This is an optimization exercise on Yosys and OpenROAD, whose aim is small area, not a production implementation.
At most, simulation tests tie the RTL to the original design; equivalence was not proved.
Some runs may be left out. An edit can pass the tests and still lose a function that they never use.
Function not checked in runs 4 and 11: the RTL went through the layout flow alone.

===== flow/constraint.sdc =====
create_clock -name core_clock -period 12.0 [get_ports {clk}]
set_input_delay 2.4000 -clock core_clock [delete_from_list [all_inputs] [get_ports {clk}]]
set_output_delay 2.4000 -clock core_clock [all_outputs]
set_load 0.01 [all_outputs]

===== flow/config.mk =====
export PLATFORM = sky130hd
export DESIGN_NAME = main
export DESIGN_NICKNAME = main
export VERILOG_FILES = /design/flow/design.v
export SDC_FILE = /design/flow/constraint.sdc
export NUM_CORES = 4
export LEC_CHECK = 0
export CAP_MARGIN = 20
export CORE_MARGIN = 2
export CORE_UTILIZATION = 40
export PLACE_DENSITY = 0.6
export SLEW_MARGIN = 20

===== flow/design.v =====
`timescale 1ns / 1ps
module display(
    input [3:0] number,
	 output reg [6:0] seg
	 );
	 always @* begin
		case(number)
			0: seg = 7'b1000000;
			1: seg = 7'b1111001;
			2: seg = 7'b0100100;
			3: seg = 7'b0110000;
			4: seg = 7'b0011001;
			5: seg = 7'b0010010;
			6: seg = 7'b0000010;
			7: seg = 7'b1111000;
			8: seg = 7'b0000000;
			9: seg = 7'b0010000;
			default: seg = 7'b1111111;  
		endcase
	 end
endmodule
`timescale 1ns / 1ps
module gamelogic(
    input master_clk,
	 input game_speed_clk,
	 input tick_rise,
	 input [1:0] direction,
	 input [9:0] index,
	 input rst,
	 output reg [9:0] score,
	 output reg won,
	 output reg lost,
	 output is_snake,
	 output is_food
	 );
parameter MAX = 30;
parameter WIN = 18;
reg [29:0] check_snake;
reg [9:0] snake_body [29:0];
reg [9:0] length;
reg [9:0] food;
reg [4:0] rng1;
reg [4:0] rng2;
reg [9:0] next_head;
integer i;
assign is_food = (food == index);
always @(posedge master_clk)
begin
	for (i=0; i<30; i=i+1) begin
		if (rst)
			check_snake[i] <= 1'b0;
		else
			check_snake[i] <= (index == snake_body[i]);
	end
end
assign is_snake = |check_snake;
wire game_over = (|check_snake[29:1] & check_snake[0]);
always @(posedge master_clk) begin
	if (rst)
		next_head <= 10'd0;
	else if (tick_rise) begin
		case(direction)
			2'd0:
			begin
				if ((snake_body[0] % 30) == 0)
					next_head <= snake_body[0] + 10'd29;
				else
					next_head <= snake_body[0] - 10'd1;
			end
			2'd1:
			begin
				if ((snake_body[0] % 30) == 29)
					next_head <= snake_body[0] - 10'd29;
				else
					next_head <= snake_body[0] + 10'd1;
			end
			2'd2:
			begin
				if ((snake_body[0] / 30) == 0)
					next_head <= snake_body[0] + 10'd870;
				else
					next_head <= snake_body[0] - 10'd30;
			end
			2'd3:
			begin
				if ((snake_body[0] / 30) == 29)
					next_head <= snake_body[0] - 10'd870;
				else
					next_head <= snake_body[0] + 10'd30;
			end
		endcase
	end
end
reg [9:0] snake_transition [29:1];
always @(posedge master_clk) begin
	if (rst) begin
		rng1 <= 5'd1;
		rng2 <= 5'd3;
		for (i=4; i<30; i=i+1) begin
			snake_body[i] <= 10'd1020;
		end
		food <= 10'd88;
		snake_body[0] <= 10'd3;
		snake_body[1] <= 10'd2;
		snake_body[2] <= 10'd1;
		snake_body[3] <= 10'd0;
		length <= 10'd4;
		won <= 0;
		lost <= 0;
		score <= 0;
	end
	else begin
		rng1 <= { rng1[3:0], rng1[4] ^ rng1[2]};
		rng2 <= { rng2[3:0], rng2[4] ^ rng2[2]};
		if (game_over) begin
			lost <= 1;
		end
		if (game_speed_clk & ~lost) begin
			if ((direction == 2'd0 && (snake_body[0] % 30) == 0) || (direction == 2'd1 && (snake_body[0] % 30) == 29) || (direction == 2'd2 && (snake_body[0] / 30) == 0) || (direction == 2'd3 && (snake_body[0] / 30) == 29)) begin
				lost <= 1;
			end
			else begin
				for (i=29; i!=0; i=i-1) begin
					if (i<length)
						snake_body[i] <= snake_transition[i];
				end
				snake_body[0] <= next_head;
			end
		end
		if (~game_speed_clk & ~lost) begin
			for (i=29; i!=0; i=i-1) begin
				if (i<length)
					snake_transition[i] <= snake_body[i-1];
			end
			if (next_head == food) begin
				length <= length + 1;
				score <= score + 1;
				food <= {rng1,rng2}%900;
			end
		end
	end
end
endmodule
`timescale 1ns / 1ps
module main(
	input clk,
	input rst,
	input btnu,
	input btnd,
	input btnl,
	input btnr,
	output reg [7:0] rgb,
	output hsync1,
	output vsync1,
	output reg [9:0] h_counter,
	output reg [9:0] v_counter,
	output reg [3:0] an,
	output reg [6:0] seg,
	output reg [1:0] direction
    );
	parameter BACKGROUND = 8'b00000000;
	parameter SNAKE_COLOR = 8'b00100011;
	parameter FOOD_COLOR = 8'b00000011;
	parameter WHITE = 8'b11111111;
	parameter MAX = 30;
	parameter WIN = 18;
	parameter TICK_HALF = 16383;
	parameter FAST_HALF = 12499;
	reg [31:0] count_2hz;
	reg clk_2hz;
	always @(posedge clk) begin
		if (rst) begin
			count_2hz <= 0;
			clk_2hz <= 0;
		end
		else if (count_2hz == TICK_HALF) begin
			count_2hz <= 0;
			clk_2hz <= ~clk_2hz;
		end
		else begin
			count_2hz <= count_2hz + 1;
		end
	end
	wire tick_rise = (count_2hz == TICK_HALF) & ~clk_2hz;
	reg [31:0] count_fast;
	reg clk_fast;
	always @(posedge clk) begin
		if (rst) begin
			count_fast <= 0;
			clk_fast <= 0;
		end
		else if (count_fast == FAST_HALF) begin
			count_fast <= 0;
			clk_fast <= ~clk_fast;
		end
		else begin
			count_fast <= count_fast + 1;
		end
	end
	wire fast_rise = (count_fast == FAST_HALF) & ~clk_fast;
	wire is_snake;
	wire is_food;
	reg in_display;
	reg is_border;
	always @(posedge clk) begin
		if (rst)
			in_display <= 0;
		else if (h_counter > 223 && h_counter < 705 && v_counter > 33 && v_counter <515)
			in_display <= 1;
		else
			in_display <= 0;
	end
	reg [9:0] index_reg;
	wire [9:0] index;
	assign index = index_reg;
	always @(posedge clk) begin
		if (rst)
			index_reg <= 0;
		else
			index_reg <= (h_counter - 224) / 16 + (v_counter - 35) / 16 * 30;
	end
	always @(posedge clk) begin
		if (rst)
			is_border <= 0;
		else if ((h_counter - 224) % 16 == 0 | (v_counter - 35) % 16 == 0 | v_counter == 514)
			is_border <= 1;
		else
			is_border <= 0;
	end
	wire won;
	wire lost;
	always @(posedge clk) begin
		if (rst)
			rgb <= BACKGROUND;
		else if (in_display) begin
			if (is_border)
				rgb <= WHITE;
			else if (is_snake)
				rgb <= SNAKE_COLOR;
			else if (is_food)
				rgb <= FOOD_COLOR;
			else
				rgb <= BACKGROUND;
		end
		else
			rgb <= BACKGROUND;
	end
	reg [1:0] next_direction;
	always @(posedge clk) begin
		if (rst) begin
			direction <= 2'd1;
			next_direction <= 2'd1;
		end
		else if (clk_2hz)
			direction <= next_direction;
		else if (btnr) begin
			if (direction != 2'd0)
				next_direction <= 2'd1;
		end
		else if (btnl) begin
			if (direction != 2'd1)
				next_direction <= 2'd0;
		end
		else if (btnu) begin
			if (direction != 2'd3)
				next_direction <= 2'd2;
		end
		else if (btnd) begin
			if (direction != 2'd2)
				next_direction <= 2'd3;
		end
	end
	wire [9:0] score;
	parameter hpixels = 800; 
	parameter vlines = 521;  
	parameter hpulse = 96; 	 
	parameter vpulse = 2; 	 
	always @(posedge clk)
	begin
		if (rst) begin
			h_counter <= 0;
			v_counter <= 0;
		end
		else if (h_counter < hpixels - 1)
			h_counter <= h_counter + 1;
		else
		begin
			h_counter <= 0;
			if (v_counter < vlines - 1)
				v_counter <= v_counter + 1;
			else
				v_counter <= 0;
		end
	end
	assign hsync1 = (h_counter < hpulse) ? 0:1;
	assign vsync1 = (v_counter < vpulse) ? 0:1;
	gamelogic gamelogic(
		.master_clk(clk),
		.game_speed_clk(clk_2hz),
		.tick_rise(tick_rise),
		.direction(direction),
		.index(index),
		.rst(rst),
		.score(score),
		.won(won),
		.lost(lost),
		.is_snake(is_snake),
		.is_food(is_food)
	);
	wire [6:0] seg_fourth_dig;
	wire [6:0] seg_third_dig;
	wire [6:0] seg_second_dig;
	wire [6:0] seg_first_dig;
	wire [3:0] first_dig;
	wire [3:0] second_dig;
	wire [3:0] third_dig;
	wire [3:0] fourth_dig;
	assign first_dig = score % 10;
	assign second_dig = (score / 10) % 10;
	assign third_dig = (score / 100) % 10;
	assign fourth_dig = (score / 1000) % 10;
	display firstdig(
		.number(first_dig),
		.seg(seg_first_dig)
	);
	display seconddig(
		.number(second_dig),
		.seg(seg_second_dig)
	);
	display thirddig(
		.number(third_dig),
		.seg(seg_third_dig)
	);
	display fourthdig(
		.number(fourth_dig),
		.seg(seg_fourth_dig)
	);
	reg [1:0] an_count;
	always @(posedge clk) begin
		if (rst) begin
			an_count <= 0;
			an <= 4'b1111;
			seg <= 7'b1111111;
		end
		else if (fast_rise) begin
			if (an_count ==0) begin
				an <= 4'b0111;
				an_count <= an_count + 1;
				seg <= seg_fourth_dig;
			end
			else if (an_count == 1) begin
				an <= 4'b1011;
				an_count <= an_count + 1;
				seg <= seg_third_dig;
			end
			else if (an_count == 2) begin
				an <= 4'b1101;
				an_count <= an_count + 1;
				seg <= seg_second_dig;
			end
			else begin
				an <= 4'b1110;
				an_count <= an_count + 1;
				seg <= seg_first_dig;
			end
		end
	end
endmodule

===== flow/run.sh =====
#!/bin/bash
# synth_recipe.tcl (not shown) runs the flow's synth.tcl, then flattens the netlist and writes it again
# the make line also repeats each setting of config.mk as NAME=value (left out here)
make -C /OpenROAD-flow-scripts/flow DESIGN_CONFIG=/design/flow/config.mk WORK_HOME=/design/flow/orfs CLKGATE_MAP_FILE= SYNTH_SCRIPT=/design/flow/synth_recipe.tcl finish

**Run 1: placement view**

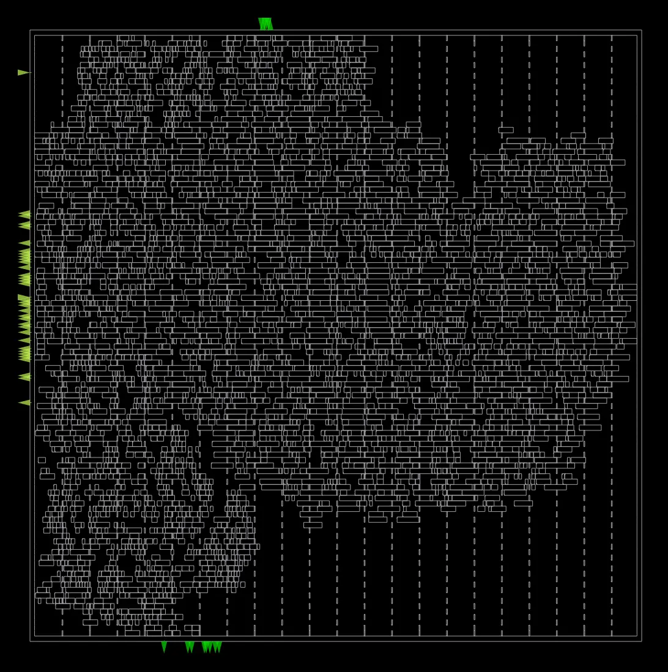
Seq/total area: 45.6%
Final Non-Filler Cells: 4829
FFs & Latches: 789

**Run 1: the metal 3 layer**

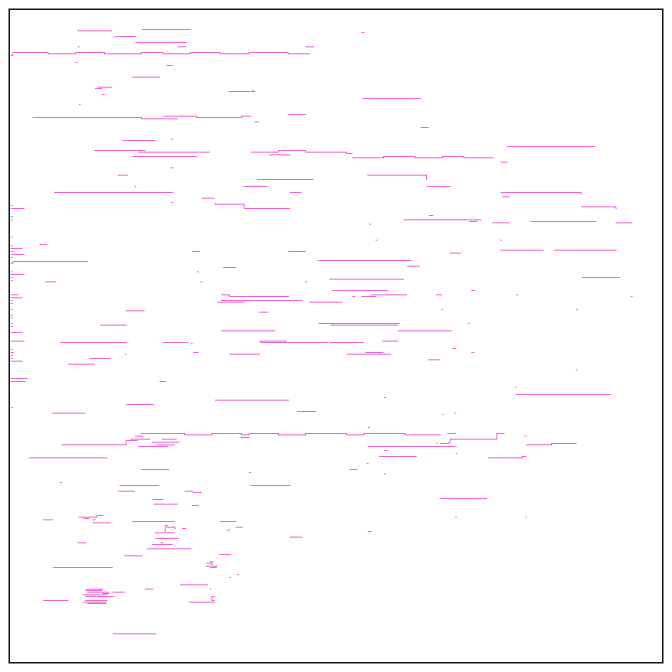
share of all routed wire: 3.5%
longest straight run: 55.9 µm
wire length on this layer: 2820 µm
nets with wire on the layer: 141
main direction: horizontal

==> results.txt, run 1 <==
- DR pass1 iterations: 5
- Maxcap violations: 0
- Wl on met1: about 40 mm
- Initial Util: between 40% and 50%
- Clock latency on the worst-skew pair: ~0.64 ns
- WHS: between 0.4 and 0.5 ns
- Fin nets: about 3700
- Synth area leader: dfxtp_1
- Slew HR: about 30%
- Global Route Usage Sum: 17.0%
- Signal buffers: between 80 and 90
- Primary FF master, synth: dfxtp_1
- Placed cell count: 4672
- Worst reg-to-reg path cell count: 31
- Fmax: between 0.1 and 0.15 GHz
- Well Taps: ~1200
- Most frequent cells in the layout: 489 x dfxtp_1, 388 x xnor2_1, 372 x nand2_1
- Max Buffers Root-to-Sink: 3
- Fraction of area in multi-input gates: a little over 40%
- Synth top area share: between 20% and 30%
- Area Growth Syn to Fin: 11.5%
- Status: complete, no violations
- IO Port Bufs: 48
- Post-synthesis sequential area ratio: 50.8%
- Top post-synthesis cells by area: dfxtp_1 27%, edfxtp_1 24%, xnor2_1 9.2%
- Worst hold path class: flop to flop
- TritonCTS Buffers: 84
- CP max FO: 24
- DR top layer: met4
- Clock-cell share of area: 6.73%
- CP Capture Type: flop
- Commonest non-fill, non-tap cell in the layout: dfxtp_1
- RSZ-0062 raised after global routing: false
- CP most frequent cell: ha_1
- Post-route setup TNS: 0 ns
- First-pass GRT wire length: roughly 130 mm
- Largest net degree at the start of global routing: between 80 and 90
- Post-Syn Nets: between 3000 and 4000
- M3 GR Usage: ~2.4%
- Buf/Inv on CP: 3
- Final setup fails: 0
- Final clock skew: slightly above 0.02 ns
- Vias after detailed routing: around 25000
- Min cycle time layout: roughly 8.4 ns
- Levels on crit path: 31
- Cell class contributing the biggest share of worst-path delay: simple AND/OR/NAND/NOR gates
- Max reg flops: 300
- Yosys warnings: 5
- Final antenna diode count: 0
- Detail Placement HPWL: ~53 mm
- EDFF count, synth: between 200 and 300
- Post-CTS Hold Buffers: 0
- Post-Place Worst Slack: between 3 and 4 ns
- RD Place Congestion: 0.846
- Compound-Gate Fraction of Synth Area: under 10%
- Post_cts resized: 0
- Final non-filler cell area: slightly above 40000 µm²
- Hold Startpoint: gamelogic.rng2[0]
- GR peak layer: met2
- Antenna violations before repair: 0
- Met2 Usage GRT: 27.2%
- Clk root buf: clkbuf_16
- Fillers: ~8600
- DIE HEIGHT: 307 µm
- CTS H-tree depth: 3
- Met2 Wirelength: 36.4 mm
**Run 1: sequential cells grouped by signal name**

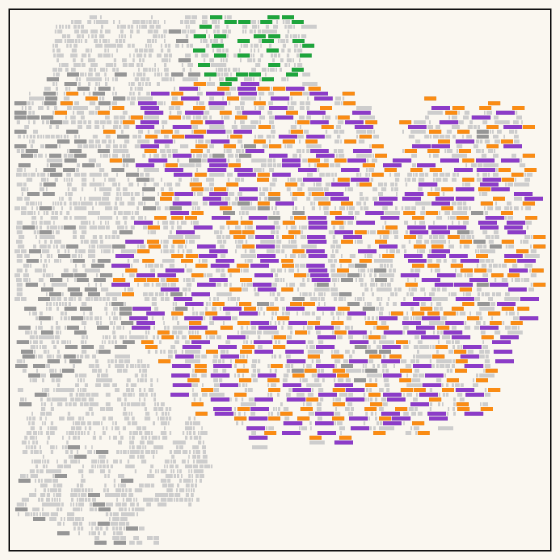
[count_2hz] green | sequential cells: 32 | where: north
[gamelogic.snake_body] orange | sequential cells: 300
[gamelogic.snake_transition] purple | sequential cells: 290
Core Util, Final: 44.9%
FF+latch area: 18700 µm²

## Run 2: files that changed since run 1, shown whole
==> flow/design.v <==
`timescale 1ns / 1ps
module display(
	input [3:0] number,
	output reg [6:0] seg
	);
	always @* begin
		case(number)
			0: seg = 7'b1000000;
			1: seg = 7'b1111001;
			2: seg = 7'b0100100;
			3: seg = 7'b0110000;
			4: seg = 7'b0011001;
			5: seg = 7'b0010010;
			6: seg = 7'b0000010;
			7: seg = 7'b1111000;
			8: seg = 7'b0000000;
			9: seg = 7'b0010000;
			default: seg = 7'b1111111;  
		endcase
	end
endmodule
`timescale 1ns / 1ps
module gamelogic(
	input clk,
	input rst,
	input clk_2hz,
	input tick_move,
	input [1:0] direction,
	input [9:0] index,
	output reg sc_th,
	output reg [3:0] sc_hu,
	output reg [3:0] sc_te,
	output reg [3:0] sc_un,
	output reg is_snake,
	output is_food
	);
	reg [9:0] head;
	reg [4:0] hrow, hcol;
	reg [9:0] body [1:29];
	reg [9:0] food;
	reg [4:0] rng1, rng2;
	reg lost;
	reg game_over;
	integer i;
	assign is_food = (food == index);
	wire wall = (direction == 2'd0 && hcol == 5'd0) || (direction == 2'd1 && hcol == 5'd29) ||
	            (direction == 2'd2 && hrow == 5'd0) || (direction == 2'd3 && hrow == 5'd29);
	reg [9:0] nh;
	always @* begin
		case (direction)
			2'd0: nh = head - 10'd1;
			2'd1: nh = head + 10'd1;
			2'd2: nh = head - 10'd30;
			default: nh = head + 10'd30;
		endcase
	end
	wire [4:0] s_small = sc_te * 5'd10 + sc_un;
	wire in_small = ~sc_th && sc_hu == 4'd0 && sc_te <= 4'd2;
	wire wrapzone = sc_th && sc_hu == 4'd0 && sc_te == 4'd2;
	reg [4:0] k;
	always @* begin
		if (wrapzone)
			k = {1'b0, sc_un};
		else if (in_small && s_small < 5'd26)
			k = s_small + 5'd4;
		else
			k = 5'd30;
	end
	reg [29:1] hit;
	always @* begin
		for (i = 1; i < 30; i = i + 1)
			hit[i] = (index == body[i]);
	end
	wire hit0 = (index == head);
	always @(posedge clk) begin
		if (rst) begin
			is_snake <= 0;
			game_over <= 0;
		end
		else begin
			is_snake <= hit0 | (|hit);
			game_over <= hit0 & (|hit);
		end
	end
	wire eat = ~clk_2hz & ~lost & (head == food);
	wire move = tick_move & ~lost & ~wall;
	always @(posedge clk) begin
		if (rst) begin
			rng1 <= 5'd1;
			rng2 <= 5'd3;
			food <= 10'd88;
			head <= 10'd3;
			hrow <= 5'd0;
			hcol <= 5'd3;
			body[1] <= 10'd2;
			body[2] <= 10'd1;
			body[3] <= 10'd0;
			for (i = 4; i < 30; i = i + 1)
				body[i] <= 10'd1020;
			lost <= 0;
			sc_th <= 0;
			sc_hu <= 0;
			sc_te <= 0;
			sc_un <= 0;
		end
		else begin
			rng1 <= {rng1[3:0], rng1[4] ^ rng1[2]};
			rng2 <= {rng2[3:0], rng2[4] ^ rng2[2]};
			if (game_over | (clk_2hz & ~lost & wall))
				lost <= 1;
			if (move) begin
				head <= nh;
				case (direction)
					2'd0: hcol <= hcol - 5'd1;
					2'd1: hcol <= hcol + 5'd1;
					2'd2: hrow <= hrow - 5'd1;
					default: hrow <= hrow + 5'd1;
				endcase
				for (i = 1; i < 30; i = i + 1)
					if (i < k)
						body[i] <= (i == 1) ? head : body[i - 1];
			end
			if (eat) begin
				food <= {rng1, rng2} % 10'd900;
				if (sc_th && sc_hu == 4'd0 && sc_te == 4'd2 && sc_un == 4'd3) begin
					sc_th <= 0; sc_te <= 0; sc_un <= 0;
				end
				else if (sc_un != 4'd9)
					sc_un <= sc_un + 4'd1;
				else begin
					sc_un <= 0;
					if (sc_te != 4'd9)
						sc_te <= sc_te + 4'd1;
					else begin
						sc_te <= 0;
						if (sc_hu != 4'd9)
							sc_hu <= sc_hu + 4'd1;
						else begin
							sc_hu <= 0;
							sc_th <= 1;
						end
					end
				end
			end
		end
	end
endmodule
`timescale 1ns / 1ps
module main(
	input clk,
	input rst,
	input btnu,
	input btnd,
	input btnl,
	input btnr,
	output [7:0] rgb,
	output hsync1,
	output vsync1,
	output reg [9:0] h_counter,
	output reg [9:0] v_counter,
	output reg [3:0] an,
	output [6:0] seg,
	output reg [1:0] direction
    );
	reg [13:0] count_2hz;
	reg clk_2hz;
	always @(posedge clk) begin
		if (rst) begin
			count_2hz <= 0;
			clk_2hz <= 0;
		end
		else begin
			count_2hz <= count_2hz + 14'd1;
			if (&count_2hz)
				clk_2hz <= ~clk_2hz;
		end
	end
	wire tick_move = clk_2hz & (count_2hz == 14'd0);
	reg [13:0] count_fast;
	reg clk_fast;
	wire fast_wrap = (count_fast == 14'd12499);
	always @(posedge clk) begin
		if (rst) begin
			count_fast <= 0;
			clk_fast <= 0;
		end
		else if (fast_wrap) begin
			count_fast <= 0;
			clk_fast <= ~clk_fast;
		end
		else
			count_fast <= count_fast + 14'd1;
	end
	wire fast_rise = fast_wrap & ~clk_fast;
	always @(posedge clk) begin
		if (rst) begin
			h_counter <= 0;
			v_counter <= 0;
		end
		else if (h_counter < 10'd799)
			h_counter <= h_counter + 10'd1;
		else begin
			h_counter <= 0;
			if (v_counter < 10'd520)
				v_counter <= v_counter + 10'd1;
			else
				v_counter <= 0;
		end
	end
	assign hsync1 = ~(h_counter < 10'd96);
	assign vsync1 = ~(v_counter < 10'd2);
	reg in_display;
	reg is_border;
	reg [9:0] index_reg;
	wire [13:0] hq = {4'b0, h_counter} - 14'd224;
	wire [13:0] vq = {4'b0, v_counter} - 14'd35;
	wire [9:0] index_calc = hq[13:4] + vq[13:4] * 10'd30;
	always @(posedge clk) begin
		if (rst) begin
			in_display <= 0;
			is_border <= 0;
			index_reg <= 0;
		end
		else begin
			in_display <= (h_counter > 10'd223) && (h_counter < 10'd705) && (v_counter > 10'd33) && (v_counter < 10'd515);
			is_border <= (h_counter[3:0] == 4'd0) | (v_counter[3:0] == 4'd3) | (v_counter == 10'd514);
			index_reg <= index_calc;
		end
	end
	wire is_snake;
	wire is_food;
	reg rgb_w, rgb_s, rgb_f;
	always @(posedge clk) begin
		if (rst | ~in_display) begin
			rgb_w <= 0; rgb_s <= 0; rgb_f <= 0;
		end
		else begin
			rgb_w <= is_border;
			rgb_s <= is_border | is_snake;
			rgb_f <= is_border | is_snake | is_food;
		end
	end
	assign rgb = {rgb_w, rgb_w, rgb_s, rgb_w, rgb_w, rgb_w, rgb_f, rgb_f};
	reg [1:0] next_direction;
	always @(posedge clk) begin
		if (rst) begin
			direction <= 2'd1;
			next_direction <= 2'd1;
		end
		else if (clk_2hz)
			direction <= next_direction;
		else if (btnr) begin
			if (direction != 2'd0)
				next_direction <= 2'd1;
		end
		else if (btnl) begin
			if (direction != 2'd1)
				next_direction <= 2'd0;
		end
		else if (btnu) begin
			if (direction != 2'd3)
				next_direction <= 2'd2;
		end
		else if (btnd) begin
			if (direction != 2'd2)
				next_direction <= 2'd3;
		end
	end
	wire sc_th;
	wire [3:0] sc_hu, sc_te, sc_un;
	gamelogic gamelogic(
		.clk(clk),
		.rst(rst),
		.clk_2hz(clk_2hz),
		.tick_move(tick_move),
		.direction(direction),
		.index(index_reg),
		.sc_th(sc_th),
		.sc_hu(sc_hu),
		.sc_te(sc_te),
		.sc_un(sc_un),
		.is_snake(is_snake),
		.is_food(is_food)
	);
	wire [3:0] an_next = (&an) ? 4'b0111 : {an[0], an[3:1]};
	reg [3:0] digit;
	always @(posedge clk) begin
		if (rst) begin
			an <= 4'b1111;
			digit <= 4'hf;
		end
		else if (fast_rise) begin
			an <= an_next;
			digit <= ({4{~an_next[3]}} & {3'b0, sc_th})
			       | ({4{~an_next[2]}} & sc_hu)
			       | ({4{~an_next[1]}} & sc_te)
			       | ({4{~an_next[0]}} & sc_un);
		end
	end
	display segdisplay(
		.number(digit),
		.seg(seg)
	);
endmodule
**Run 2: placement view**

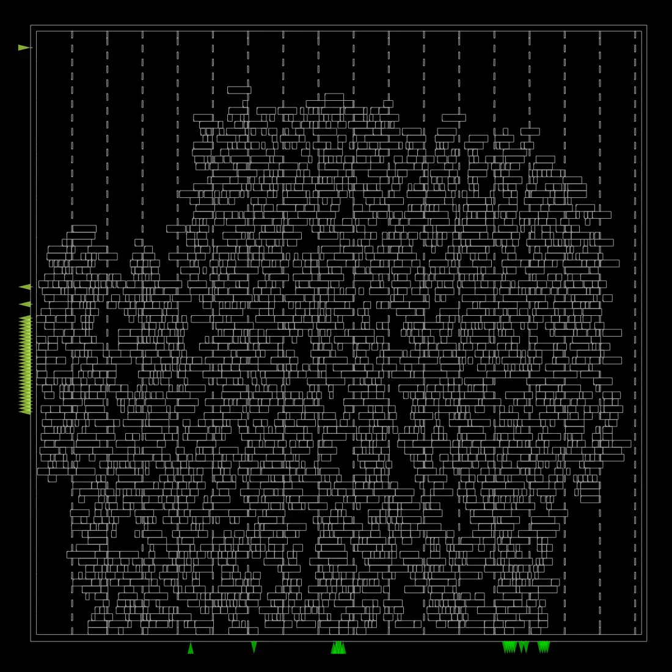
fillers: 5513
# rows: 87

**Run 2: M2 wires**

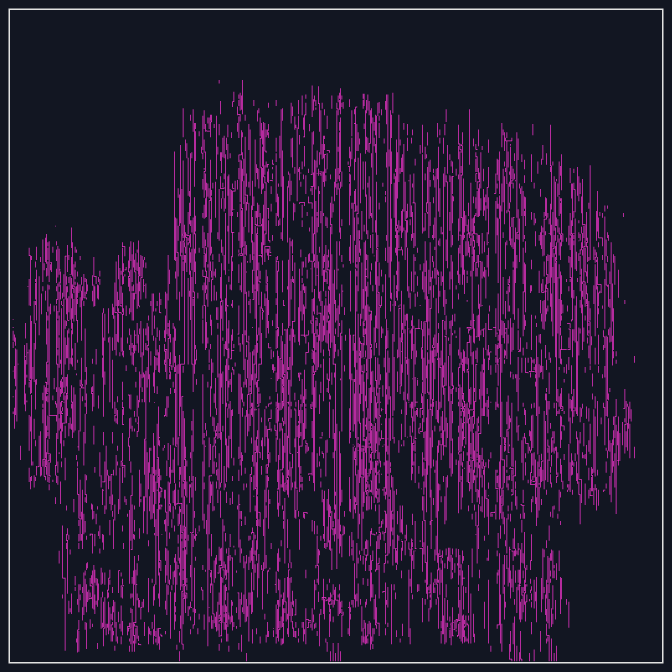
longest straight run: 85.7 µm
share of all routed wire: 47%
final wirelength: 55.8 mm
met2 Usage GRT: 31.3%

==> results.txt, run 2 <==
- EDFF count, synth: 0
- FFs & Latches: 430
- Top post-synthesis cells by area: dfxtp_1 38%, xnor2_1 9.4%, mux2i_1 8.0%
- Synth top area share: 38.1%
- First-pass GRT wire length: ~91 mm
- Slew HR: between 10% and 20%
- Clock-cell share of area: between 6 and 7%
- Final setup fails: 0
- IO Port Bufs: 48
- Synth area leader: dfxtp_1
- Area of the multi-input gates: roughly 13000 µm²
- Area Growth Syn to Fin: 11.2%
- M3 GR Usage: about 2.2%
- Antenna violations before repair: 0
- Met2 Wirelength: 26.1 mm
- TritonCTS Buffers: 48
- Worst hold path class: flop to flop
- Compound-Gate Fraction of Synth Area: under 10%
- WHS: around 0.44 ns
- Post-Place Worst Slack: 6.86 ns
- Final Non-Filler Cells: roughly 3300
- Most frequent cells in the layout: 420 x dfxtp_1, 303 x nor2_1, 242 x xnor2_1
- Post-synthesis sequential area ratio: about two fifths
- Worst reg-to-reg path cell count: 18
- Primary FF master, synth: dfxtp_1
- Levels on crit path: 18
- Hold Startpoint: gamelogic.rng2[0]
- Seq/total area: around a third
- Clk root buf: clkbuf_16
- Global Route Usage Sum: a little under a fifth
- GR peak layer: met2
- Yosys warnings: 4
- Final non-filler cell area: 25100 µm²
- Detail Placement HPWL: about 37 mm
- Status: complete, no violations
- Fin nets: 2615
- Buf/Inv on CP: 2
- Min cycle time layout: approximately 5.1 ns
- CP Capture Type: flop
- Maxcap violations: 0
- CP most frequent cell: ha_1
- Fmax: 0.195 GHz
- Cell class contributing the biggest share of worst-path delay: adder cells
- DR pass1 iterations: 7
- Post-Syn Nets: around 2700
- Post-CTS Hold Buffers: 0
- CTS H-tree depth: 2
- Well Taps: 756
- RSZ-0062 raised after global routing: false
- Clock latency on the worst-skew pair: 0.59 ns
- Max reg flops: 290
- Final antenna diode count: 0
- Vias after detailed routing: 17600
- DR top layer: met4
- Wl on met1: roughly 26 mm
- Largest net degree at the start of global routing: 242
**Run 2: the metal 3 layer**

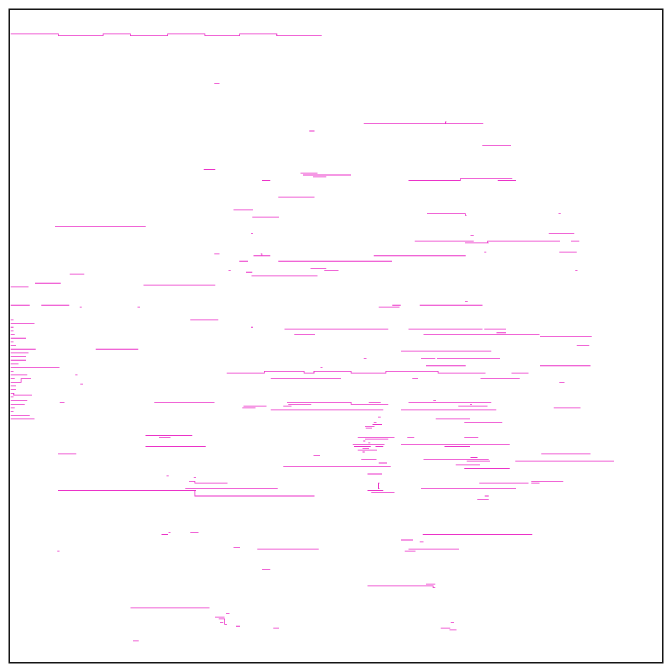
wire length on this layer: 2170 µm
longest straight run: 50.8 µm
share of all routed wire: 3.9%

==> inputs of run 3 (changes only) <==
--- a/flow/design.v
+++ b/flow/design.v
@@ -29,2 +29,3 @@
 	input [9:0] index,
+	input [9:0] h_counter,
 	output reg sc_th,
@@ -38,3 +39,2 @@
 	reg [4:0] hrow, hcol;
-	reg [9:0] body [1:29];
 	reg [9:0] food;
@@ -43,3 +43,2 @@
 	reg game_over;
-	integer i;
 	assign is_food = (food == index);
@@ -68,20 +67,92 @@
 	end
-	reg [29:1] hit;
+	wire k2 = (k >= 5'd2);           
+	wire [4:0] kx = k - 5'd1;        
+	reg [9:0] ring [0:28];
+	reg [4:0] jin;                   
+	reg init;                        
+	reg pend;                        
+	reg strm;                        
+	reg [9:0] xhead;                 
+	wire [9:0] port_a = ring[28];
+	wire [9:0] port_b = ring[13];
+	wire [4:0] jb = (jin > 5'd14) ? jin - 5'd14 : jin + 5'd15;
+	wire window = (h_counter >= 10'd704) || (h_counter < 10'd176);
+	wire active = pend & (strm | (window & (jin == 5'd1)));
+	wire last = (jin == kx);
+	reg [9:0] port_out;
 	always @* begin
-		for (i = 1; i < 30; i = i + 1)
-			hit[i] = (index == body[i]);
+		if (init)
+			port_out = {{8{jin >= 5'd4}}, jin == 5'd2, jin == 5'd1};
+		else if (active)
+			port_out = xhead;
+		else
+			port_out = port_a;
 	end
-	wire hit0 = (index == head);
+	integer i;
+	always @(posedge clk) begin
+		for (i = 1; i < 29; i = i + 1)
+			ring[i] <= ring[i - 1];
+		ring[0] <= port_out;
+	end
+	wire move = tick_move & ~lost & ~wall;
 	always @(posedge clk) begin
 		if (rst) begin
-			is_snake <= 0;
-			game_over <= 0;
+			jin <= 5'd1;
+			init <= 1;
+			pend <= 0;
+			strm <= 0;
+		end
+		else begin
+			jin <= (jin == 5'd29) ? 5'd1 : jin + 5'd1;
+			if (jin == 5'd29)
+				init <= 0;
+			if (move & k2)
+				pend <= 1;
+			else if (active & last)
+				pend <= 0;
+			strm <= active & ~last;
+		end
+		if (move)
+			xhead <= head;
+		else if (active)
+			xhead <= port_a;
+	end
+	wire mask_a = k2 & (jin == kx);
+	wire mask_b = k2 & (jb == kx);
+	wire [9:0] target = index + 10'd1;
+	wire ma = (port_a == target);
+	wire mb = (port_b == target);
+	reg acc_all, acc_keep, cur_all, cur_keep;
+	always @(posedge clk) begin
+		if (h_counter[3:0] == 4'd0) begin
+			cur_all <= acc_all;
+			cur_keep <= acc_keep;
+			acc_all <= 0;
+			acc_keep <= 0;
 		end
 		else begin
-			is_snake <= hit0 | (|hit);
-			game_over <= hit0 & (|hit);
+			acc_all <= acc_all | ma | mb;
+			acc_keep <= acc_keep | (ma & ~mask_a) | (mb & ~mask_b);
 		end
 	end
+	reg acc_sc, selfcol_next, selfcol;
+	wire msc = (port_a == nh) & ~mask_a;
+	always @(posedge clk) begin
+		if (jin == 5'd29) begin
+			selfcol_next <= acc_sc | msc;
+			acc_sc <= 0;
+		end
+		else
+			acc_sc <= acc_sc | msc;
+	end
+	wire hit0 = (index == head);
+	wire hitx = (index == xhead);
+	always @(posedge clk) begin
+		is_snake <= (pend ? (cur_keep | hitx) : cur_all) | hit0;
+		if (rst)
+			game_over <= 0;
+		else
+			game_over <= hit0 & selfcol;
+	end
 	wire eat = ~clk_2hz & ~lost & (head == food);
-	wire move = tick_move & ~lost & ~wall;
 	always @(posedge clk) begin
@@ -94,7 +165,3 @@
 			hcol <= 5'd3;
-			body[1] <= 10'd2;
-			body[2] <= 10'd1;
-			body[3] <= 10'd0;
-			for (i = 4; i < 30; i = i + 1)
-				body[i] <= 10'd1020;
+			selfcol <= 0;
 			lost <= 0;
@@ -112,2 +179,3 @@
 				head <= nh;
+				selfcol <= selfcol_next;
 				case (direction)
@@ -118,5 +186,2 @@
 				endcase
-				for (i = 1; i < 30; i = i + 1)
-					if (i < k)
-						body[i] <= (i == 1) ? head : body[i - 1];
 			end
@@ -277,2 +342,3 @@
 		.index(index_reg),
+		.h_counter(h_counter),
 		.sc_th(sc_th),
**Run 3: placement view**

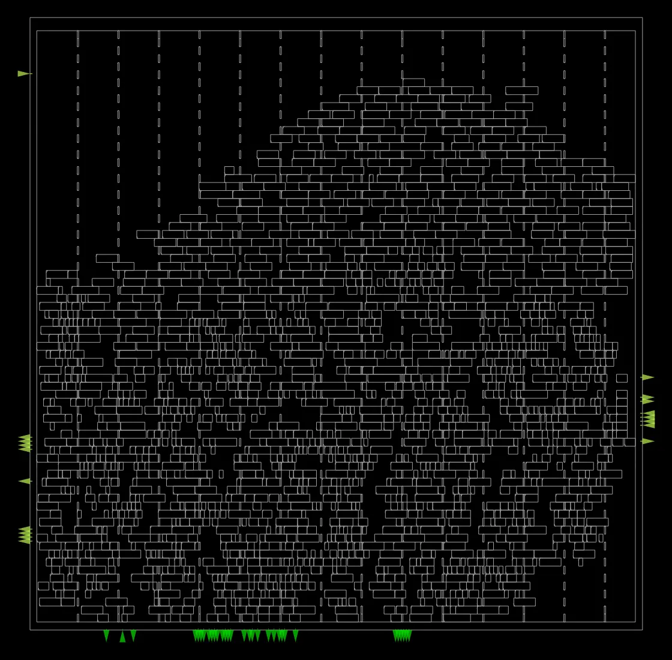
core footprint: 41000 µm²
Well Taps: 532
FFs & Latches: 455
# rows: 74
Seq/total area: 48.1%

**Run 3: cell sizes after repair**

The bar under the picture is 50 µm long.
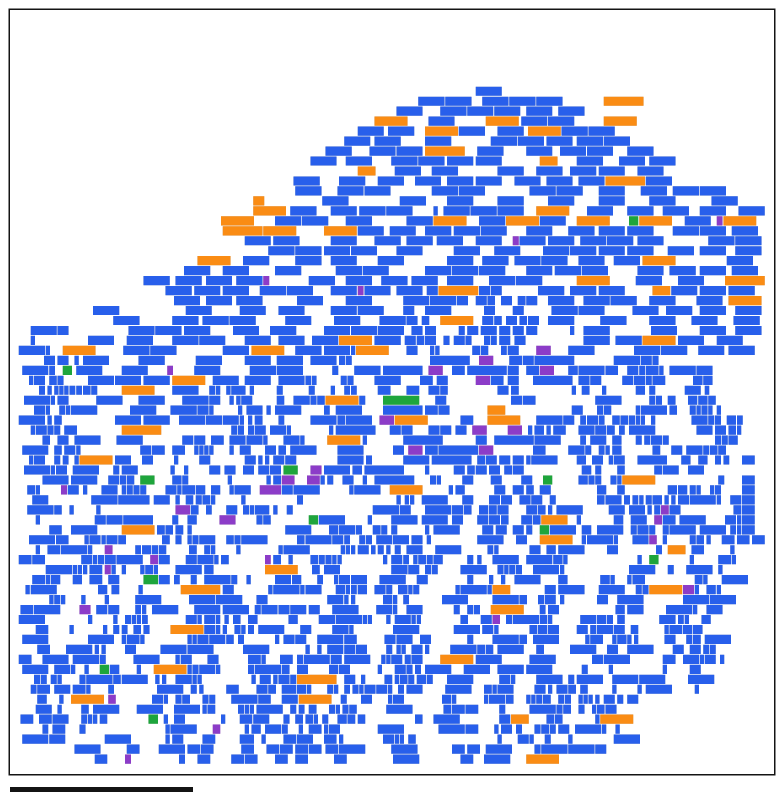
[x2] purple | cells: 35 | most used: mux2_2
[x6 and larger] orange | cells: 64 | most used: clkbuf_16
[x3 and x4] green | cells: 12 | most used: buf_4
[x1 and smaller] blue | cells: 1526 | most used: dfxtp_1
Signal buffers: 54
Area Growth Syn to Fin: 14.9%
final non-filler cell area: 19200 µm²
final worst setup slack: 6.53 ns

==> results.txt, run 3 <==
- R2r endpoint: index_reg[9]
- Final Non-Filler Cells: approximately 2200
- RD Place Congestion: roughly 0.85
- Commonest non-fill, non-tap cell in the layout: dfxtp_1
- Top cell category: registers
- Final clock skew: about 0.039 ns
- Gr ovfl total: 0
- EDFF count, synth: 13
- Global Route Usage Sum: about 15%
- Worst hold path class: flop to flop
- Met2 Usage GRT: 23.1%
- Post-Place Worst Slack: about 6.7 ns
- Placed cell count: approximately 2100
- Met2 Wirelength: 13.9 mm
- DIE HEIGHT: 208 µm
- Worst reg-to-reg path cell count: 17
- Synth top area share: a little over half
- Share of cells above drive strength 1: slightly below 7%
- TritonCTS Buffers: 45
- Hold Startpoint: gamelogic.ring[25][9]
- Top post-synthesis cells by area: dfxtp_1 53%, ha_1 5.5%, xnor2_1 5.1%
- Buf/Inv on CP: 2
- Initial Util: roughly two fifths
- Chip width: ~210 µm
- Maxcap violations: 0
- Worst Hold Depth: 0
- Number of global-route vias before repair: between 10000 and 15000
- Post-CTS Setup Bufs: 0
- Min cycle time layout: roughly 5.5 ns
- Clock-cell share of area: under 10%
- Area of the multi-input gates: between 6000 and 7000 µm²
- Yosys warnings: 4
- Final wirelength: between 30 and 40 mm
- Antenna violations before repair: 0
- Multi-input gates: 978
- Final antenna diode count: 0
- Wl on met1: approximately 16 mm
- Post-synthesis mux area share: under 10%
- Cell class contributing the biggest share of worst-path delay: adder cells
- Largest net degree at the start of global routing: 82
- Post-CTS Hold Buffers: 0
- Fmax: 0.183 GHz
- Fraction of area in multi-input gates: about 36%
- CP Capture Type: flop
- GR peak layer: met2
- Status: complete, no violations
- Cells after Synth: around 1600
- IO Port Bufs: 48
- DR top layer: met4
- CP Capture Point: index_reg[9]
- Post_cts resized: 0
- Syn_area_per_cell: between 10 and 15 µm²
- Compound-Gate Fraction of Synth Area: between 8 and 9%
- Vias after detailed routing: roughly 11000
- First-pass GRT wire length: roughly 53 mm
- DR DRC count: 0
- Max Buffers Root-to-Sink: 3
- Fin nets: approximately 1700
- Most frequent cells in the layout: 442 x dfxtp_1, 128 x nor2_1, 97 x xnor2_1
- Fillers: ~3800
- CTS sink cnt: around 460
- M3 GR Usage: 2.84%
- Post-route ant nets: 0
- Primary FF master, synth: dfxtp_1
- Levels on crit path: 17
- Clock latency on the worst-skew pair: ~0.6 ns
- DR pass1 iterations: 5
- Final setup fails: 0
- Slew HR: about a third
- CTS H-tree depth: 2
- CP most frequent cell: o21ai_0
- Synth area leader: dfxtp_1
- Detail Placement HPWL: around 22 mm
- Max incr delay on CP: about 0.75 ns
- RSZ-0062 raised after global routing: false
- Post-route setup TNS: 0 ns
- Max reg flops: between 200 and 300
- WHS: 0.299 ns
- Clk root buf: clkbuf_16
- Final Hold Vio Count: 0
- Post-Syn Nets: approximately 1700
- Largest family of logic cells by synthesized area: simple AND/OR/NAND/NOR gates
- Post-synthesis sequential area ratio: between 50% and 60%
- Signal buffers share of area: under 10%
- DR iter-0 viols: 625
- CP max FO: 10
- # clk buffers: between 50 and 60
**Run 3: sequential cells grouped by signal name**

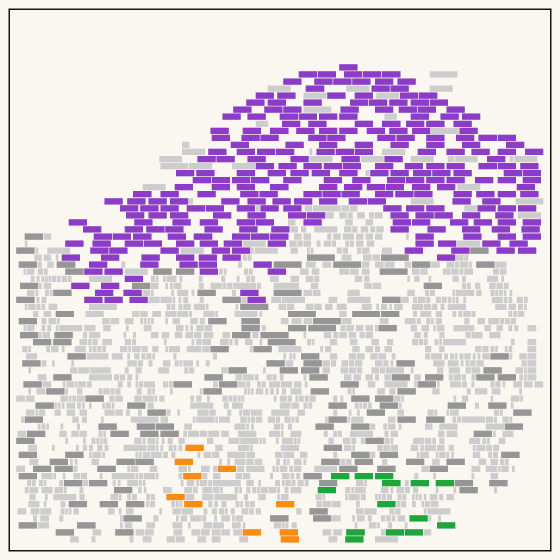
[v_counter] orange | sequential cells: 10
[gamelogic.ring] purple | sequential cells: 290
[count_2hz] green | sequential cells: 14
Core Util, Final: 46.9%
FF+latch area: 9240 µm²

==> inputs of run 4 (changes only) <==
--- a/flow/design.v
+++ b/flow/design.v
@@ -40,3 +40,4 @@
 	reg [9:0] food;
-	reg [4:0] rng1, rng2;
+	reg [4:0] rng1;
+	wire [4:0] rng2 = {rng1[3] ^ rng1[4], rng1[2] ^ rng1[3], rng1[1] ^ rng1[2], rng1[0] ^ rng1[1], rng1[0] ^ rng1[2] ^ rng1[4]};
 	reg lost;
@@ -160,3 +161,2 @@
 			rng1 <= 5'd1;
-			rng2 <= 5'd3;
 			food <= 10'd88;
@@ -174,3 +174,2 @@
 			rng1 <= {rng1[3:0], rng1[4] ^ rng1[2]};
-			rng2 <= {rng2[3:0], rng2[4] ^ rng2[2]};
 			if (game_over | (clk_2hz & ~lost & wall))
@@ -231,2 +230,4 @@
 	reg clk_2hz;
+	wire c2_low0 = ~|count_2hz[12:0];
+	wire c2_wrap = count_2hz[13] & c2_low0;
 	always @(posedge clk) begin
@@ -237,4 +238,4 @@
 		else begin
-			count_2hz <= count_2hz + 14'd1;
-			if (&count_2hz)
+			count_2hz <= {count_2hz[12:0], count_2hz[13] ^ count_2hz[12] ^ count_2hz[11] ^ count_2hz[1] ^ c2_low0};
+			if (c2_wrap)
 				clk_2hz <= ~clk_2hz;
@@ -242,6 +243,6 @@
 	end
-	wire tick_move = clk_2hz & (count_2hz == 14'd0);
+	wire tick_move = clk_2hz & ~count_2hz[13] & c2_low0;
 	reg [13:0] count_fast;
 	reg clk_fast;
-	wire fast_wrap = (count_fast == 14'd12499);
+	wire fast_wrap = (count_fast == 14'd10522);
 	always @(posedge clk) begin
@@ -256,3 +257,3 @@
 		else
-			count_fast <= count_fast + 14'd1;
+			count_fast <= {count_fast[12:0], ~(count_fast[13] ^ count_fast[12] ^ count_fast[11] ^ count_fast[1])};
 	end
@@ -279,5 +280,13 @@
 	reg [9:0] index_reg;
-	wire [13:0] hq = {4'b0, h_counter} - 14'd224;
-	wire [13:0] vq = {4'b0, v_counter} - 14'd35;
-	wire [9:0] index_calc = hq[13:4] + vq[13:4] * 10'd30;
+	reg [9:0] index_step;
+	always @* begin
+		if (h_counter != 10'd0)
+			index_step = {9'd0, h_counter[3:0] == 4'd0};
+		else if (v_counter == 10'd0)
+			index_step = -10'd15;
+		else if (v_counter[3:0] == 4'd3)
+			index_step = -10'd19;
+		else
+			index_step = -10'd49;
+	end
 	always @(posedge clk) begin
@@ -286,3 +295,3 @@
 			is_border <= 0;
-			index_reg <= 0;
+			index_reg <= 10'd935;
 		end
@@ -291,3 +300,3 @@
 			is_border <= (h_counter[3:0] == 4'd0) | (v_counter[3:0] == 4'd3) | (v_counter == 10'd514);
-			index_reg <= index_calc;
+			index_reg <= index_reg + index_step;
 		end
**Run 4: placement view**

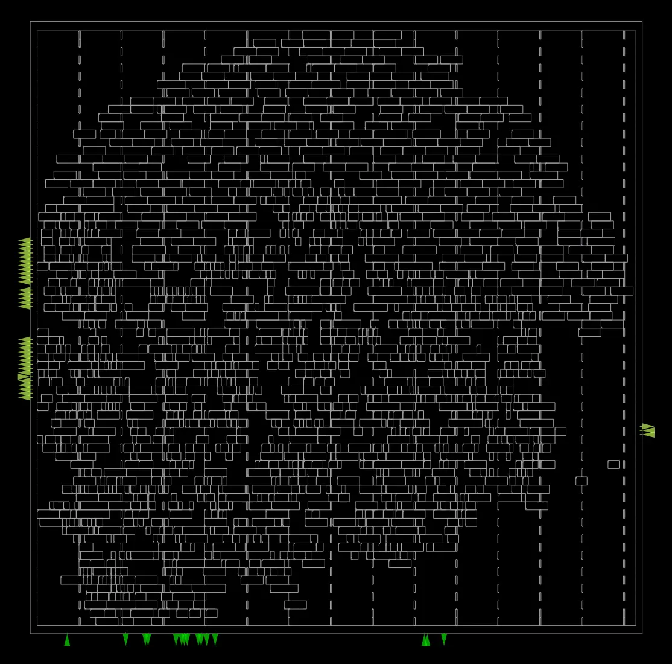
Core Util, Final: 46.8%
Well Taps: 518
FFs & Latches: 450
core footprint: 38600 µm²
Final Non-Filler Cells: 2041

**Run 4: the metal 3 layer**

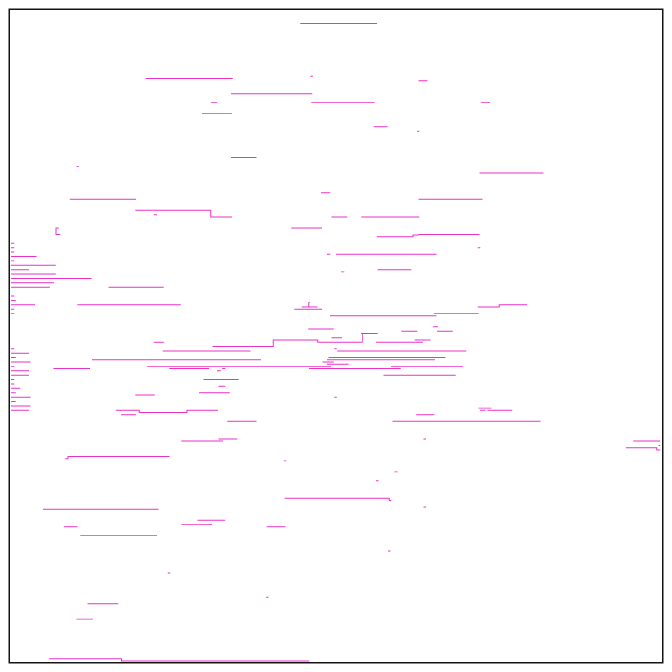
nets with wire on the layer: 82
longest straight run: 58.0 µm
share of all routed wire: 4.9%
wire length on this layer: 1470 µm
final wirelength: 30.0 mm
vias after detailed routing: 9853

==> results.txt, run 4 <==
- Compound-Gate Fraction of Synth Area: 8.59%
- RSZ-0062 raised after global routing: false
- Post-synthesis mux area share: about 1.8%
- Multi-input gates: approximately 880
- Chip width: 202 µm
- Post-CTS Setup Bufs: 0
- Number of global-route vias before repair: approximately 9700
- # clk buffers: 64
- Yosys warnings: 4
- Final worst setup slack: 6.85 ns
- First-pass GRT wire length: 50.2 mm
- DIE HEIGHT: 202 µm
- WHS: about 0.32 ns
- Synth area leader: dfxtp_1
- Gr ovfl total: 0
- Status: complete, no violations
- Final Hold Vio Count: 0
- Cells after Synth: 1455
- Share of cells above drive strength 1: 5.58%
- DR pass1 iterations: 5
- Global Route Usage Sum: about 15%
- Final antenna diode count: 0
- Initial Util: approximately two fifths
- Fillers: roughly 3500
- Placed cell count: between 1500 and 2000
- Commonest non-fill, non-tap cell in the layout: dfxtp_1
- Post-CTS Hold Buffers: 0
- Worst Hold Depth: 0
- # rows: 72
- Top cell category: registers
- Max incr delay on CP: 0.48 ns
- Area of the multi-input gates: around 6000 µm²
- GR peak layer: met2
- Levels on crit path: 6
- Worst hold path class: flop to flop
- CP most frequent cell: or3_1
- Buf/Inv on CP: 1
- Clock-cell share of area: about 8.6%
- Fraction of area in multi-input gates: approximately a third
- CP Capture Point: vsync1
- Worst reg-to-reg path cell count: 12
- Met2 Wirelength: around 13 mm
- Largest net degree at the start of global routing: a little under 80
- Final setup fails: 0
- Post_cts resized: 0
- Synth top area share: a little under three fifths
- Most frequent cells in the layout: 437 x dfxtp_1, 122 x nand2_1, 99 x nor2_1
- IO Port Bufs: 48
- Signal buffers share of area: under 10%
- EDFF count, synth: 13
- Post-route setup TNS: 0 ns
- Area Growth Syn to Fin: 15.7%
- M3 GR Usage: a little over 3%
- Fmax: between 0.15 and 0.2 GHz
- TritonCTS Buffers: 44
- Fin nets: around 1600
- Hold Startpoint: gamelogic.ring[5][1]
- Largest family of logic cells by synthesized area: simple AND/OR/NAND/NOR gates
- DR DRC count: 0
- CP Capture Type: primary output
- Signal buffers: between 50 and 60
- Top post-synthesis cells by area: dfxtp_1 56%, xnor2_1 5.4%, ha_1 5.4%
- Max Buffers Root-to-Sink: 3
- Post-Place Worst Slack: roughly 7.4 ns
- Max reg flops: 290
- Clk root buf: clkbuf_16
- Maxcap violations: 0
- Detail Placement HPWL: approximately 20 mm
- Seq/total area: roughly half
- DR iter-0 viols: between 500 and 600
- CTS sink cnt: 450
- Primary FF master, synth: dfxtp_1
**Run 4: M2 wires**

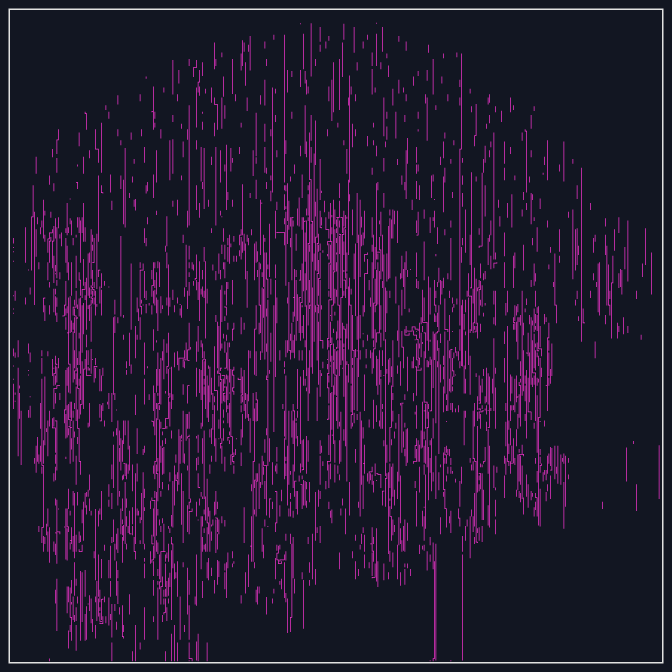
share of all routed wire: 44%
wire length on this layer: 13100 µm
met2 Usage GRT: 23.1%

==> inputs of run 5 (changes only) <==
--- a/flow/design.v
+++ b/flow/design.v
@@ -38,3 +38,3 @@
 	reg [9:0] head;
-	reg [4:0] hrow, hcol;
+	reg [4:0] hcol;                  
 	reg [9:0] food;
@@ -46,26 +46,29 @@
 	wire wall = (direction == 2'd0 && hcol == 5'd0) || (direction == 2'd1 && hcol == 5'd29) ||
-	            (direction == 2'd2 && hrow == 5'd0) || (direction == 2'd3 && hrow == 5'd29);
-	reg [9:0] nh;
+	            (direction == 2'd2 && head < 10'd30) || (direction == 2'd3 && head >= 10'd870);
+	reg [9:0] nh_step;
 	always @* begin
 		case (direction)
-			2'd0: nh = head - 10'd1;
-			2'd1: nh = head + 10'd1;
-			2'd2: nh = head - 10'd30;
-			default: nh = head + 10'd30;
+			2'd0: nh_step = -10'd1;
+			2'd1: nh_step = 10'd1;
+			2'd2: nh_step = -10'd30;
+			default: nh_step = 10'd30;
 		endcase
 	end
-	wire [4:0] s_small = sc_te * 5'd10 + sc_un;
-	wire in_small = ~sc_th && sc_hu == 4'd0 && sc_te <= 4'd2;
-	wire wrapzone = sc_th && sc_hu == 4'd0 && sc_te == 4'd2;
-	reg [4:0] k;
+	wire [9:0] nh = head + nh_step;
+	wire low_score = ~sc_th && sc_hu == 4'd0;
+	wire wrapzone = sc_th && sc_hu == 4'd0 && sc_te == 4'd2;    
+	reg [4:0] kx;
 	always @* begin
 		if (wrapzone)
-			k = {1'b0, sc_un};
-		else if (in_small && s_small < 5'd26)
-			k = s_small + 5'd4;
+			kx = {1'b0, sc_un} - 5'd1;
+		else if (low_score && sc_te == 4'd0)
+			kx = {1'b0, sc_un} + 5'd3;
+		else if (low_score && sc_te == 4'd1)
+			kx = {1'b0, sc_un} + 5'd13;
+		else if (low_score && sc_te == 4'd2 && sc_un < 4'd6)
+			kx = {1'b0, sc_un} + 5'd23;
 		else
-			k = 5'd30;
+			kx = 5'd29;
 	end
-	wire k2 = (k >= 5'd2);           
-	wire [4:0] kx = k - 5'd1;        
+	wire k2 = (kx != 5'd31) && (kx != 5'd0);    
 	reg [9:0] ring [0:28];
@@ -120,4 +123,4 @@
 	end
-	wire mask_a = k2 & (jin == kx);
-	wire mask_b = k2 & (jb == kx);
+	wire mask_a = (jin == kx);
+	wire mask_b = (jb == kx);
 	wire [9:0] target = index + 10'd1;
@@ -163,3 +166,2 @@
 			head <= 10'd3;
-			hrow <= 5'd0;
 			hcol <= 5'd3;
@@ -179,8 +181,4 @@
 				selfcol <= selfcol_next;
-				case (direction)
-					2'd0: hcol <= hcol - 5'd1;
-					2'd1: hcol <= hcol + 5'd1;
-					2'd2: hrow <= hrow - 5'd1;
-					default: hrow <= hrow + 5'd1;
-				endcase
+				if (~direction[1])
+					hcol <= hcol + {{4{~direction[0]}}, 1'b1};
 			end
@@ -244,18 +242,11 @@
 	wire tick_move = clk_2hz & ~count_2hz[13] & c2_low0;
-	reg [13:0] count_fast;
-	reg clk_fast;
-	wire fast_wrap = (count_fast == 14'd10522);
+	reg [11:0] fast_cnt;
+	wire fast_end = (fast_cnt == 12'd877);
 	always @(posedge clk) begin
-		if (rst) begin
-			count_fast <= 0;
-			clk_fast <= 0;
-		end
-		else if (fast_wrap) begin
-			count_fast <= 0;
-			clk_fast <= ~clk_fast;
-		end
+		if (rst | fast_end)
+			fast_cnt <= 0;
 		else
-			count_fast <= {count_fast[12:0], ~(count_fast[13] ^ count_fast[12] ^ count_fast[11] ^ count_fast[1])};
+			fast_cnt <= {fast_cnt[10:0], ~(fast_cnt[11] ^ fast_cnt[10] ^ fast_cnt[9] ^ fast_cnt[3])};
 	end
-	wire fast_rise = fast_wrap & ~clk_fast;
+	wire fast_rise = fast_end & (h_counter[2:0] == 3'd3);
 	always @(posedge clk) begin
@@ -277,4 +268,4 @@
 	assign vsync1 = ~(v_counter < 10'd2);
-	reg in_display;
-	reg is_border;
+	wire in_display = (h_counter > 10'd224) && (h_counter < 10'd706) && (v_counter > 10'd33) && (v_counter < 10'd515);
+	wire is_border = (h_counter[3:0] == 4'd1) | (v_counter[3:0] == 4'd3) | (v_counter == 10'd514);
 	reg [9:0] index_reg;
@@ -292,12 +283,6 @@
 	always @(posedge clk) begin
-		if (rst) begin
-			in_display <= 0;
-			is_border <= 0;
+		if (rst)
 			index_reg <= 10'd935;
-		end
-		else begin
-			in_display <= (h_counter > 10'd223) && (h_counter < 10'd705) && (v_counter > 10'd33) && (v_counter < 10'd515);
-			is_border <= (h_counter[3:0] == 4'd0) | (v_counter[3:0] == 4'd3) | (v_counter == 10'd514);
+		else
 			index_reg <= index_reg + index_step;
-		end
 	end
--- a/flow/config.mk
+++ b/flow/config.mk
@@ -10,2 +10,5 @@
 export CORE_UTILIZATION = 40
+export CTS_BUF_LIST = sky130_fd_sc_hd__clkbuf_4
+export CTS_CLUSTER_DIAMETER = 40
+export CTS_CLUSTER_SIZE = 10
 export PLACE_DENSITY = 0.6
**Run 5: the metal 3 layer**

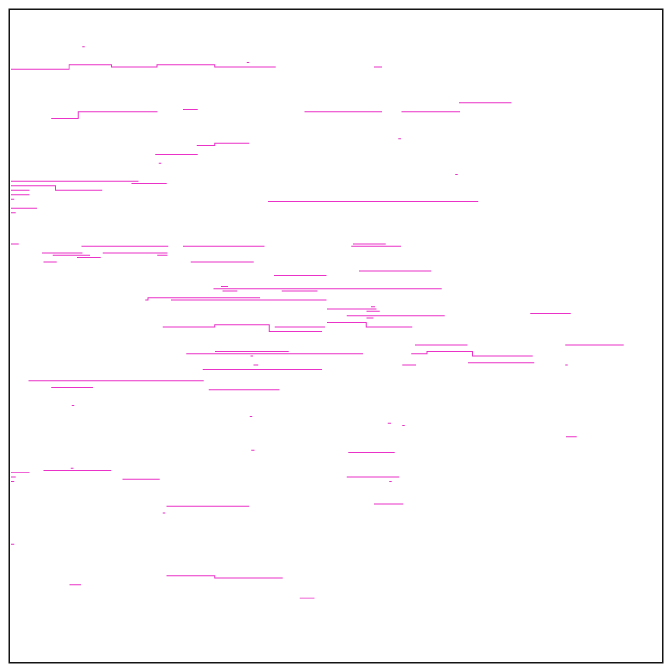
main direction: horizontal
nets with wire on the layer: 52
longest straight run: 69.0 µm
vias after detailed routing: 9299
M3 GR Usage: 3.34%

**Run 5: cell sizes after repair**

The bar under the picture is 50 µm long.
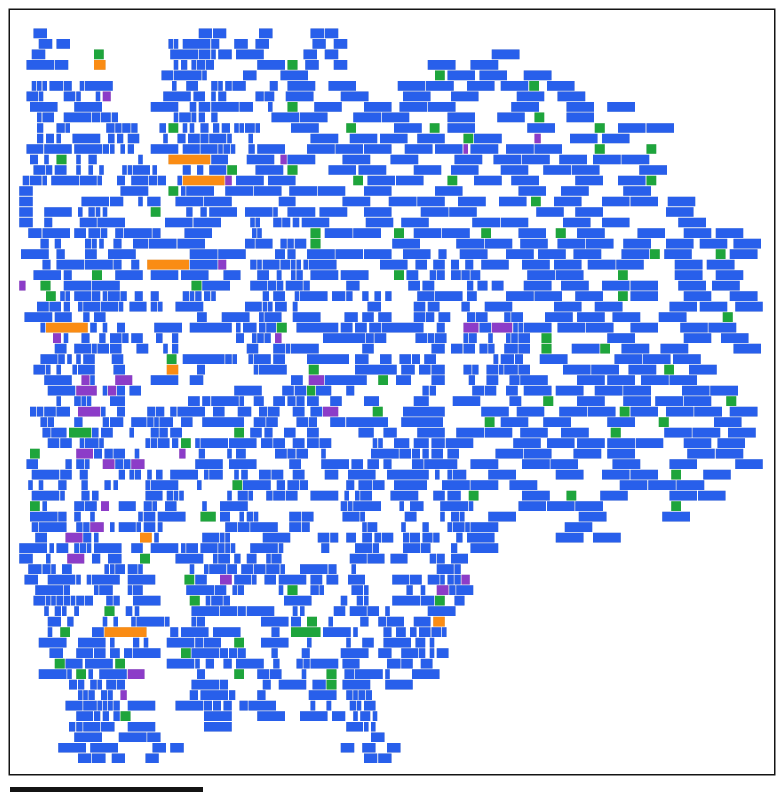
[x6 and larger] orange | cells: 9 | most used: bufinv_16
[x2] purple | cells: 31 | most used: clkinv_2
[x1 and smaller] blue | cells: 1320 | most used: dfxtp_1
[x3 and x4] green | cells: 82 | most used: clkbuf_4
Signal buffers: 52
final non-filler cell area: 16600 µm²
Area Growth Syn to Fin: 10.8%
final worst setup slack: 6.63 ns

==> results.txt, run 5 <==
- Post-Place Worst Slack: 7.43 ns
- CP Capture Type: primary output
- Met2 Wirelength: roughly 13 mm
- Synth top area share: 56.9%
- Fin nets: between 1000 and 1500
- Cell class contributing the biggest share of worst-path delay: simple AND/OR/NAND/NOR gates
- Placed cell count: 1814
- Syn_area_per_cell: ~11 µm²
- Final clock skew: a little under 0.06 ns
- Antenna violations before repair: 1
- Worst reg-to-reg path cell count: 16
- Status: complete, no violations
- Maxcap violations: 0
- Hold endpoint: gamelogic.ring[17][9]
- Final wirelength: 27.9 mm
- Post-route ant nets: 0
- WHS: 0.293 ns
- Post-Syn Nets: about 1400
- Max incr delay on CP: between 0.4 and 0.5 ns
- Number of global-route vias before repair: 8885
- Min cycle time layout: roughly 5.4 ns
- Compound-Gate Fraction of Synth Area: about 8%
- Initial Util: approximately 41%
- Most frequent cells in the layout: 427 x dfxtp_1, 107 x nor2_1, 75 x nand2_1
- Register bit total from synthesis: 440
- Cells after Synth: 1354
- Post-CTS Hold Buffers: 0
- R2r setup slk: 8.12 ns
- Multi-input gates: roughly 800
- DR pass1 iterations: 4
- DR DRC count: 0
- Largest family of logic cells by synthesized area: simple AND/OR/NAND/NOR gates
- FF+latch area: 8940 µm²
- DR iter-0 viols: 446
- Yosys warnings: 4
- Fmax: ~0.19 GHz
- Seq/total area: roughly 54%
- Post-synthesis mux area share: between 3 and 4%
- Levels on crit path: 6
- Buf/Inv on CP: 1
- Area of the multi-input gates: 5630 µm²
- Fillers: 3475
- Global Route Usage Sum: between 10 and 15%
- CP Capture Point: vsync1
- Top post-synthesis cells by area: dfxtp_1 57%, ha_1 4.9%, xnor2_1 4.1%
- Final Non-Filler Cells: ~1900
- CP most frequent cell: or3_1
- Max reg flops: 290
- RSZ-0062 raised after global routing: false
- Gr ovfl total: 0
- Top cell category: registers
- CP max FO: 5
- Post-synthesis sequential area ratio: 59.5%
- Final setup fails: 0
- R2r endpoint: index_reg[9]
- Hold Startpoint: gamelogic.ring[16][9]
- Met2 Usage GRT: between 20% and 30%
- DR top layer: met4
- Signal inverters: 50
- Signal buffers share of area: 3.04%
- Chip width: about 200 µm
- Detail Placement HPWL: about 19 mm
- Clock-cell share of area: 4.80%
- Worst Hold Depth: 0
- Synth area leader: dfxtp_1
- Slew HR: 46.6%
- CTS sink cnt: 440
- Core Util, Final: 45.3%
- Largest net degree at the start of global routing: 71
- Clock latency on the worst-skew pair: between 0.7 and 0.8 ns
- IO Port Bufs: between 40 and 50
- Share of cells above drive strength 1: under 10%
- Post-route setup TNS: 0 ns
- RD Place Congestion: a little under 0.8
- CTS tree: done
- Primary FF master, synth: dfxtp_1
- TritonCTS Buffers: 60
- Worst hold path class: flop to flop
- Commonest non-fill, non-tap cell in the layout: dfxtp_1
- DIE HEIGHT: around 200 µm
- Tcrit/Tclk final: between 40% and 50%
- # rows: 70
- EDFF count, synth: 13
- CTS H-tree depth: 2
- Core footprint: 36800 µm²
- Post-CTS Setup Bufs: 0
- Well Taps: 468
- Fraction of area in multi-input gates: around a third
- FFs & Latches: 440
- Final antenna diode count: 1
- Post_cts resized: 0
- First-pass GRT wire length: 45.2 mm
- Max Buffers Root-to-Sink: 3
- Clk root buf: clkbuf_4
- Final Hold Vio Count: 0
- # clk buffers: between 60 and 70
- GR peak layer: met2
- Wl on met1: roughly 13 mm
**Run 5: M2 wires**

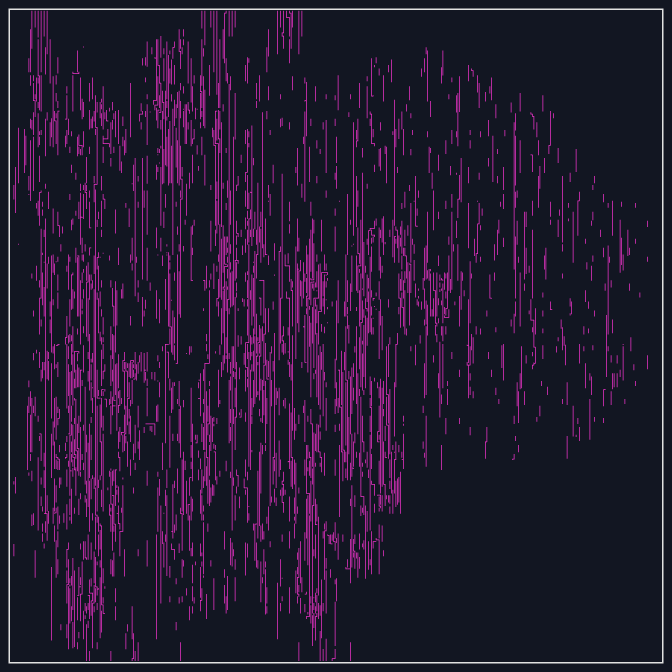
main direction: vertical
share of all routed wire: 46%
wire length on this layer: 12800 µm

==> inputs of run 6 (changes only) <==
--- a/flow/config.mk
+++ b/flow/config.mk
@@ -10,5 +10,5 @@
 export CORE_UTILIZATION = 40
-export CTS_BUF_LIST = sky130_fd_sc_hd__clkbuf_4
-export CTS_CLUSTER_DIAMETER = 40
-export CTS_CLUSTER_SIZE = 10
+export CTS_BUF_LIST = sky130_fd_sc_hd__clkbuf_8
+export CTS_CLUSTER_DIAMETER = 60
+export CTS_CLUSTER_SIZE = 16
 export PLACE_DENSITY = 0.6
**Run 6: sequential cells grouped by signal name**

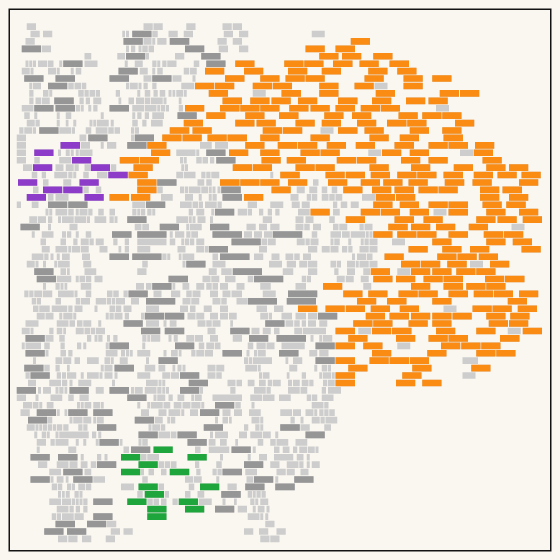
[count_2hz] green | sequential cells: 14 | where: south-west
[fast_cnt] purple | sequential cells: 12
[gamelogic.ring] orange | sequential cells: 290

**Run 6: cell sizes after repair**

The bar under the picture is 50 µm long.
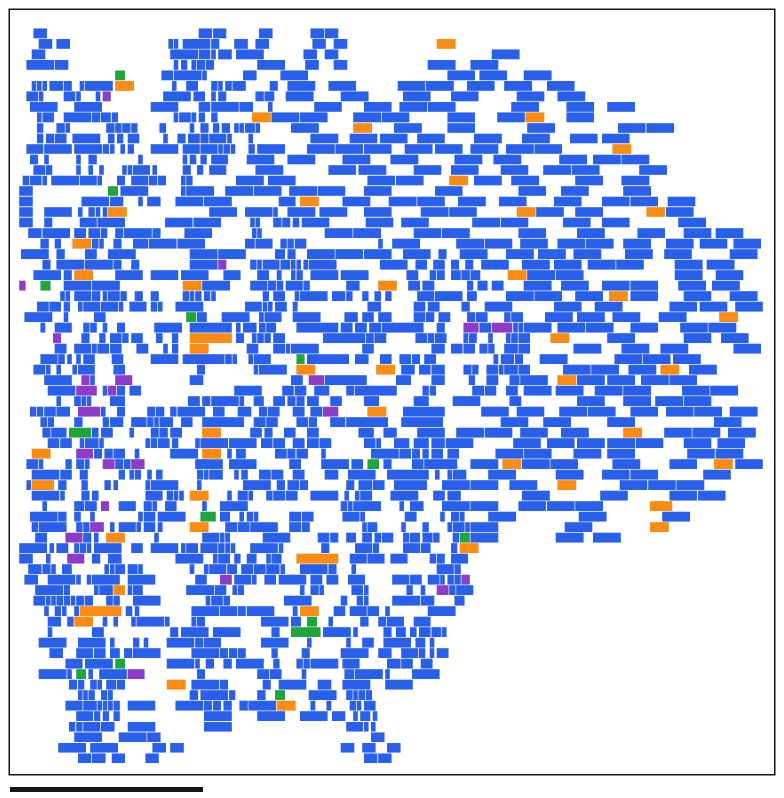
[x2] purple | cells: 24 | most used: or2_2
[x6 and larger] orange | cells: 47 | most used: clkbuf_8
[x1 and smaller] blue | cells: 1316 | most used: dfxtp_1
[x3 and x4] green | cells: 14 | most used: clkinvlp_4

==> results.txt, run 6 <==
- Worst reg-to-reg path cell count: 16
- RD Place Congestion: 0.795
- Top cell category: registers
- Largest family of logic cells by synthesized area: simple AND/OR/NAND/NOR gates
- Signal buffers share of area: under 10%
- Cells after Synth: ~1400
- CTS sink cnt: 440
- Fin nets: around 1500
- # rows: 70
- Min cycle time layout: roughly 5 ns
- Wl on met1: approximately 13 mm
- Syn_area_per_cell: around 11 µm²
- Final antenna diode count: 0
- Post-Place Worst Slack: approximately 7.4 ns
- Slew HR: between 40% and 50%
- FF+latch area: between 8000 and 9000 µm²
- Global Route Usage Sum: between 10% and 20%
- Compound-Gate Fraction of Synth Area: under 10%
- Commonest non-fill, non-tap cell in the layout: dfxtp_1
- Clock latency on the worst-skew pair: 0.58 ns
- First-pass GRT wire length: between 40 and 50 mm
- Cell class contributing the biggest share of worst-path delay: simple AND/OR/NAND/NOR gates
- Area of the multi-input gates: roughly 5600 µm²
- Fmax: about 0.19 GHz
- R2r endpoint: index_reg[9]
- Synth top area share: between 50% and 60%
- Post-synthesis sequential area ratio: between 50% and 60%
- Core footprint: between 30000 and 40000 µm²
- Met2 Usage GRT: around a quarter
- Well Taps: 468
- Primary FF master, synth: dfxtp_1
- Post-route ant nets: 0
- WHS: about 0.31 ns
- Final setup fails: 0
- Top post-synthesis cells by area: dfxtp_1 57%, ha_1 4.9%, xnor2_1 4.1%
- Max reg flops: 290
- Fraction of area in multi-input gates: 33.9%
- Most frequent cells in the layout: 427 x dfxtp_1, 107 x nor2_1, 75 x nand2_1
- Tcrit/Tclk final: between 40 and 50%
- Worst hold path class: flop to flop
- Post_cts resized: 0
- Maxcap violations: 0
- Share of cells above drive strength 1: under 10%
- Chip width: 198 µm
- DR pass1 iterations: 5
- Placed cell count: ~1800
- IO Port Bufs: 48
- CTS H-tree depth: 2
- DR DRC count: 0
- R2r setup slk: a little over 8 ns
- Final wirelength: 27.6 mm
- Hold Startpoint: gamelogic.ring[20][6]
- DIE HEIGHT: 198 µm
- Fillers: 3478
- Post-synthesis mux area share: about 3.1%
- Clk root buf: clkbuf_8
- Signal buffers: 52
- Status: complete, no violations
- CP Capture Point: vsync1
- Post-route setup TNS: 0 ns
- Number of global-route vias before repair: between 8000 and 9000
- Max incr delay on CP: about 0.48 ns
- RSZ-0062 raised after global routing: false
- DR iter-0 viols: roughly 440
- Worst Hold Depth: 0
- Initial Util: between 40% and 50%
- Largest net degree at the start of global routing: a little over 70
- CP most frequent cell: or3_1
- EDFF count, synth: 13
- Signal inverters: 50
- Buf/Inv on CP: 1
- M3 GR Usage: between 2 and 3%
- CTS tree: done
- Hold endpoint: gamelogic.ring[21][6]
- Final non-filler cell area: roughly 17000 µm²
- Gr ovfl total: 0
- CP max FO: 5
- TritonCTS Buffers: 38
- Register bit total from synthesis: between 400 and 500
- GR peak layer: met2
- Post-CTS Hold Buffers: 0
- # clk buffers: 41
**Run 6: placement view**

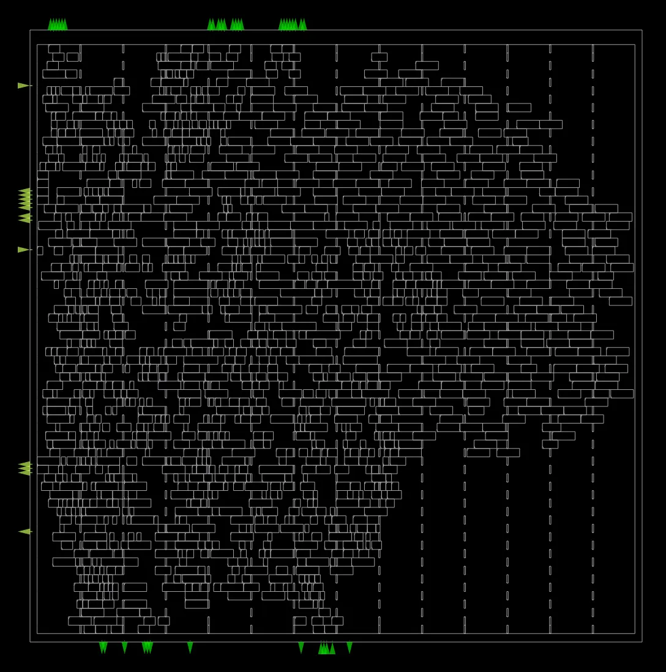
Seq/total area: 53.9%
Final Non-Filler Cells: 1869
FFs & Latches: 440

==> inputs of run 7 (changes only) <==
==> flow/flow/run.sh (new file) <==
#!/bin/bash
# Layout flow: the standard ORFS flow (standard.sh, synthesis unchanged) with two
# changes: the clock tree is built without dummy load cells, and the port buffers that
# buffer_ports inserts are the smallest buffer cell. make's full output goes to flow.log
# here; ORFS keeps each step's own log under orfs/logs/.
set -euo pipefail
export CTS_ARGS="-sink_clustering_enable -repair_clock_nets -sink_clustering_size 16 -sink_clustering_max_diameter 60 -buf_list sky130_fd_sc_hd__clkbuf_8 -dont_use_dummy_load"
export BUFFER_PORTS_ARGS="-buffer_cell sky130_fd_sc_hd__buf_1"
bash standard.sh > flow.log 2>&1
==> flow/standard.sh (new file) <==
#!/bin/bash
# synth_recipe.tcl (not shown) runs the flow's synth.tcl, then flattens the netlist and writes it again
# the make line also repeats each setting of config.mk as NAME=value (left out here)
make -C /OpenROAD-flow-scripts/flow DESIGN_CONFIG=/design/flow/config.mk WORK_HOME=/design/flow/orfs CLKGATE_MAP_FILE= SYNTH_SCRIPT=/design/flow/synth_recipe.tcl "${@:-finish}"
--- a/flow/config.mk
+++ b/flow/config.mk
@@ -10,5 +10,2 @@
 export CORE_UTILIZATION = 40
-export CTS_BUF_LIST = sky130_fd_sc_hd__clkbuf_8
-export CTS_CLUSTER_DIAMETER = 60
-export CTS_CLUSTER_SIZE = 16
 export PLACE_DENSITY = 0.6
removed: flow/run.sh
**Run 7: cell sizes after repair**

The bar under the picture is 50 µm long.
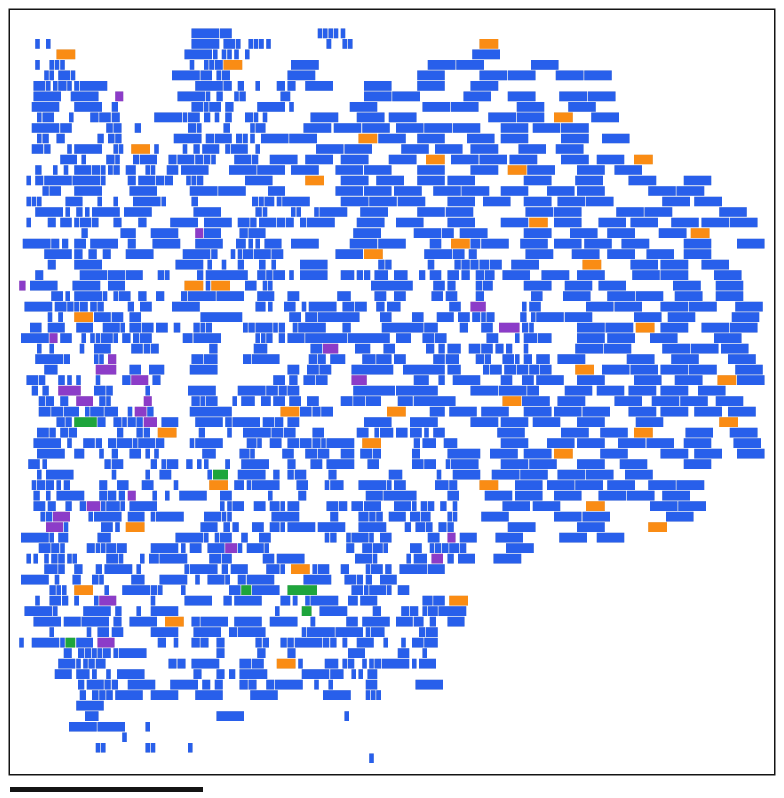
[x1 and smaller] blue | cells: 1314 | most used: dfxtp_1
[x2] purple | cells: 25 | most used: or2_2
[x6 and larger] orange | cells: 39 | most used: clkbuf_8
[x3 and x4] green | cells: 6 | most used: buf_4
final non-filler cell area: 16100 µm²
final worst setup slack: 7.21 ns
Area Growth Syn to Fin: 7.04%

**Run 7: M2 wires**

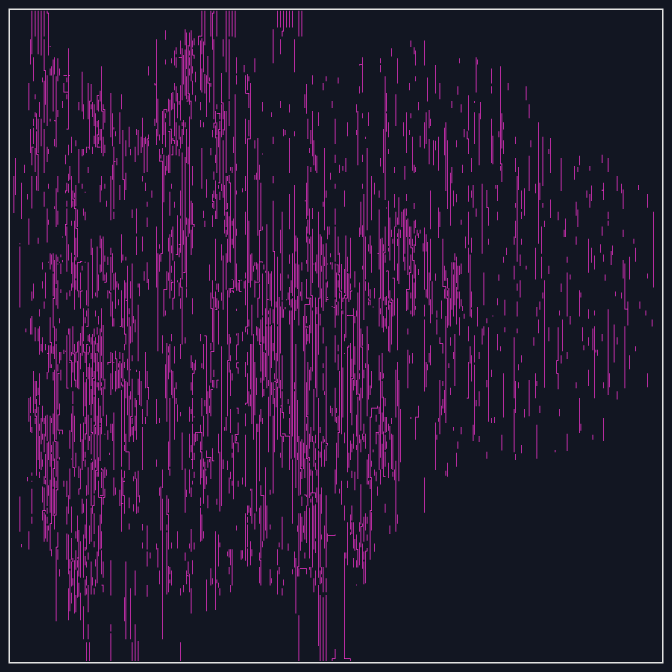
wire length on this layer: 12700 µm
nets with wire on the layer: 1215
main direction: vertical

==> results.txt, run 7 <==
- Area of the multi-input gates: about 5600 µm²
- Clock-cell share of area: under 10%
- Levels on crit path: 6
- Final Non-Filler Cells: about 1900
- Max incr delay on CP: 0.40 ns
- Global Route Usage Sum: 14.4%
- Yosys warnings: 4
- Most frequent cells in the layout: 427 x dfxtp_1, 107 x nor2_1, 75 x nand2_1
- Met2 Wirelength: approximately 13 mm
- Post-route ant nets: 0
- Hold Startpoint: gamelogic.ring[21][6]
- Synth area leader: dfxtp_1
- Post-synthesis mux area share: 3.09%
- First-pass GRT wire length: ~45 mm
- Post-Syn Nets: between 1000 and 1500
- Detail Placement HPWL: 19.1 mm
- Final setup fails: 0
- CTS sink cnt: 440
- Syn_area_per_cell: ~11 µm²
- Clock latency on the worst-skew pair: between 0.5 and 0.6 ns
- Vias after detailed routing: around 9200
- FFs & Latches: 440
- Fmax: about 0.21 GHz
- Largest net degree at the start of global routing: 57
- Slew HR: a little under half
- WHS: between 0.2 and 0.3 ns
- RD Place Congestion: roughly 0.80
- CTS tree: done
- Top post-synthesis cells by area: dfxtp_1 57%, ha_1 4.9%, xnor2_1 4.1%
- Multi-input gates: 804
- Signal buffers: just over 50
- Final antenna diode count: 0
- R2r setup slk: approximately 8.1 ns
- Worst hold path class: flop to flop
- Chip width: 198 µm
- Cell class contributing the biggest share of worst-path delay: simple AND/OR/NAND/NOR gates
- CTS H-tree depth: 2
- Primary FF master, synth: dfxtp_1
- Share of cells above drive strength 1: under 10%
- Signal inverters: 50
- Tcrit/Tclk final: roughly two fifths
- DR DRC count: 0
- # rows: 70
- Final Hold Vio Count: 0
- Status: complete, no violations
- DIE HEIGHT: a little under 200 µm
- EDFF count, synth: 13
- Post-Place Worst Slack: between 7 and 8 ns
- CP Capture Point: vsync1
- Fraction of area in multi-input gates: 35.0%
- Post-CTS Hold Buffers: 0
- Largest family of logic cells by synthesized area: simple AND/OR/NAND/NOR gates
- DR pass1 iterations: 4
- Post-route setup TNS: 0 ns
- Fin nets: 1454
- Cells after Synth: between 1000 and 1500
- RSZ-0062 raised after global routing: false
- Initial Util: around 40%
- DR iter-0 viols: between 500 and 600
- R2r endpoint: index_reg[9]
- Synth top area share: between 50% and 60%
- Number of global-route vias before repair: ~9000
- Min cycle time layout: about 4.8 ns
- Hold endpoint: gamelogic.ring[22][6]
**Run 7: sequential cells grouped by signal name**

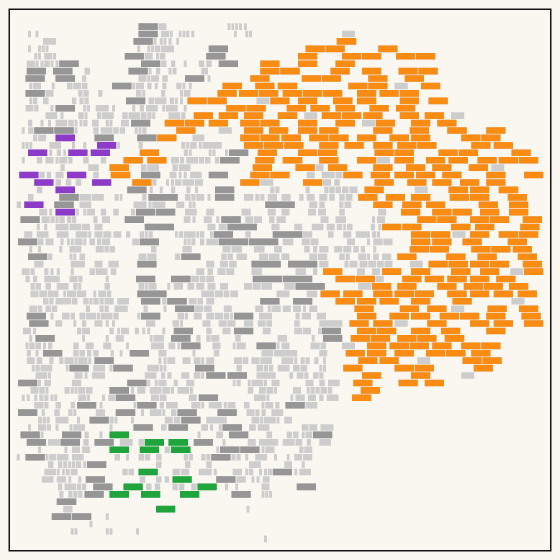
[fast_cnt] purple | sequential cells: 12
[gamelogic.ring] orange | sequential cells: 290
[count_2hz] green | sequential cells: 14 | where: south-west
not colored: 124
Core Util, Final: 43.7%
Seq/total area: 55.6%
FF+latch area: 8940 µm²

==> inputs of run 8 (changes only) <==
--- a/flow/flow/run.sh
+++ b/flow/flow/run.sh
@@ -6,3 +6,3 @@
 set -euo pipefail
-export CTS_ARGS="-sink_clustering_enable -repair_clock_nets -sink_clustering_size 16 -sink_clustering_max_diameter 60 -buf_list sky130_fd_sc_hd__clkbuf_8 -dont_use_dummy_load"
+export CTS_ARGS="-sink_clustering_enable -repair_clock_nets -sink_clustering_size 12 -sink_clustering_max_diameter 50 -buf_list sky130_fd_sc_hd__clkbuf_4 -dont_use_dummy_load"
 export BUFFER_PORTS_ARGS="-buffer_cell sky130_fd_sc_hd__buf_1"
**Run 8: cell sizes after repair**

The bar under the picture is 50 µm long.
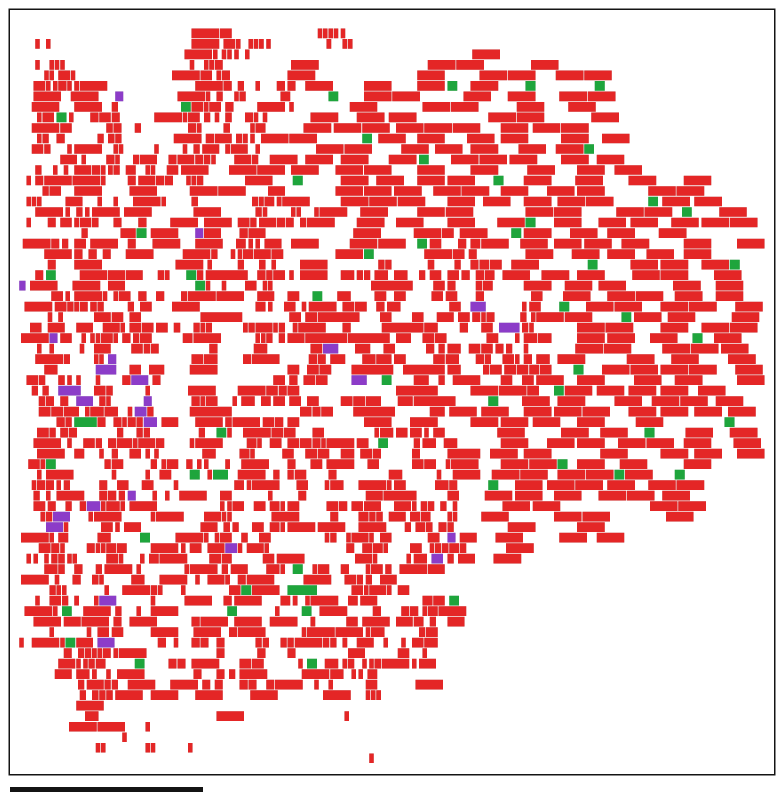
[x1 and smaller] red | cells: 1314 | most used: dfxtp_1
[x3 and x4] green | cells: 54 | most used: clkbuf_4
[x2] purple | cells: 25 | most used: or2_2

**Run 8: sequential cells grouped by signal name**

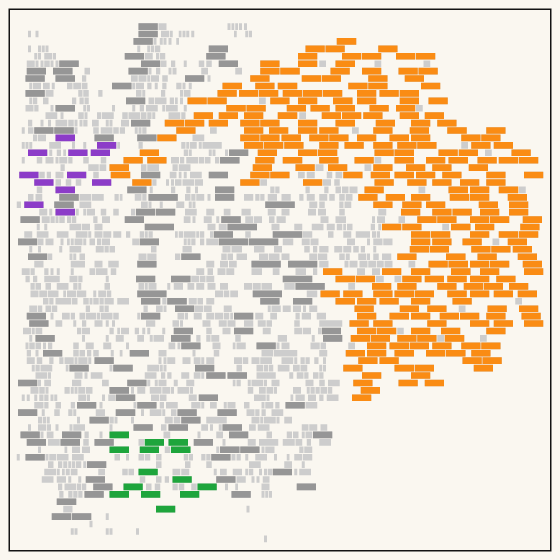
[count_2hz] green | sequential cells: 14 | where: south-west
[gamelogic.ring] orange | sequential cells: 290
[fast_cnt] purple | sequential cells: 12
not colored: 124
Seq/total area: 56.2%
Core Util, Final: 43.3%

==> results.txt, run 8 <==
- Clk root buf: clkbuf_4
- WHS: approximately 0.26 ns
- Final antenna diode count: 1
- Fillers: about 3500
- Fraction of area in multi-input gates: between 30 and 40%
- Share of cells above drive strength 1: 5.67%
- CTS H-tree depth: 2
- Wl on met1: about 13 mm
- CTS tree: done
- FFs & Latches: 440
- DR top layer: met4
- Final wirelength: ~28 mm
- Cells after Synth: approximately 1400
- Met2 Usage GRT: a little under a quarter
- Met2 Wirelength: ~13 mm
- Signal inverters: 50
- Global Route Usage Sum: between 10% and 20%
- DR pass1 iterations: 7
- Post-synthesis mux area share: under 10%
- Initial Util: slightly above 40%
- Signal buffers share of area: between 1 and 1.5%
- CP most frequent cell: or3_1
- Post-Place Worst Slack: roughly 7.4 ns
- Post-Syn Nets: 1422
- Post-CTS Hold Buffers: 0
- Detail Placement HPWL: between 15 and 20 mm
- Post-synthesis sequential area ratio: 59.5%
- EDFF count, synth: 13
- Status: complete, no violations
- Chip width: 198 µm
- GR peak layer: met2
- Compound-Gate Fraction of Synth Area: around 7.8%
- TritonCTS Buffers: 48
- # clk buffers: between 40 and 50
- Most frequent cells in the layout: 427 x dfxtp_1, 107 x nor2_1, 75 x nand2_1
- Area of the multi-input gates: around 5600 µm²
- Min cycle time layout: a little under 5 ns
- R2r endpoint: index_reg[9]
- FF+latch area: ~8900 µm²
- Syn_area_per_cell: ~11 µm²
- Post-CTS Setup Bufs: 0
- Number of global-route vias before repair: between 9000 and 10000
- Largest family of logic cells by synthesized area: simple AND/OR/NAND/NOR gates
- Post-route setup TNS: 0 ns
- Buf/Inv on CP: 1
- Max Buffers Root-to-Sink: 3
- Tcrit/Tclk final: between 40% and 50%
- DIE HEIGHT: 198 µm
- First-pass GRT wire length: between 40 and 50 mm
- Top post-synthesis cells by area: dfxtp_1 57%, ha_1 4.9%, xnor2_1 4.1%
- Multi-input gates: roughly 800
- Final Non-Filler Cells: approximately 1900
- Hold endpoint: gamelogic.ring[27][0]
- Gr ovfl total: 0
- Placed cell count: between 1500 and 2000
- Maxcap violations: 0
- Top cell category: registers
- Synth top area share: about 57%
- M3 GR Usage: 3.20%
- Final Hold Vio Count: 0
- Yosys warnings: 4
- Register bit total from synthesis: 440
- Slew HR: a little under half
- Final clock skew: 0.0586 ns
- IO Port Bufs: 48
- Fmax: ~0.20 GHz
- Primary FF master, synth: dfxtp_1
- Hold Startpoint: gamelogic.ring[26][0]
- Cell class contributing the biggest share of worst-path delay: simple AND/OR/NAND/NOR gates
- RSZ-0062 raised after global routing: false
- Levels on crit path: 6
- Fin nets: roughly 1500
- DR DRC count: 0
- Vias after detailed routing: between 9000 and 10000
- Post-route ant nets: 0
- Post_cts resized: 0
- Largest net degree at the start of global routing: between 50 and 60
- Commonest non-fill, non-tap cell in the layout: dfxtp_1
**Run 8: placement view**

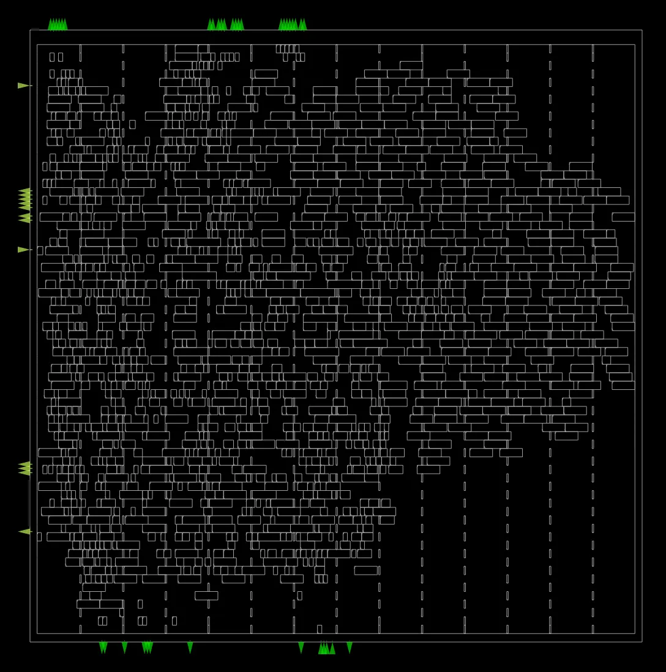
core footprint: 36800 µm²
# rows: 70

==> inputs of run 9 (changes only) <==
--- a/flow/flow/run.sh
+++ b/flow/flow/run.sh
@@ -6,3 +6,3 @@
 set -euo pipefail
-export CTS_ARGS="-sink_clustering_enable -repair_clock_nets -sink_clustering_size 12 -sink_clustering_max_diameter 50 -buf_list sky130_fd_sc_hd__clkbuf_4 -dont_use_dummy_load"
+export CTS_ARGS="-sink_clustering_enable -repair_clock_nets -sink_clustering_size 14 -sink_clustering_max_diameter 50 -buf_list {sky130_fd_sc_hd__clkbuf_2 sky130_fd_sc_hd__clkbuf_4 sky130_fd_sc_hd__clkbuf_8} -dont_use_dummy_load"
 export BUFFER_PORTS_ARGS="-buffer_cell sky130_fd_sc_hd__buf_1"
--- a/flow/config.mk
+++ b/flow/config.mk
@@ -9,4 +9,4 @@
 export CORE_MARGIN = 2
-export CORE_UTILIZATION = 40
-export PLACE_DENSITY = 0.6
+export CORE_UTILIZATION = 55
+export PLACE_DENSITY = 0.75
 export SLEW_MARGIN = 20
**Run 9: placement view**

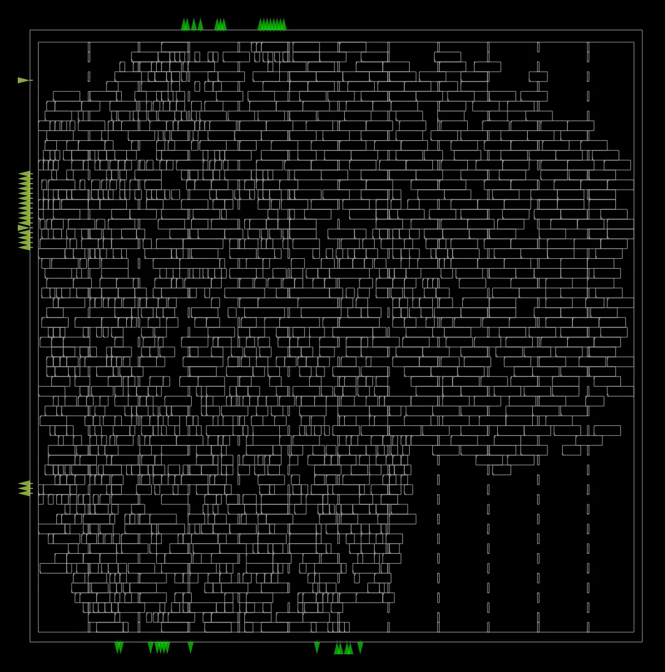
Seq/total area: 56.0%
Core Util, Final: 59.4%
Well Taps: 341

**Run 9: M2 wires**

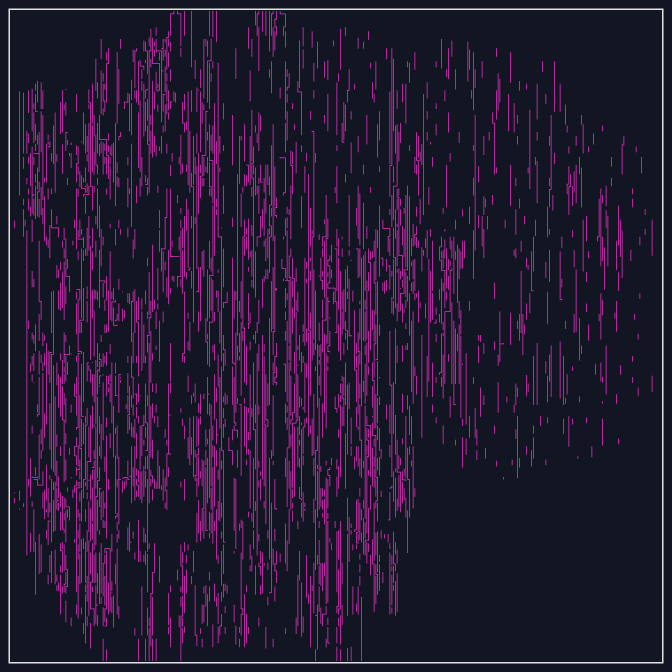
share of all routed wire: 48%
longest straight run: 84.3 µm
main direction: vertical
wire length on this layer: 12800 µm
nets with wire on the layer: 1222

==> results.txt, run 9 <==
- Cell class contributing the biggest share of worst-path delay: simple AND/OR/NAND/NOR gates
- Syn_area_per_cell: approximately 11 µm²
- Signal buffers: 51
- Hold endpoint: gamelogic.ring[24][0]
- CP max FO: 5
- Top cell category: registers
- Post-route ant nets: 0
- DR DRC count: 0
- R2r setup slk: a little over 8 ns
- Status: complete, no violations
- DR pass1 iterations: 4
- Top post-synthesis cells by area: dfxtp_1 57%, ha_1 4.9%, xnor2_1 4.1%
- Buf/Inv on CP: 1
- Initial Util: between 50% and 60%
- Synth area leader: dfxtp_1
- Clock latency on the worst-skew pair: 0.55 ns
- Met2 Usage GRT: 32.0%
- Signal inverters: 50
- Primary FF master, synth: dfxtp_1
- Final wirelength: ~27 mm
- Final worst setup slack: between 7 and 8 ns
- Final setup fails: 0
- CP Capture Type: primary output
- Final Hold Vio Count: 0
- Maxcap violations: 0
- Wl on met1: 12.3 mm
- Share of cells above drive strength 1: 5.26%
- Yosys warnings: 4
- Largest net degree at the start of global routing: 69
- R2r endpoint: index_reg[9]
- Tcrit/Tclk final: between 30% and 40%
- Commonest non-fill, non-tap cell in the layout: dfxtp_1
- Post-CTS Setup Bufs: 0
- Largest family of logic cells by synthesized area: simple AND/OR/NAND/NOR gates
- Final Non-Filler Cells: 1728
- Detail Placement HPWL: ~18 mm
- DR iter-0 viols: around 520
- FF+latch area: slightly below 9000 µm²
- # clk buffers: 42
- Most frequent cells in the layout: 427 x dfxtp_1, 107 x nor2_1, 75 x nand2_1
- CTS H-tree depth: 2
- Max reg flops: between 200 and 300
- GR peak layer: met2
- Min cycle time layout: between 4 and 5 ns
- # rows: 60
- RSZ-0062 raised after global routing: false
- Post_cts resized: 0
- Core footprint: 26900 µm²
- Worst hold path class: flop to flop
- Post-synthesis sequential area ratio: 59.5%
**Run 9: the metal 3 layer**

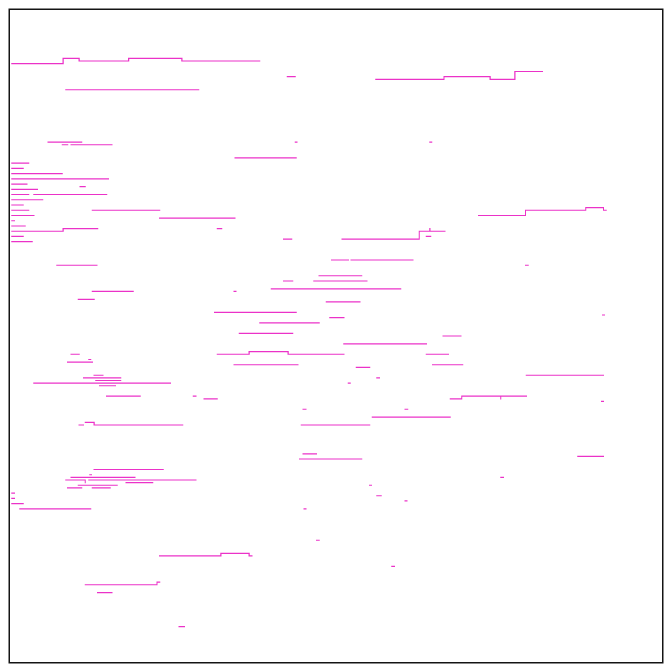
nets with wire on the layer: 65
main direction: horizontal
share of all routed wire: 4.1%
wire length on this layer: 1080 µm
longest straight run: 35.4 µm

==> inputs of run 10 (changes only) <==
==> flow/flow/run.sh (replaced) <==
#!/bin/bash
# Layout flow: the standard ORFS flow (standard.sh) with these changes:
#  - synthesis maps the logic with the area-oriented ABC script flow/abc_area_map.script
#    instead of ORFS's abc_speed.script (which also buffers and upsizes), and without
#    ORFS's half/full adder cell extraction; registers are mapped as in the standard
#    synthesis (dfflibmap runs before ABC), so they keep their names and cells;
#  - the clock tree is built from clkbuf_4 cells in clusters of at most 10 sinks,
#    without dummy load cells;
#  - the port buffers that buffer_ports inserts are buf_1 cells.
# The ORFS scripts are used from a copy that differs only in the ABC script. make's
# full output goes to flow.log here; ORFS keeps each step's own log under orfs/logs/.
set -euo pipefail
here=$(pwd)
rm -rf "$here/orfs_scripts"
cp -r "$FLOW_HOME/scripts" "$here/orfs_scripts"
cp "$here/flow/abc_area_map.script" "$here/orfs_scripts/abc_speed.script"
export SCRIPTS_DIR="$here/orfs_scripts"
export ADDER_MAP_FILE=
export CTS_ARGS="-sink_clustering_enable -repair_clock_nets -sink_clustering_size 10 -sink_clustering_max_diameter 40 -buf_list sky130_fd_sc_hd__clkbuf_4 -dont_use_dummy_load"
export BUFFER_PORTS_ARGS="-buffer_cell sky130_fd_sc_hd__buf_1"
bash standard.sh > flow.log 2>&1
==> flow/flow/abc_area_map.script (new file) <==
strash
ifraig
scorr
dc2
dretime
strash
dch -f
dc2
strash
&get -n
&dch -f
&nf -R 1000
&put
--- a/flow/config.mk
+++ b/flow/config.mk
@@ -9,4 +9,4 @@
 export CORE_MARGIN = 2
-export CORE_UTILIZATION = 55
-export PLACE_DENSITY = 0.75
+export CORE_UTILIZATION = 40
+export PLACE_DENSITY = 0.6
 export SLEW_MARGIN = 20
**Run 10: sequential cells grouped by signal name**

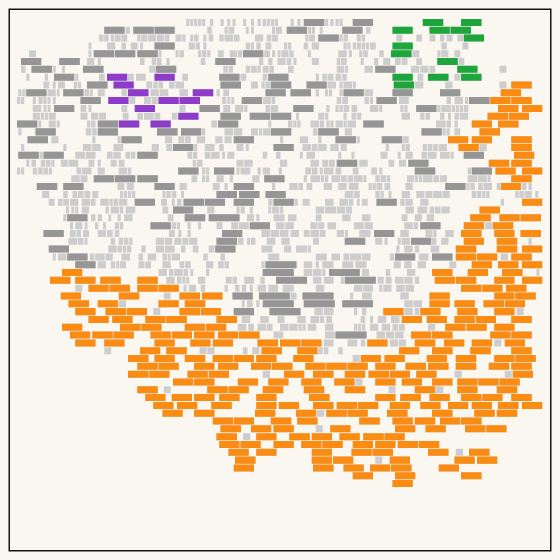
[gamelogic.ring] orange | sequential cells: 290
[fast_cnt] purple | sequential cells: 12 | where: north-west
[count_2hz] green | sequential cells: 14 | where: north-east
not colored: 124
Core Util, Final: 43.9%
Seq/total area: 60.9%

**Run 10: cell sizes after repair**

The bar under the picture is 50 µm long.
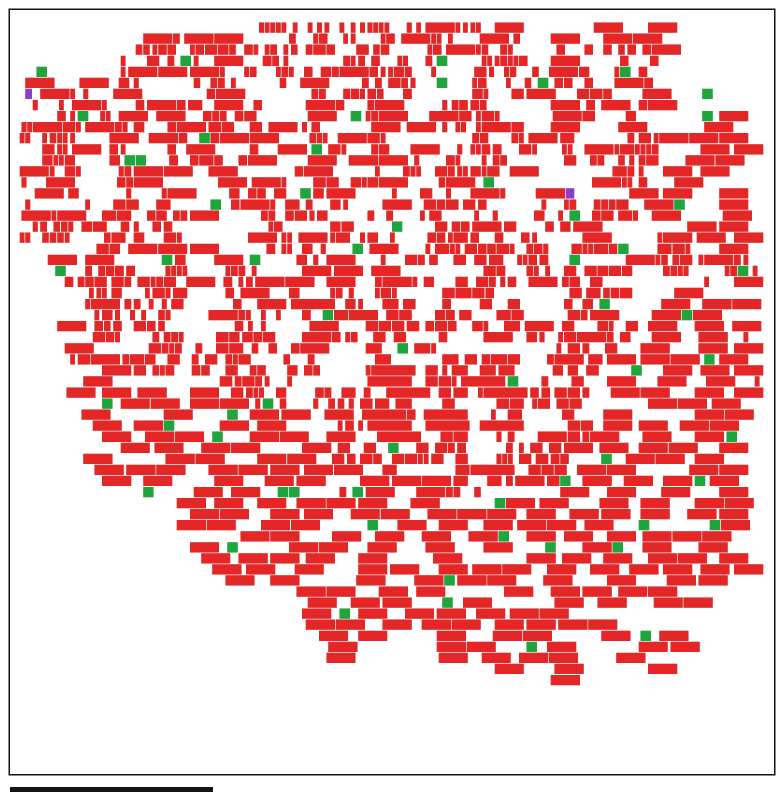
[x2] purple | cells: 2
[x3 and x4] green | cells: 61 | most used: clkbuf_4
[x1 and smaller] red | cells: 1228 | most used: dfxtp_1

==> results.txt, run 10 <==
- Status: complete, no violations
- EDFF count, synth: 13
- Gr ovfl total: 0
- Commonest non-fill, non-tap cell in the layout: dfxtp_1
- DR pass1 iterations: 5
- Antenna violations before repair: 1
- Placed cell count: between 1500 and 2000
- Max Buffers Root-to-Sink: 3
- Fin nets: between 1000 and 1500
- Synth area leader: dfxtp_1
- Final Hold Vio Count: 0
- Final worst setup slack: 7.54 ns
- Cells after Synth: 1190
- Synth top area share: between 60% and 70%
- Tcrit/Tclk final: between 30% and 40%
- Chip width: around 190 µm
- Largest net degree at the start of global routing: between 70 and 80
- CP max FO: 6
- Hold Startpoint: gamelogic.ring[12][8]
- Clk root buf: clkbuf_4
- R2r setup slk: ~8 ns
- Max incr delay on CP: ~0.37 ns
- Well Taps: about 450
- Final non-filler cell area: approximately 15000 µm²
- Fraction of area in multi-input gates: 30.0%
- CTS H-tree depth: 2
- Fmax: roughly 0.22 GHz
- GR peak layer: met2
- Core footprint: between 30000 and 40000 µm²
- Compound-Gate Fraction of Synth Area: a little under a tenth
- RSZ-0062 raised after global routing: false
- Maxcap violations: 0
- Hold endpoint: gamelogic.ring[13][8]
- Top post-synthesis cells by area: dfxtp_1 63%, xnor2_1 4.6%, edfxtp_1 2.9%
- Final clock skew: 0.0909 ns
- CTS sink cnt: 440
- CP Capture Type: primary output
- Met2 Wirelength: approximately 11 mm
- TritonCTS Buffers: between 50 and 60
- Levels on crit path: 5
- Primary FF master, synth: dfxtp_1
- Yosys warnings: 4
- Signal inverters: 37
- Post_cts resized: 0
**Run 10: M2 wires**

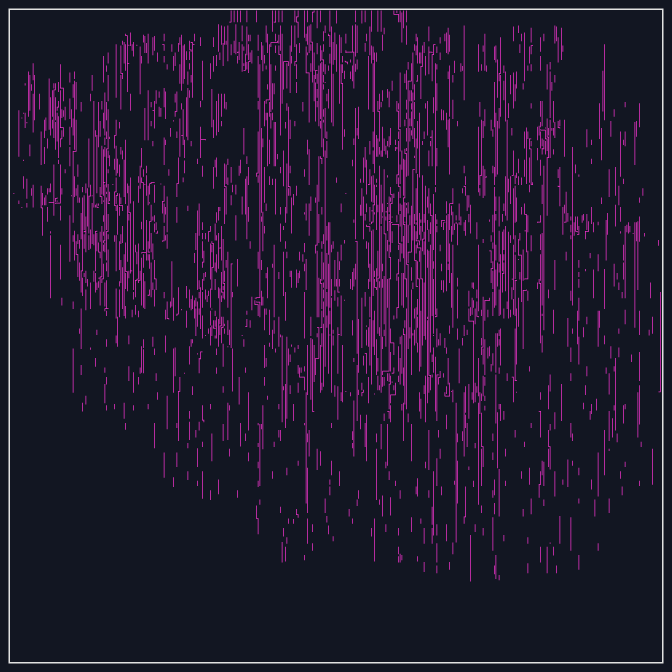
share of all routed wire: 43%
longest straight run: 67.1 µm
nets with wire on the layer: 1080
main direction: vertical
final wirelength: 24.7 mm
vias after detailed routing: 8575

==> inputs of run 11 (changes only) <==
--- a/flow/design.v
+++ b/flow/design.v
@@ -82,3 +82,3 @@
 	wire [4:0] jb = (jin > 5'd14) ? jin - 5'd14 : jin + 5'd15;
-	wire window = (h_counter >= 10'd704) || (h_counter < 10'd176);
+	wire window = (h_counter[9] & h_counter[8]) | ~(h_counter[9] | h_counter[8] | h_counter[7]);    
 	wire active = pend & (strm | (window & (jin == 5'd1)));
@@ -226,14 +226,14 @@
     );
-	reg [13:0] count_2hz;
+	reg [8:0] tick_cnt;
 	reg clk_2hz;
-	wire c2_low0 = ~|count_2hz[12:0];
-	wire c2_wrap = count_2hz[13] & c2_low0;
+	wire h_end32 = &h_counter[4:0];
+	wire tick_low0 = ~|tick_cnt[7:0];
 	always @(posedge clk) begin
 		if (rst) begin
-			count_2hz <= 0;
+			tick_cnt <= 0;
 			clk_2hz <= 0;
 		end
-		else begin
-			count_2hz <= {count_2hz[12:0], count_2hz[13] ^ count_2hz[12] ^ count_2hz[11] ^ count_2hz[1] ^ c2_low0};
-			if (c2_wrap)
+		else if (h_end32) begin
+			tick_cnt <= {tick_cnt[7:0], tick_cnt[8] ^ tick_cnt[4] ^ tick_low0};
+			if (tick_cnt[8] & tick_low0)
 				clk_2hz <= ~clk_2hz;
@@ -241,3 +241,3 @@
 	end
-	wire tick_move = clk_2hz & ~count_2hz[13] & c2_low0;
+	wire tick_move = clk_2hz & ~tick_cnt[8] & tick_low0 & (h_counter[4:0] == 5'd0);
 	reg [11:0] fast_cnt;
@@ -344,7 +344,19 @@
 	);
-	wire [3:0] an_next = (&an) ? 4'b0111 : {an[0], an[3:1]};
+	reg an_on;
+	reg [1:0] an_pos;
+	wire [1:0] an_pos_next = an_on ? an_pos + 2'd1 : 2'd0;
 	reg [3:0] digit;
+	always @* begin
+		case ({an_on, an_pos})
+			3'b100: an = 4'b0111;
+			3'b101: an = 4'b1011;
+			3'b110: an = 4'b1101;
+			3'b111: an = 4'b1110;
+			default: an = 4'b1111;
+		endcase
+	end
 	always @(posedge clk) begin
 		if (rst) begin
-			an <= 4'b1111;
+			an_on <= 0;
+			an_pos <= 0;
 			digit <= 4'hf;
@@ -352,7 +364,10 @@
 		else if (fast_rise) begin
-			an <= an_next;
-			digit <= ({4{~an_next[3]}} & {3'b0, sc_th})
-			       | ({4{~an_next[2]}} & sc_hu)
-			       | ({4{~an_next[1]}} & sc_te)
-			       | ({4{~an_next[0]}} & sc_un);
+			an_on <= 1;
+			an_pos <= an_pos_next;
+			case (an_pos_next)
+				2'd0: digit <= {3'b0, sc_th};
+				2'd1: digit <= sc_hu;
+				2'd2: digit <= sc_te;
+				default: digit <= sc_un;
+			endcase
 		end
**Run 11: M2 wires**

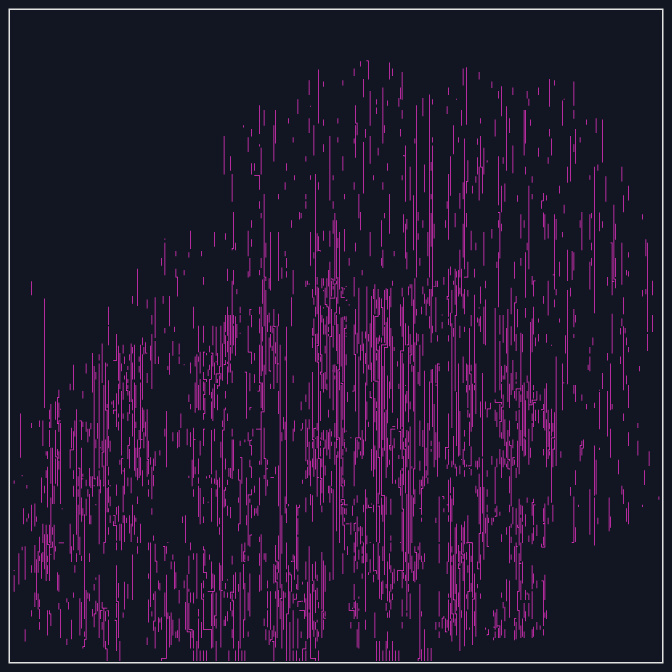
main direction: vertical
share of all routed wire: 44%
longest straight run: 69.7 µm

**Run 11: placement view**

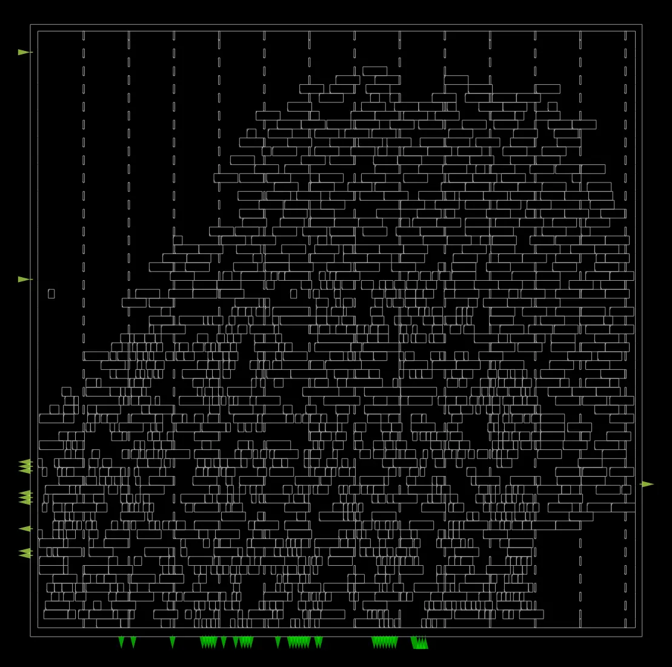
fillers: 3204
Core Util, Final: 43.7%
Seq/total area: 60.7%
core footprint: 33300 µm²

==> results.txt, run 11 <==
- Number of global-route vias before repair: around 8100
- Clock latency on the worst-skew pair: 0.72 ns
- Largest net degree at the start of global routing: slightly below 70
- Wl on met1: roughly 12 mm
- Antenna violations before repair: 1
- Final antenna diode count: 1
- # clk buffers: 56
- Cells after Synth: ~1200
- DR top layer: met4
- CTS H-tree depth: 2
- Max incr delay on CP: between 0.8 and 0.9 ns
- Vias after detailed routing: between 8000 and 9000
- TritonCTS Buffers: 56
- Levels on crit path: 17
- Final worst setup slack: roughly 7 ns
- Final non-filler cell area: ~15000 µm²
- Syn_area_per_cell: 11.1 µm²
- Multi-input gates: approximately 730
- Post-CTS Hold Buffers: 0
- Max Buffers Root-to-Sink: 3
- CTS sink cnt: about 430
- Status: complete, no violations
- Final clock skew: slightly below 0.1 ns
- Chip width: 187 µm
- Global Route Usage Sum: between 10% and 20%
- GR peak layer: met2
- Post-route ant nets: 0
- Yosys warnings: 4
- R2r setup slk: ~7.0 ns
- Worst reg-to-reg path cell count: 17
- Maxcap violations: 0
- Max reg flops: between 200 and 300
- DR DRC count: 0
- DR pass1 iterations: 6
- M3 GR Usage: about 3%
- DIE HEIGHT: about 190 µm
- Clock-cell share of area: ~2.9%
- Final Hold Vio Count: 0
- RD Place Congestion: 0.808
- Tcrit/Tclk final: approximately two fifths
- # rows: 67
- Post_cts resized: 0
- DR iter-0 viols: 564
- CP max FO: 20
- Hold Startpoint: gamelogic.ring[7][1]
- Synth top area share: 62.9%
**Run 11: sequential cells grouped by signal name**

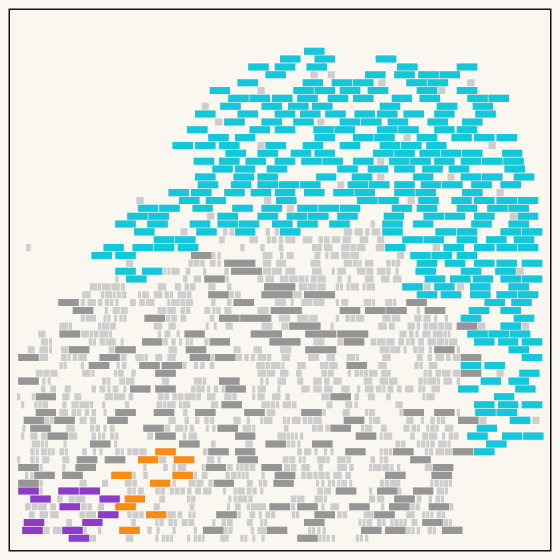
[gamelogic.ring] cyan | sequential cells: 290
[v_counter] orange | sequential cells: 10 | where: south-west
[fast_cnt] purple | sequential cells: 12 | where: south-west
FF+latch area: 8820 µm²

==> inputs of run 12 (changes only) <==
--- a/flow/design.v
+++ b/flow/design.v
@@ -88,3 +88,3 @@
 		if (init)
-			port_out = {{8{jin >= 5'd4}}, jin == 5'd2, jin == 5'd1};
+			port_out = {{8{jin >= 5'd4}}, jin == 5'd1, jin == 5'd2};    
 		else if (active)
==> flow/flow/abc_area_map.script (replaced) <==
strash
ifraig
scorr
dc2
dretime
strash
&get -n
&deepsyn -T 150
&put
dch -f
&get -n
&dch -f
&nf -R 1000 -p
&put
**Run 12: the metal 3 layer**

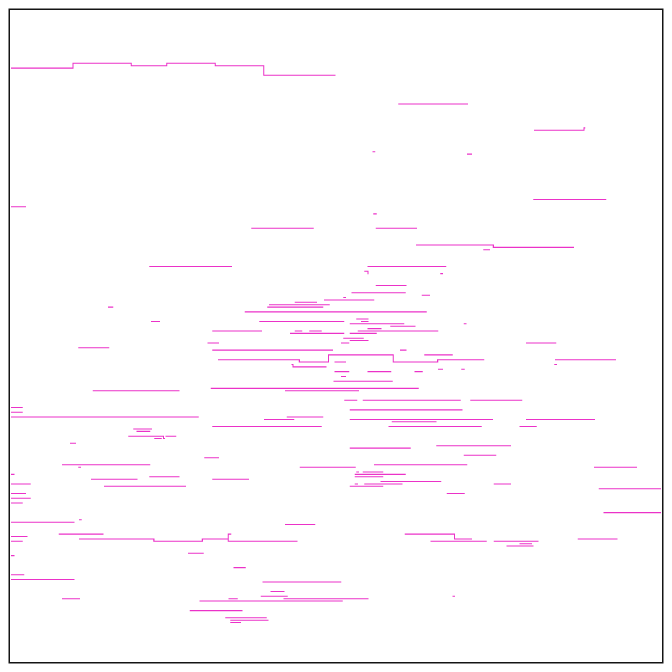
nets with wire on the layer: 89
share of all routed wire: 7.2%
main direction: horizontal
longest straight run: 58.9 µm

**Run 12: cell sizes after repair**

The bar under the picture is 50 µm long.
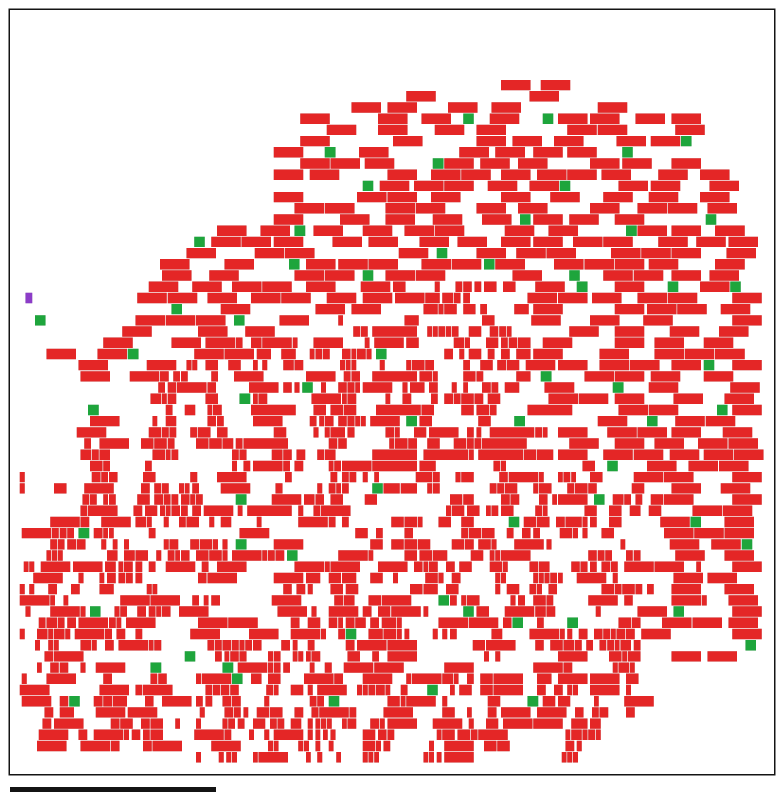
[x1 and smaller] red | cells: 1201 | most used: dfxtp_1
[x2] purple | cells: 1 | most used: clkbuf_2
[x3 and x4] green | cells: 62 | most used: clkbuf_4
Signal buffers: 53
final worst setup slack: 7.47 ns
final non-filler cell area: 14300 µm²
Area Growth Syn to Fin: 8.67%

==> results.txt, run 12 <==
- TritonCTS Buffers: 57
- Max incr delay on CP: ~0.42 ns
- Post-Syn Nets: between 1000 and 1500
- Worst Hold Depth: 0
- Post-Place Worst Slack: 7.74 ns
- Chip width: between 150 and 200 µm
- First-pass GRT wire length: a little over 40 mm
- M3 GR Usage: around 3.7%
- Post-synthesis sequential area ratio: about two thirds
- IO Port Bufs: between 40 and 50
- Met2 Wirelength: ~11 mm
- Commonest non-fill, non-tap cell in the layout: dfxtp_1
- Post-route ant nets: 0
- GR peak layer: met2
- Largest family of logic cells by synthesized area: simple AND/OR/NAND/NOR gates
- Post-route setup TNS: 0 ns
- Levels on crit path: 4
- Slew HR: approximately 42%
- R2r setup slk: 7.91 ns
- Yosys warnings: 4
- Top cell category: registers
- CTS H-tree depth: 2
- Detail Placement HPWL: about 17 mm
- R2r endpoint: index_reg[9]
- Clock-cell share of area: ~3%
- Synth top area share: 64.0%
- Hold Startpoint: gamelogic.ring[10][1]
- Tcrit/Tclk final: 37.7%
- RD Place Congestion: roughly 0.87
- Post-synthesis mux area share: 0.741%
- CP Capture Type: primary output
- Primary FF master, synth: dfxtp_1
- RSZ-0062 raised after global routing: false
- Area of the multi-input gates: 4170 µm²
- Seq/total area: 61.6%
- CTS sink cnt: approximately 430
- Min cycle time layout: approximately 4.5 ns
- Post-CTS Setup Bufs: 0
- Share of cells above drive strength 1: under 10%
- Max Buffers Root-to-Sink: 3
- Post-CTS Hold Buffers: 0
- Hold endpoint: gamelogic.ring[11][1]
- Status: complete, no violations
- Final wirelength: roughly 25 mm
- DIE HEIGHT: 186 µm
- Final clock skew: roughly 0.12 ns
- Antenna violations before repair: 1
- Largest net degree at the start of global routing: 75
- FF+latch area: between 8000 and 9000 µm²
- Initial Util: around 41%
- Fin nets: about 1300
- Worst hold path class: flop to flop
- DR top layer: met4
- CP most frequent cell: nor2b_1
- Global Route Usage Sum: 15.1%
- Syn_area_per_cell: about 11 µm²
- Compound-Gate Fraction of Synth Area: between 10% and 20%
- Final Hold Vio Count: 0
- Met2 Usage GRT: roughly 23%
- Cell class contributing the biggest share of worst-path delay: simple AND/OR/NAND/NOR gates
- Post_cts resized: 0
- Most frequent cells in the layout: 421 x dfxtp_1, 102 x nor2_1, 66 x a21oi_1
- Gr ovfl total: 0
- Max reg flops: between 200 and 300
- Signal inverters: 34
- Final antenna diode count: 1
- CP max FO: 7
- Synth area leader: dfxtp_1
- Register bit total from synthesis: 434
- Wl on met1: 12.0 mm
- DR iter-0 viols: between 600 and 700
- Fraction of area in multi-input gates: between 20% and 30%
- Well Taps: around 440
**Run 12: placement view**

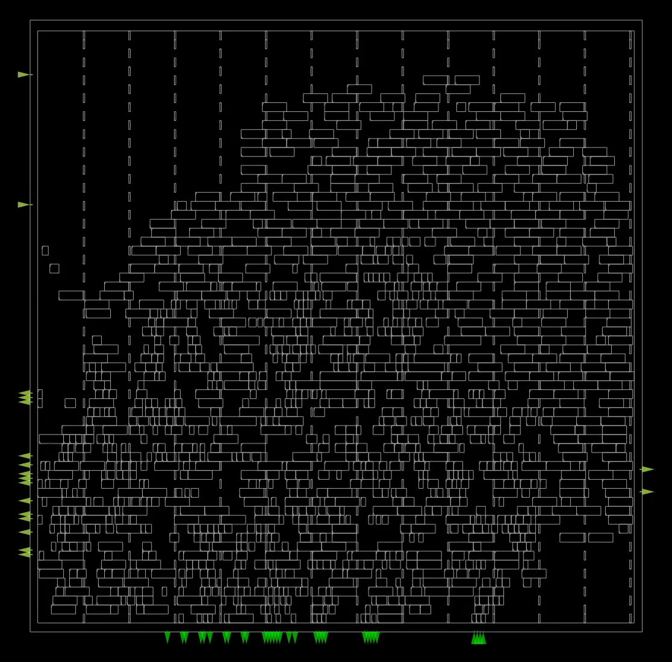
FFs & Latches: 434
Final Non-Filler Cells: 1707
Core Util, Final: 44.1%
core footprint: 32500 µm²
# rows: 66


## Gallery

M2 wires.
shot_01.png
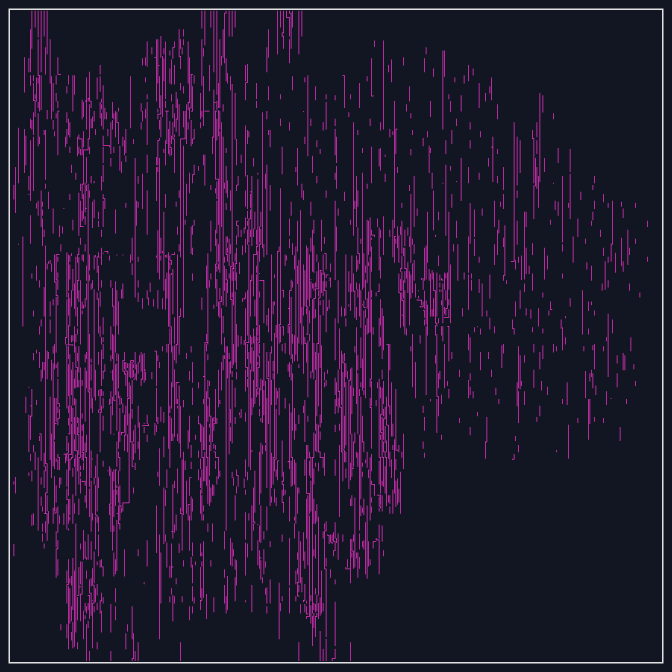
shot_02.png
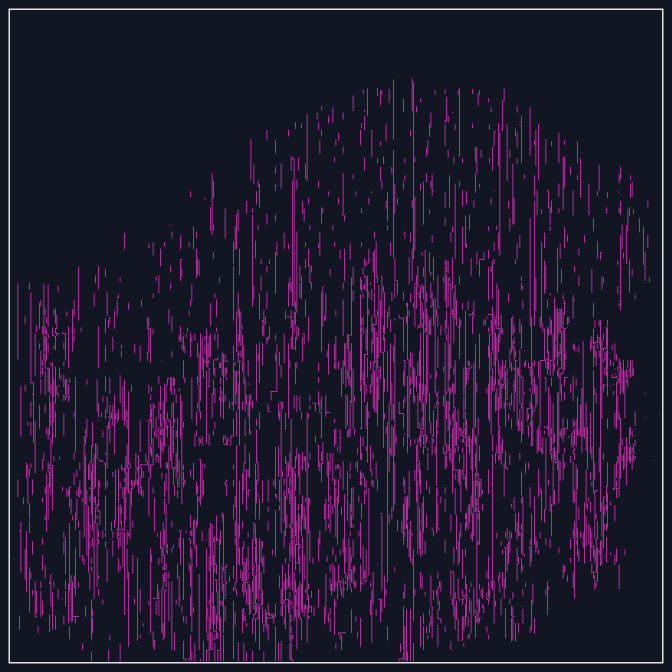
shot_03.png
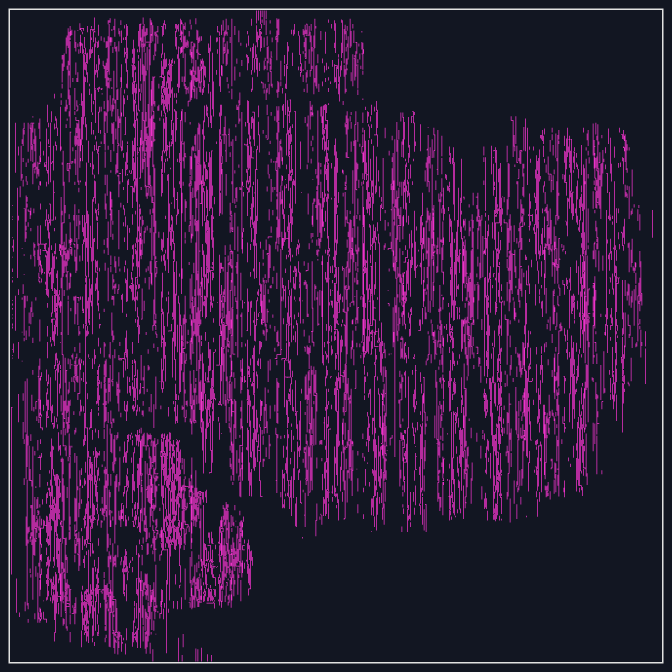
shot_04.png
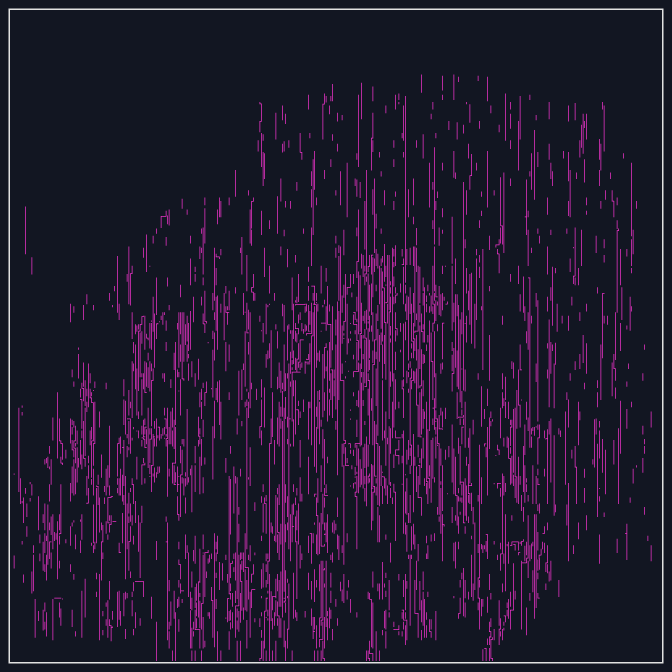
shot_02.png: run 3
shot_03.png: run 1
shot_01.png: run 6
shot_04.png: run 12


==> notes/layouts.md <==
Pictures saved along the way, in no particular order.

The metal 3 layer.
Plate I
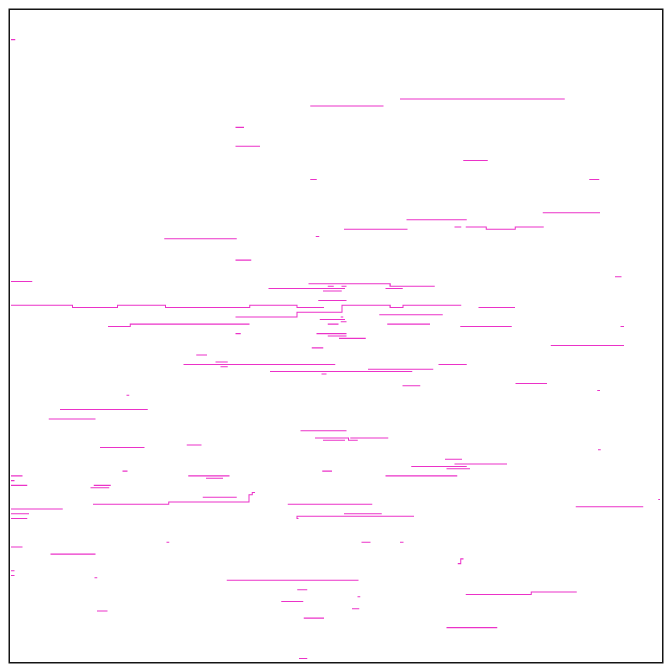
Plate II
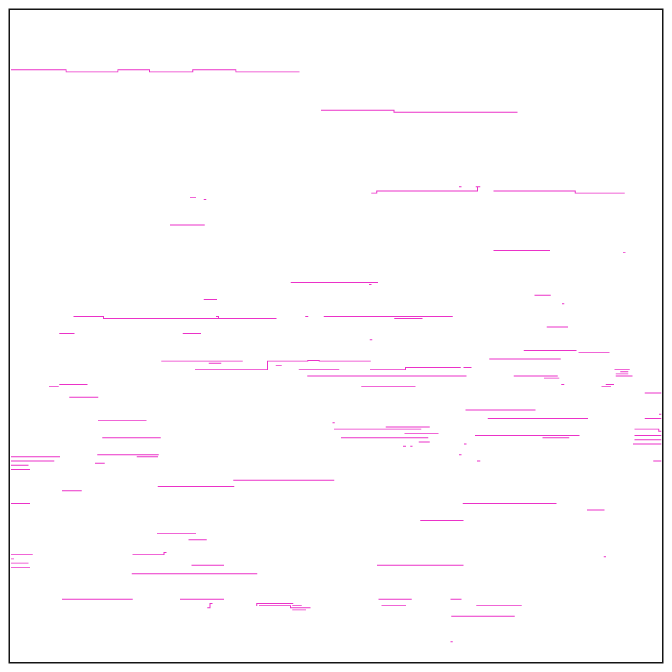
Plate III
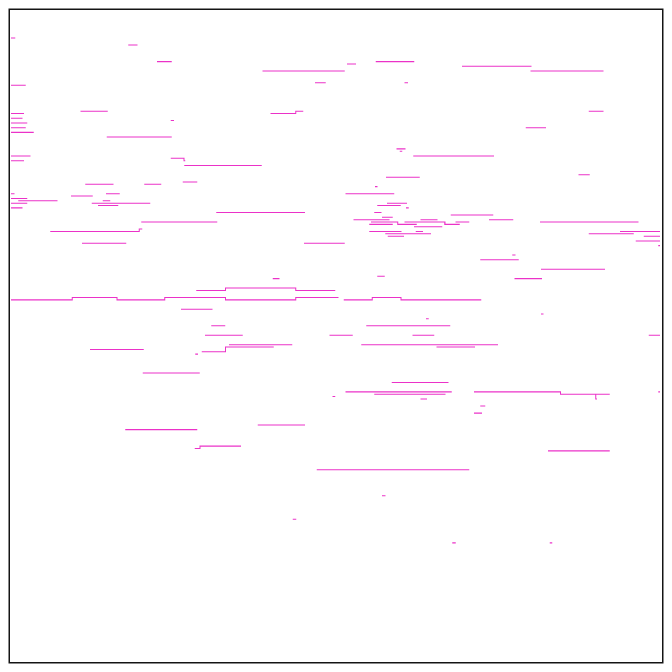
Plate IV
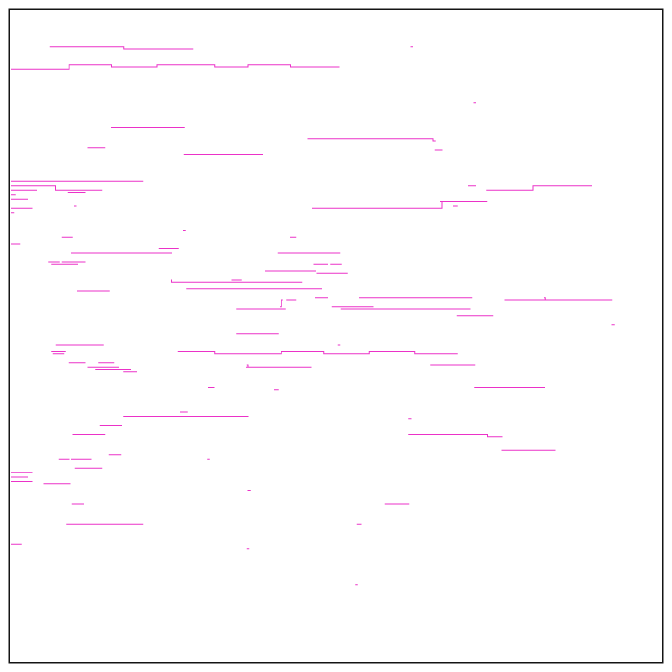
Plate II -> run 3
Plate I -> run 11
Plate IV -> run 7
Plate III -> run 10

==> what the ideal ports hide <==
The results above use ideal ports. As a check the final layouts listed here were re-extracted and re-timed, cells and wires unchanged. Step 1, drivers: a clkbuf_16 drives clk and a buf_2 each remaining input, both assumed. Step 2 adds t to the input delays and takes it off the output delays; t is the mean of the earliest and latest rising clock arrival at the registers after step 1. Input paths then give back, and output paths get back, about the clock's delay inside the block. Three values: ideal ports, drivers, drivers and shift; two values: the first two.
| run | t (ns) | setup slack, ns | worst hold slack (ns) | slew at the worst register clock pin (ns) |
|---|---|---|---|---|
| run 1 | 0.701 | 3.568 / 3.568 / 3.568 | 0.442 / 0.442 / 0.442 | 0.06 / 0.06 |
| run 2 | 0.634 | 6.873 / 6.873 / 6.836 | 0.444 / 0.444 / 0.444 | 0.07 / 0.07 |
| run 3 | 0.635 | 6.529 / 6.529 / 6.529 | 0.299 / 0.299 / 0.299 | 0.06 / 0.06 |
| run 4 | 0.613 | 6.855 / 6.805 / 7.418 | 0.316 / 0.316 / 0.316 | 0.06 / 0.06 |
| run 5 | 0.807 | 6.628 / 6.583 / 7.390 | 0.293 / 0.293 / 0.293 | 0.11 / 0.11 |
| run 6 | 0.601 | 6.851 / 6.805 / 7.406 | 0.314 / 0.314 / 0.314 | 0.10 / 0.10 |
| run 7 | 0.588 | 7.214 / 7.164 / 7.560 | 0.280 / 0.280 / 0.280 | 0.10 / 0.10 |
| run 8 | 0.710 | 7.064 / 7.018 / 7.583 | 0.265 / 0.265 / 0.265 | 0.12 / 0.12 |
| run 9 | 0.571 | 7.243 / 7.198 / 7.743 | 0.302 / 0.302 / 0.302 | 0.09 / 0.09 |
| run 10 | 0.731 | 7.542 / 7.498 / 7.625 | 0.268 / 0.268 / 0.268 | 0.11 / 0.11 |
| run 11 | 0.710 | 7.021 / 7.021 / 7.021 | 0.246 / 0.246 / 0.246 | 0.11 / 0.11 |
| run 12 | 0.712 | 7.474 / 7.429 / 7.759 | 0.248 / 0.248 / 0.248 | 0.11 / 0.11 |
After both steps setup and hold are still met in every run listed. For run 2, which loses most, drivers alone change the setup slack by 0.000 ns; drivers and shift together by -0.037 ns.
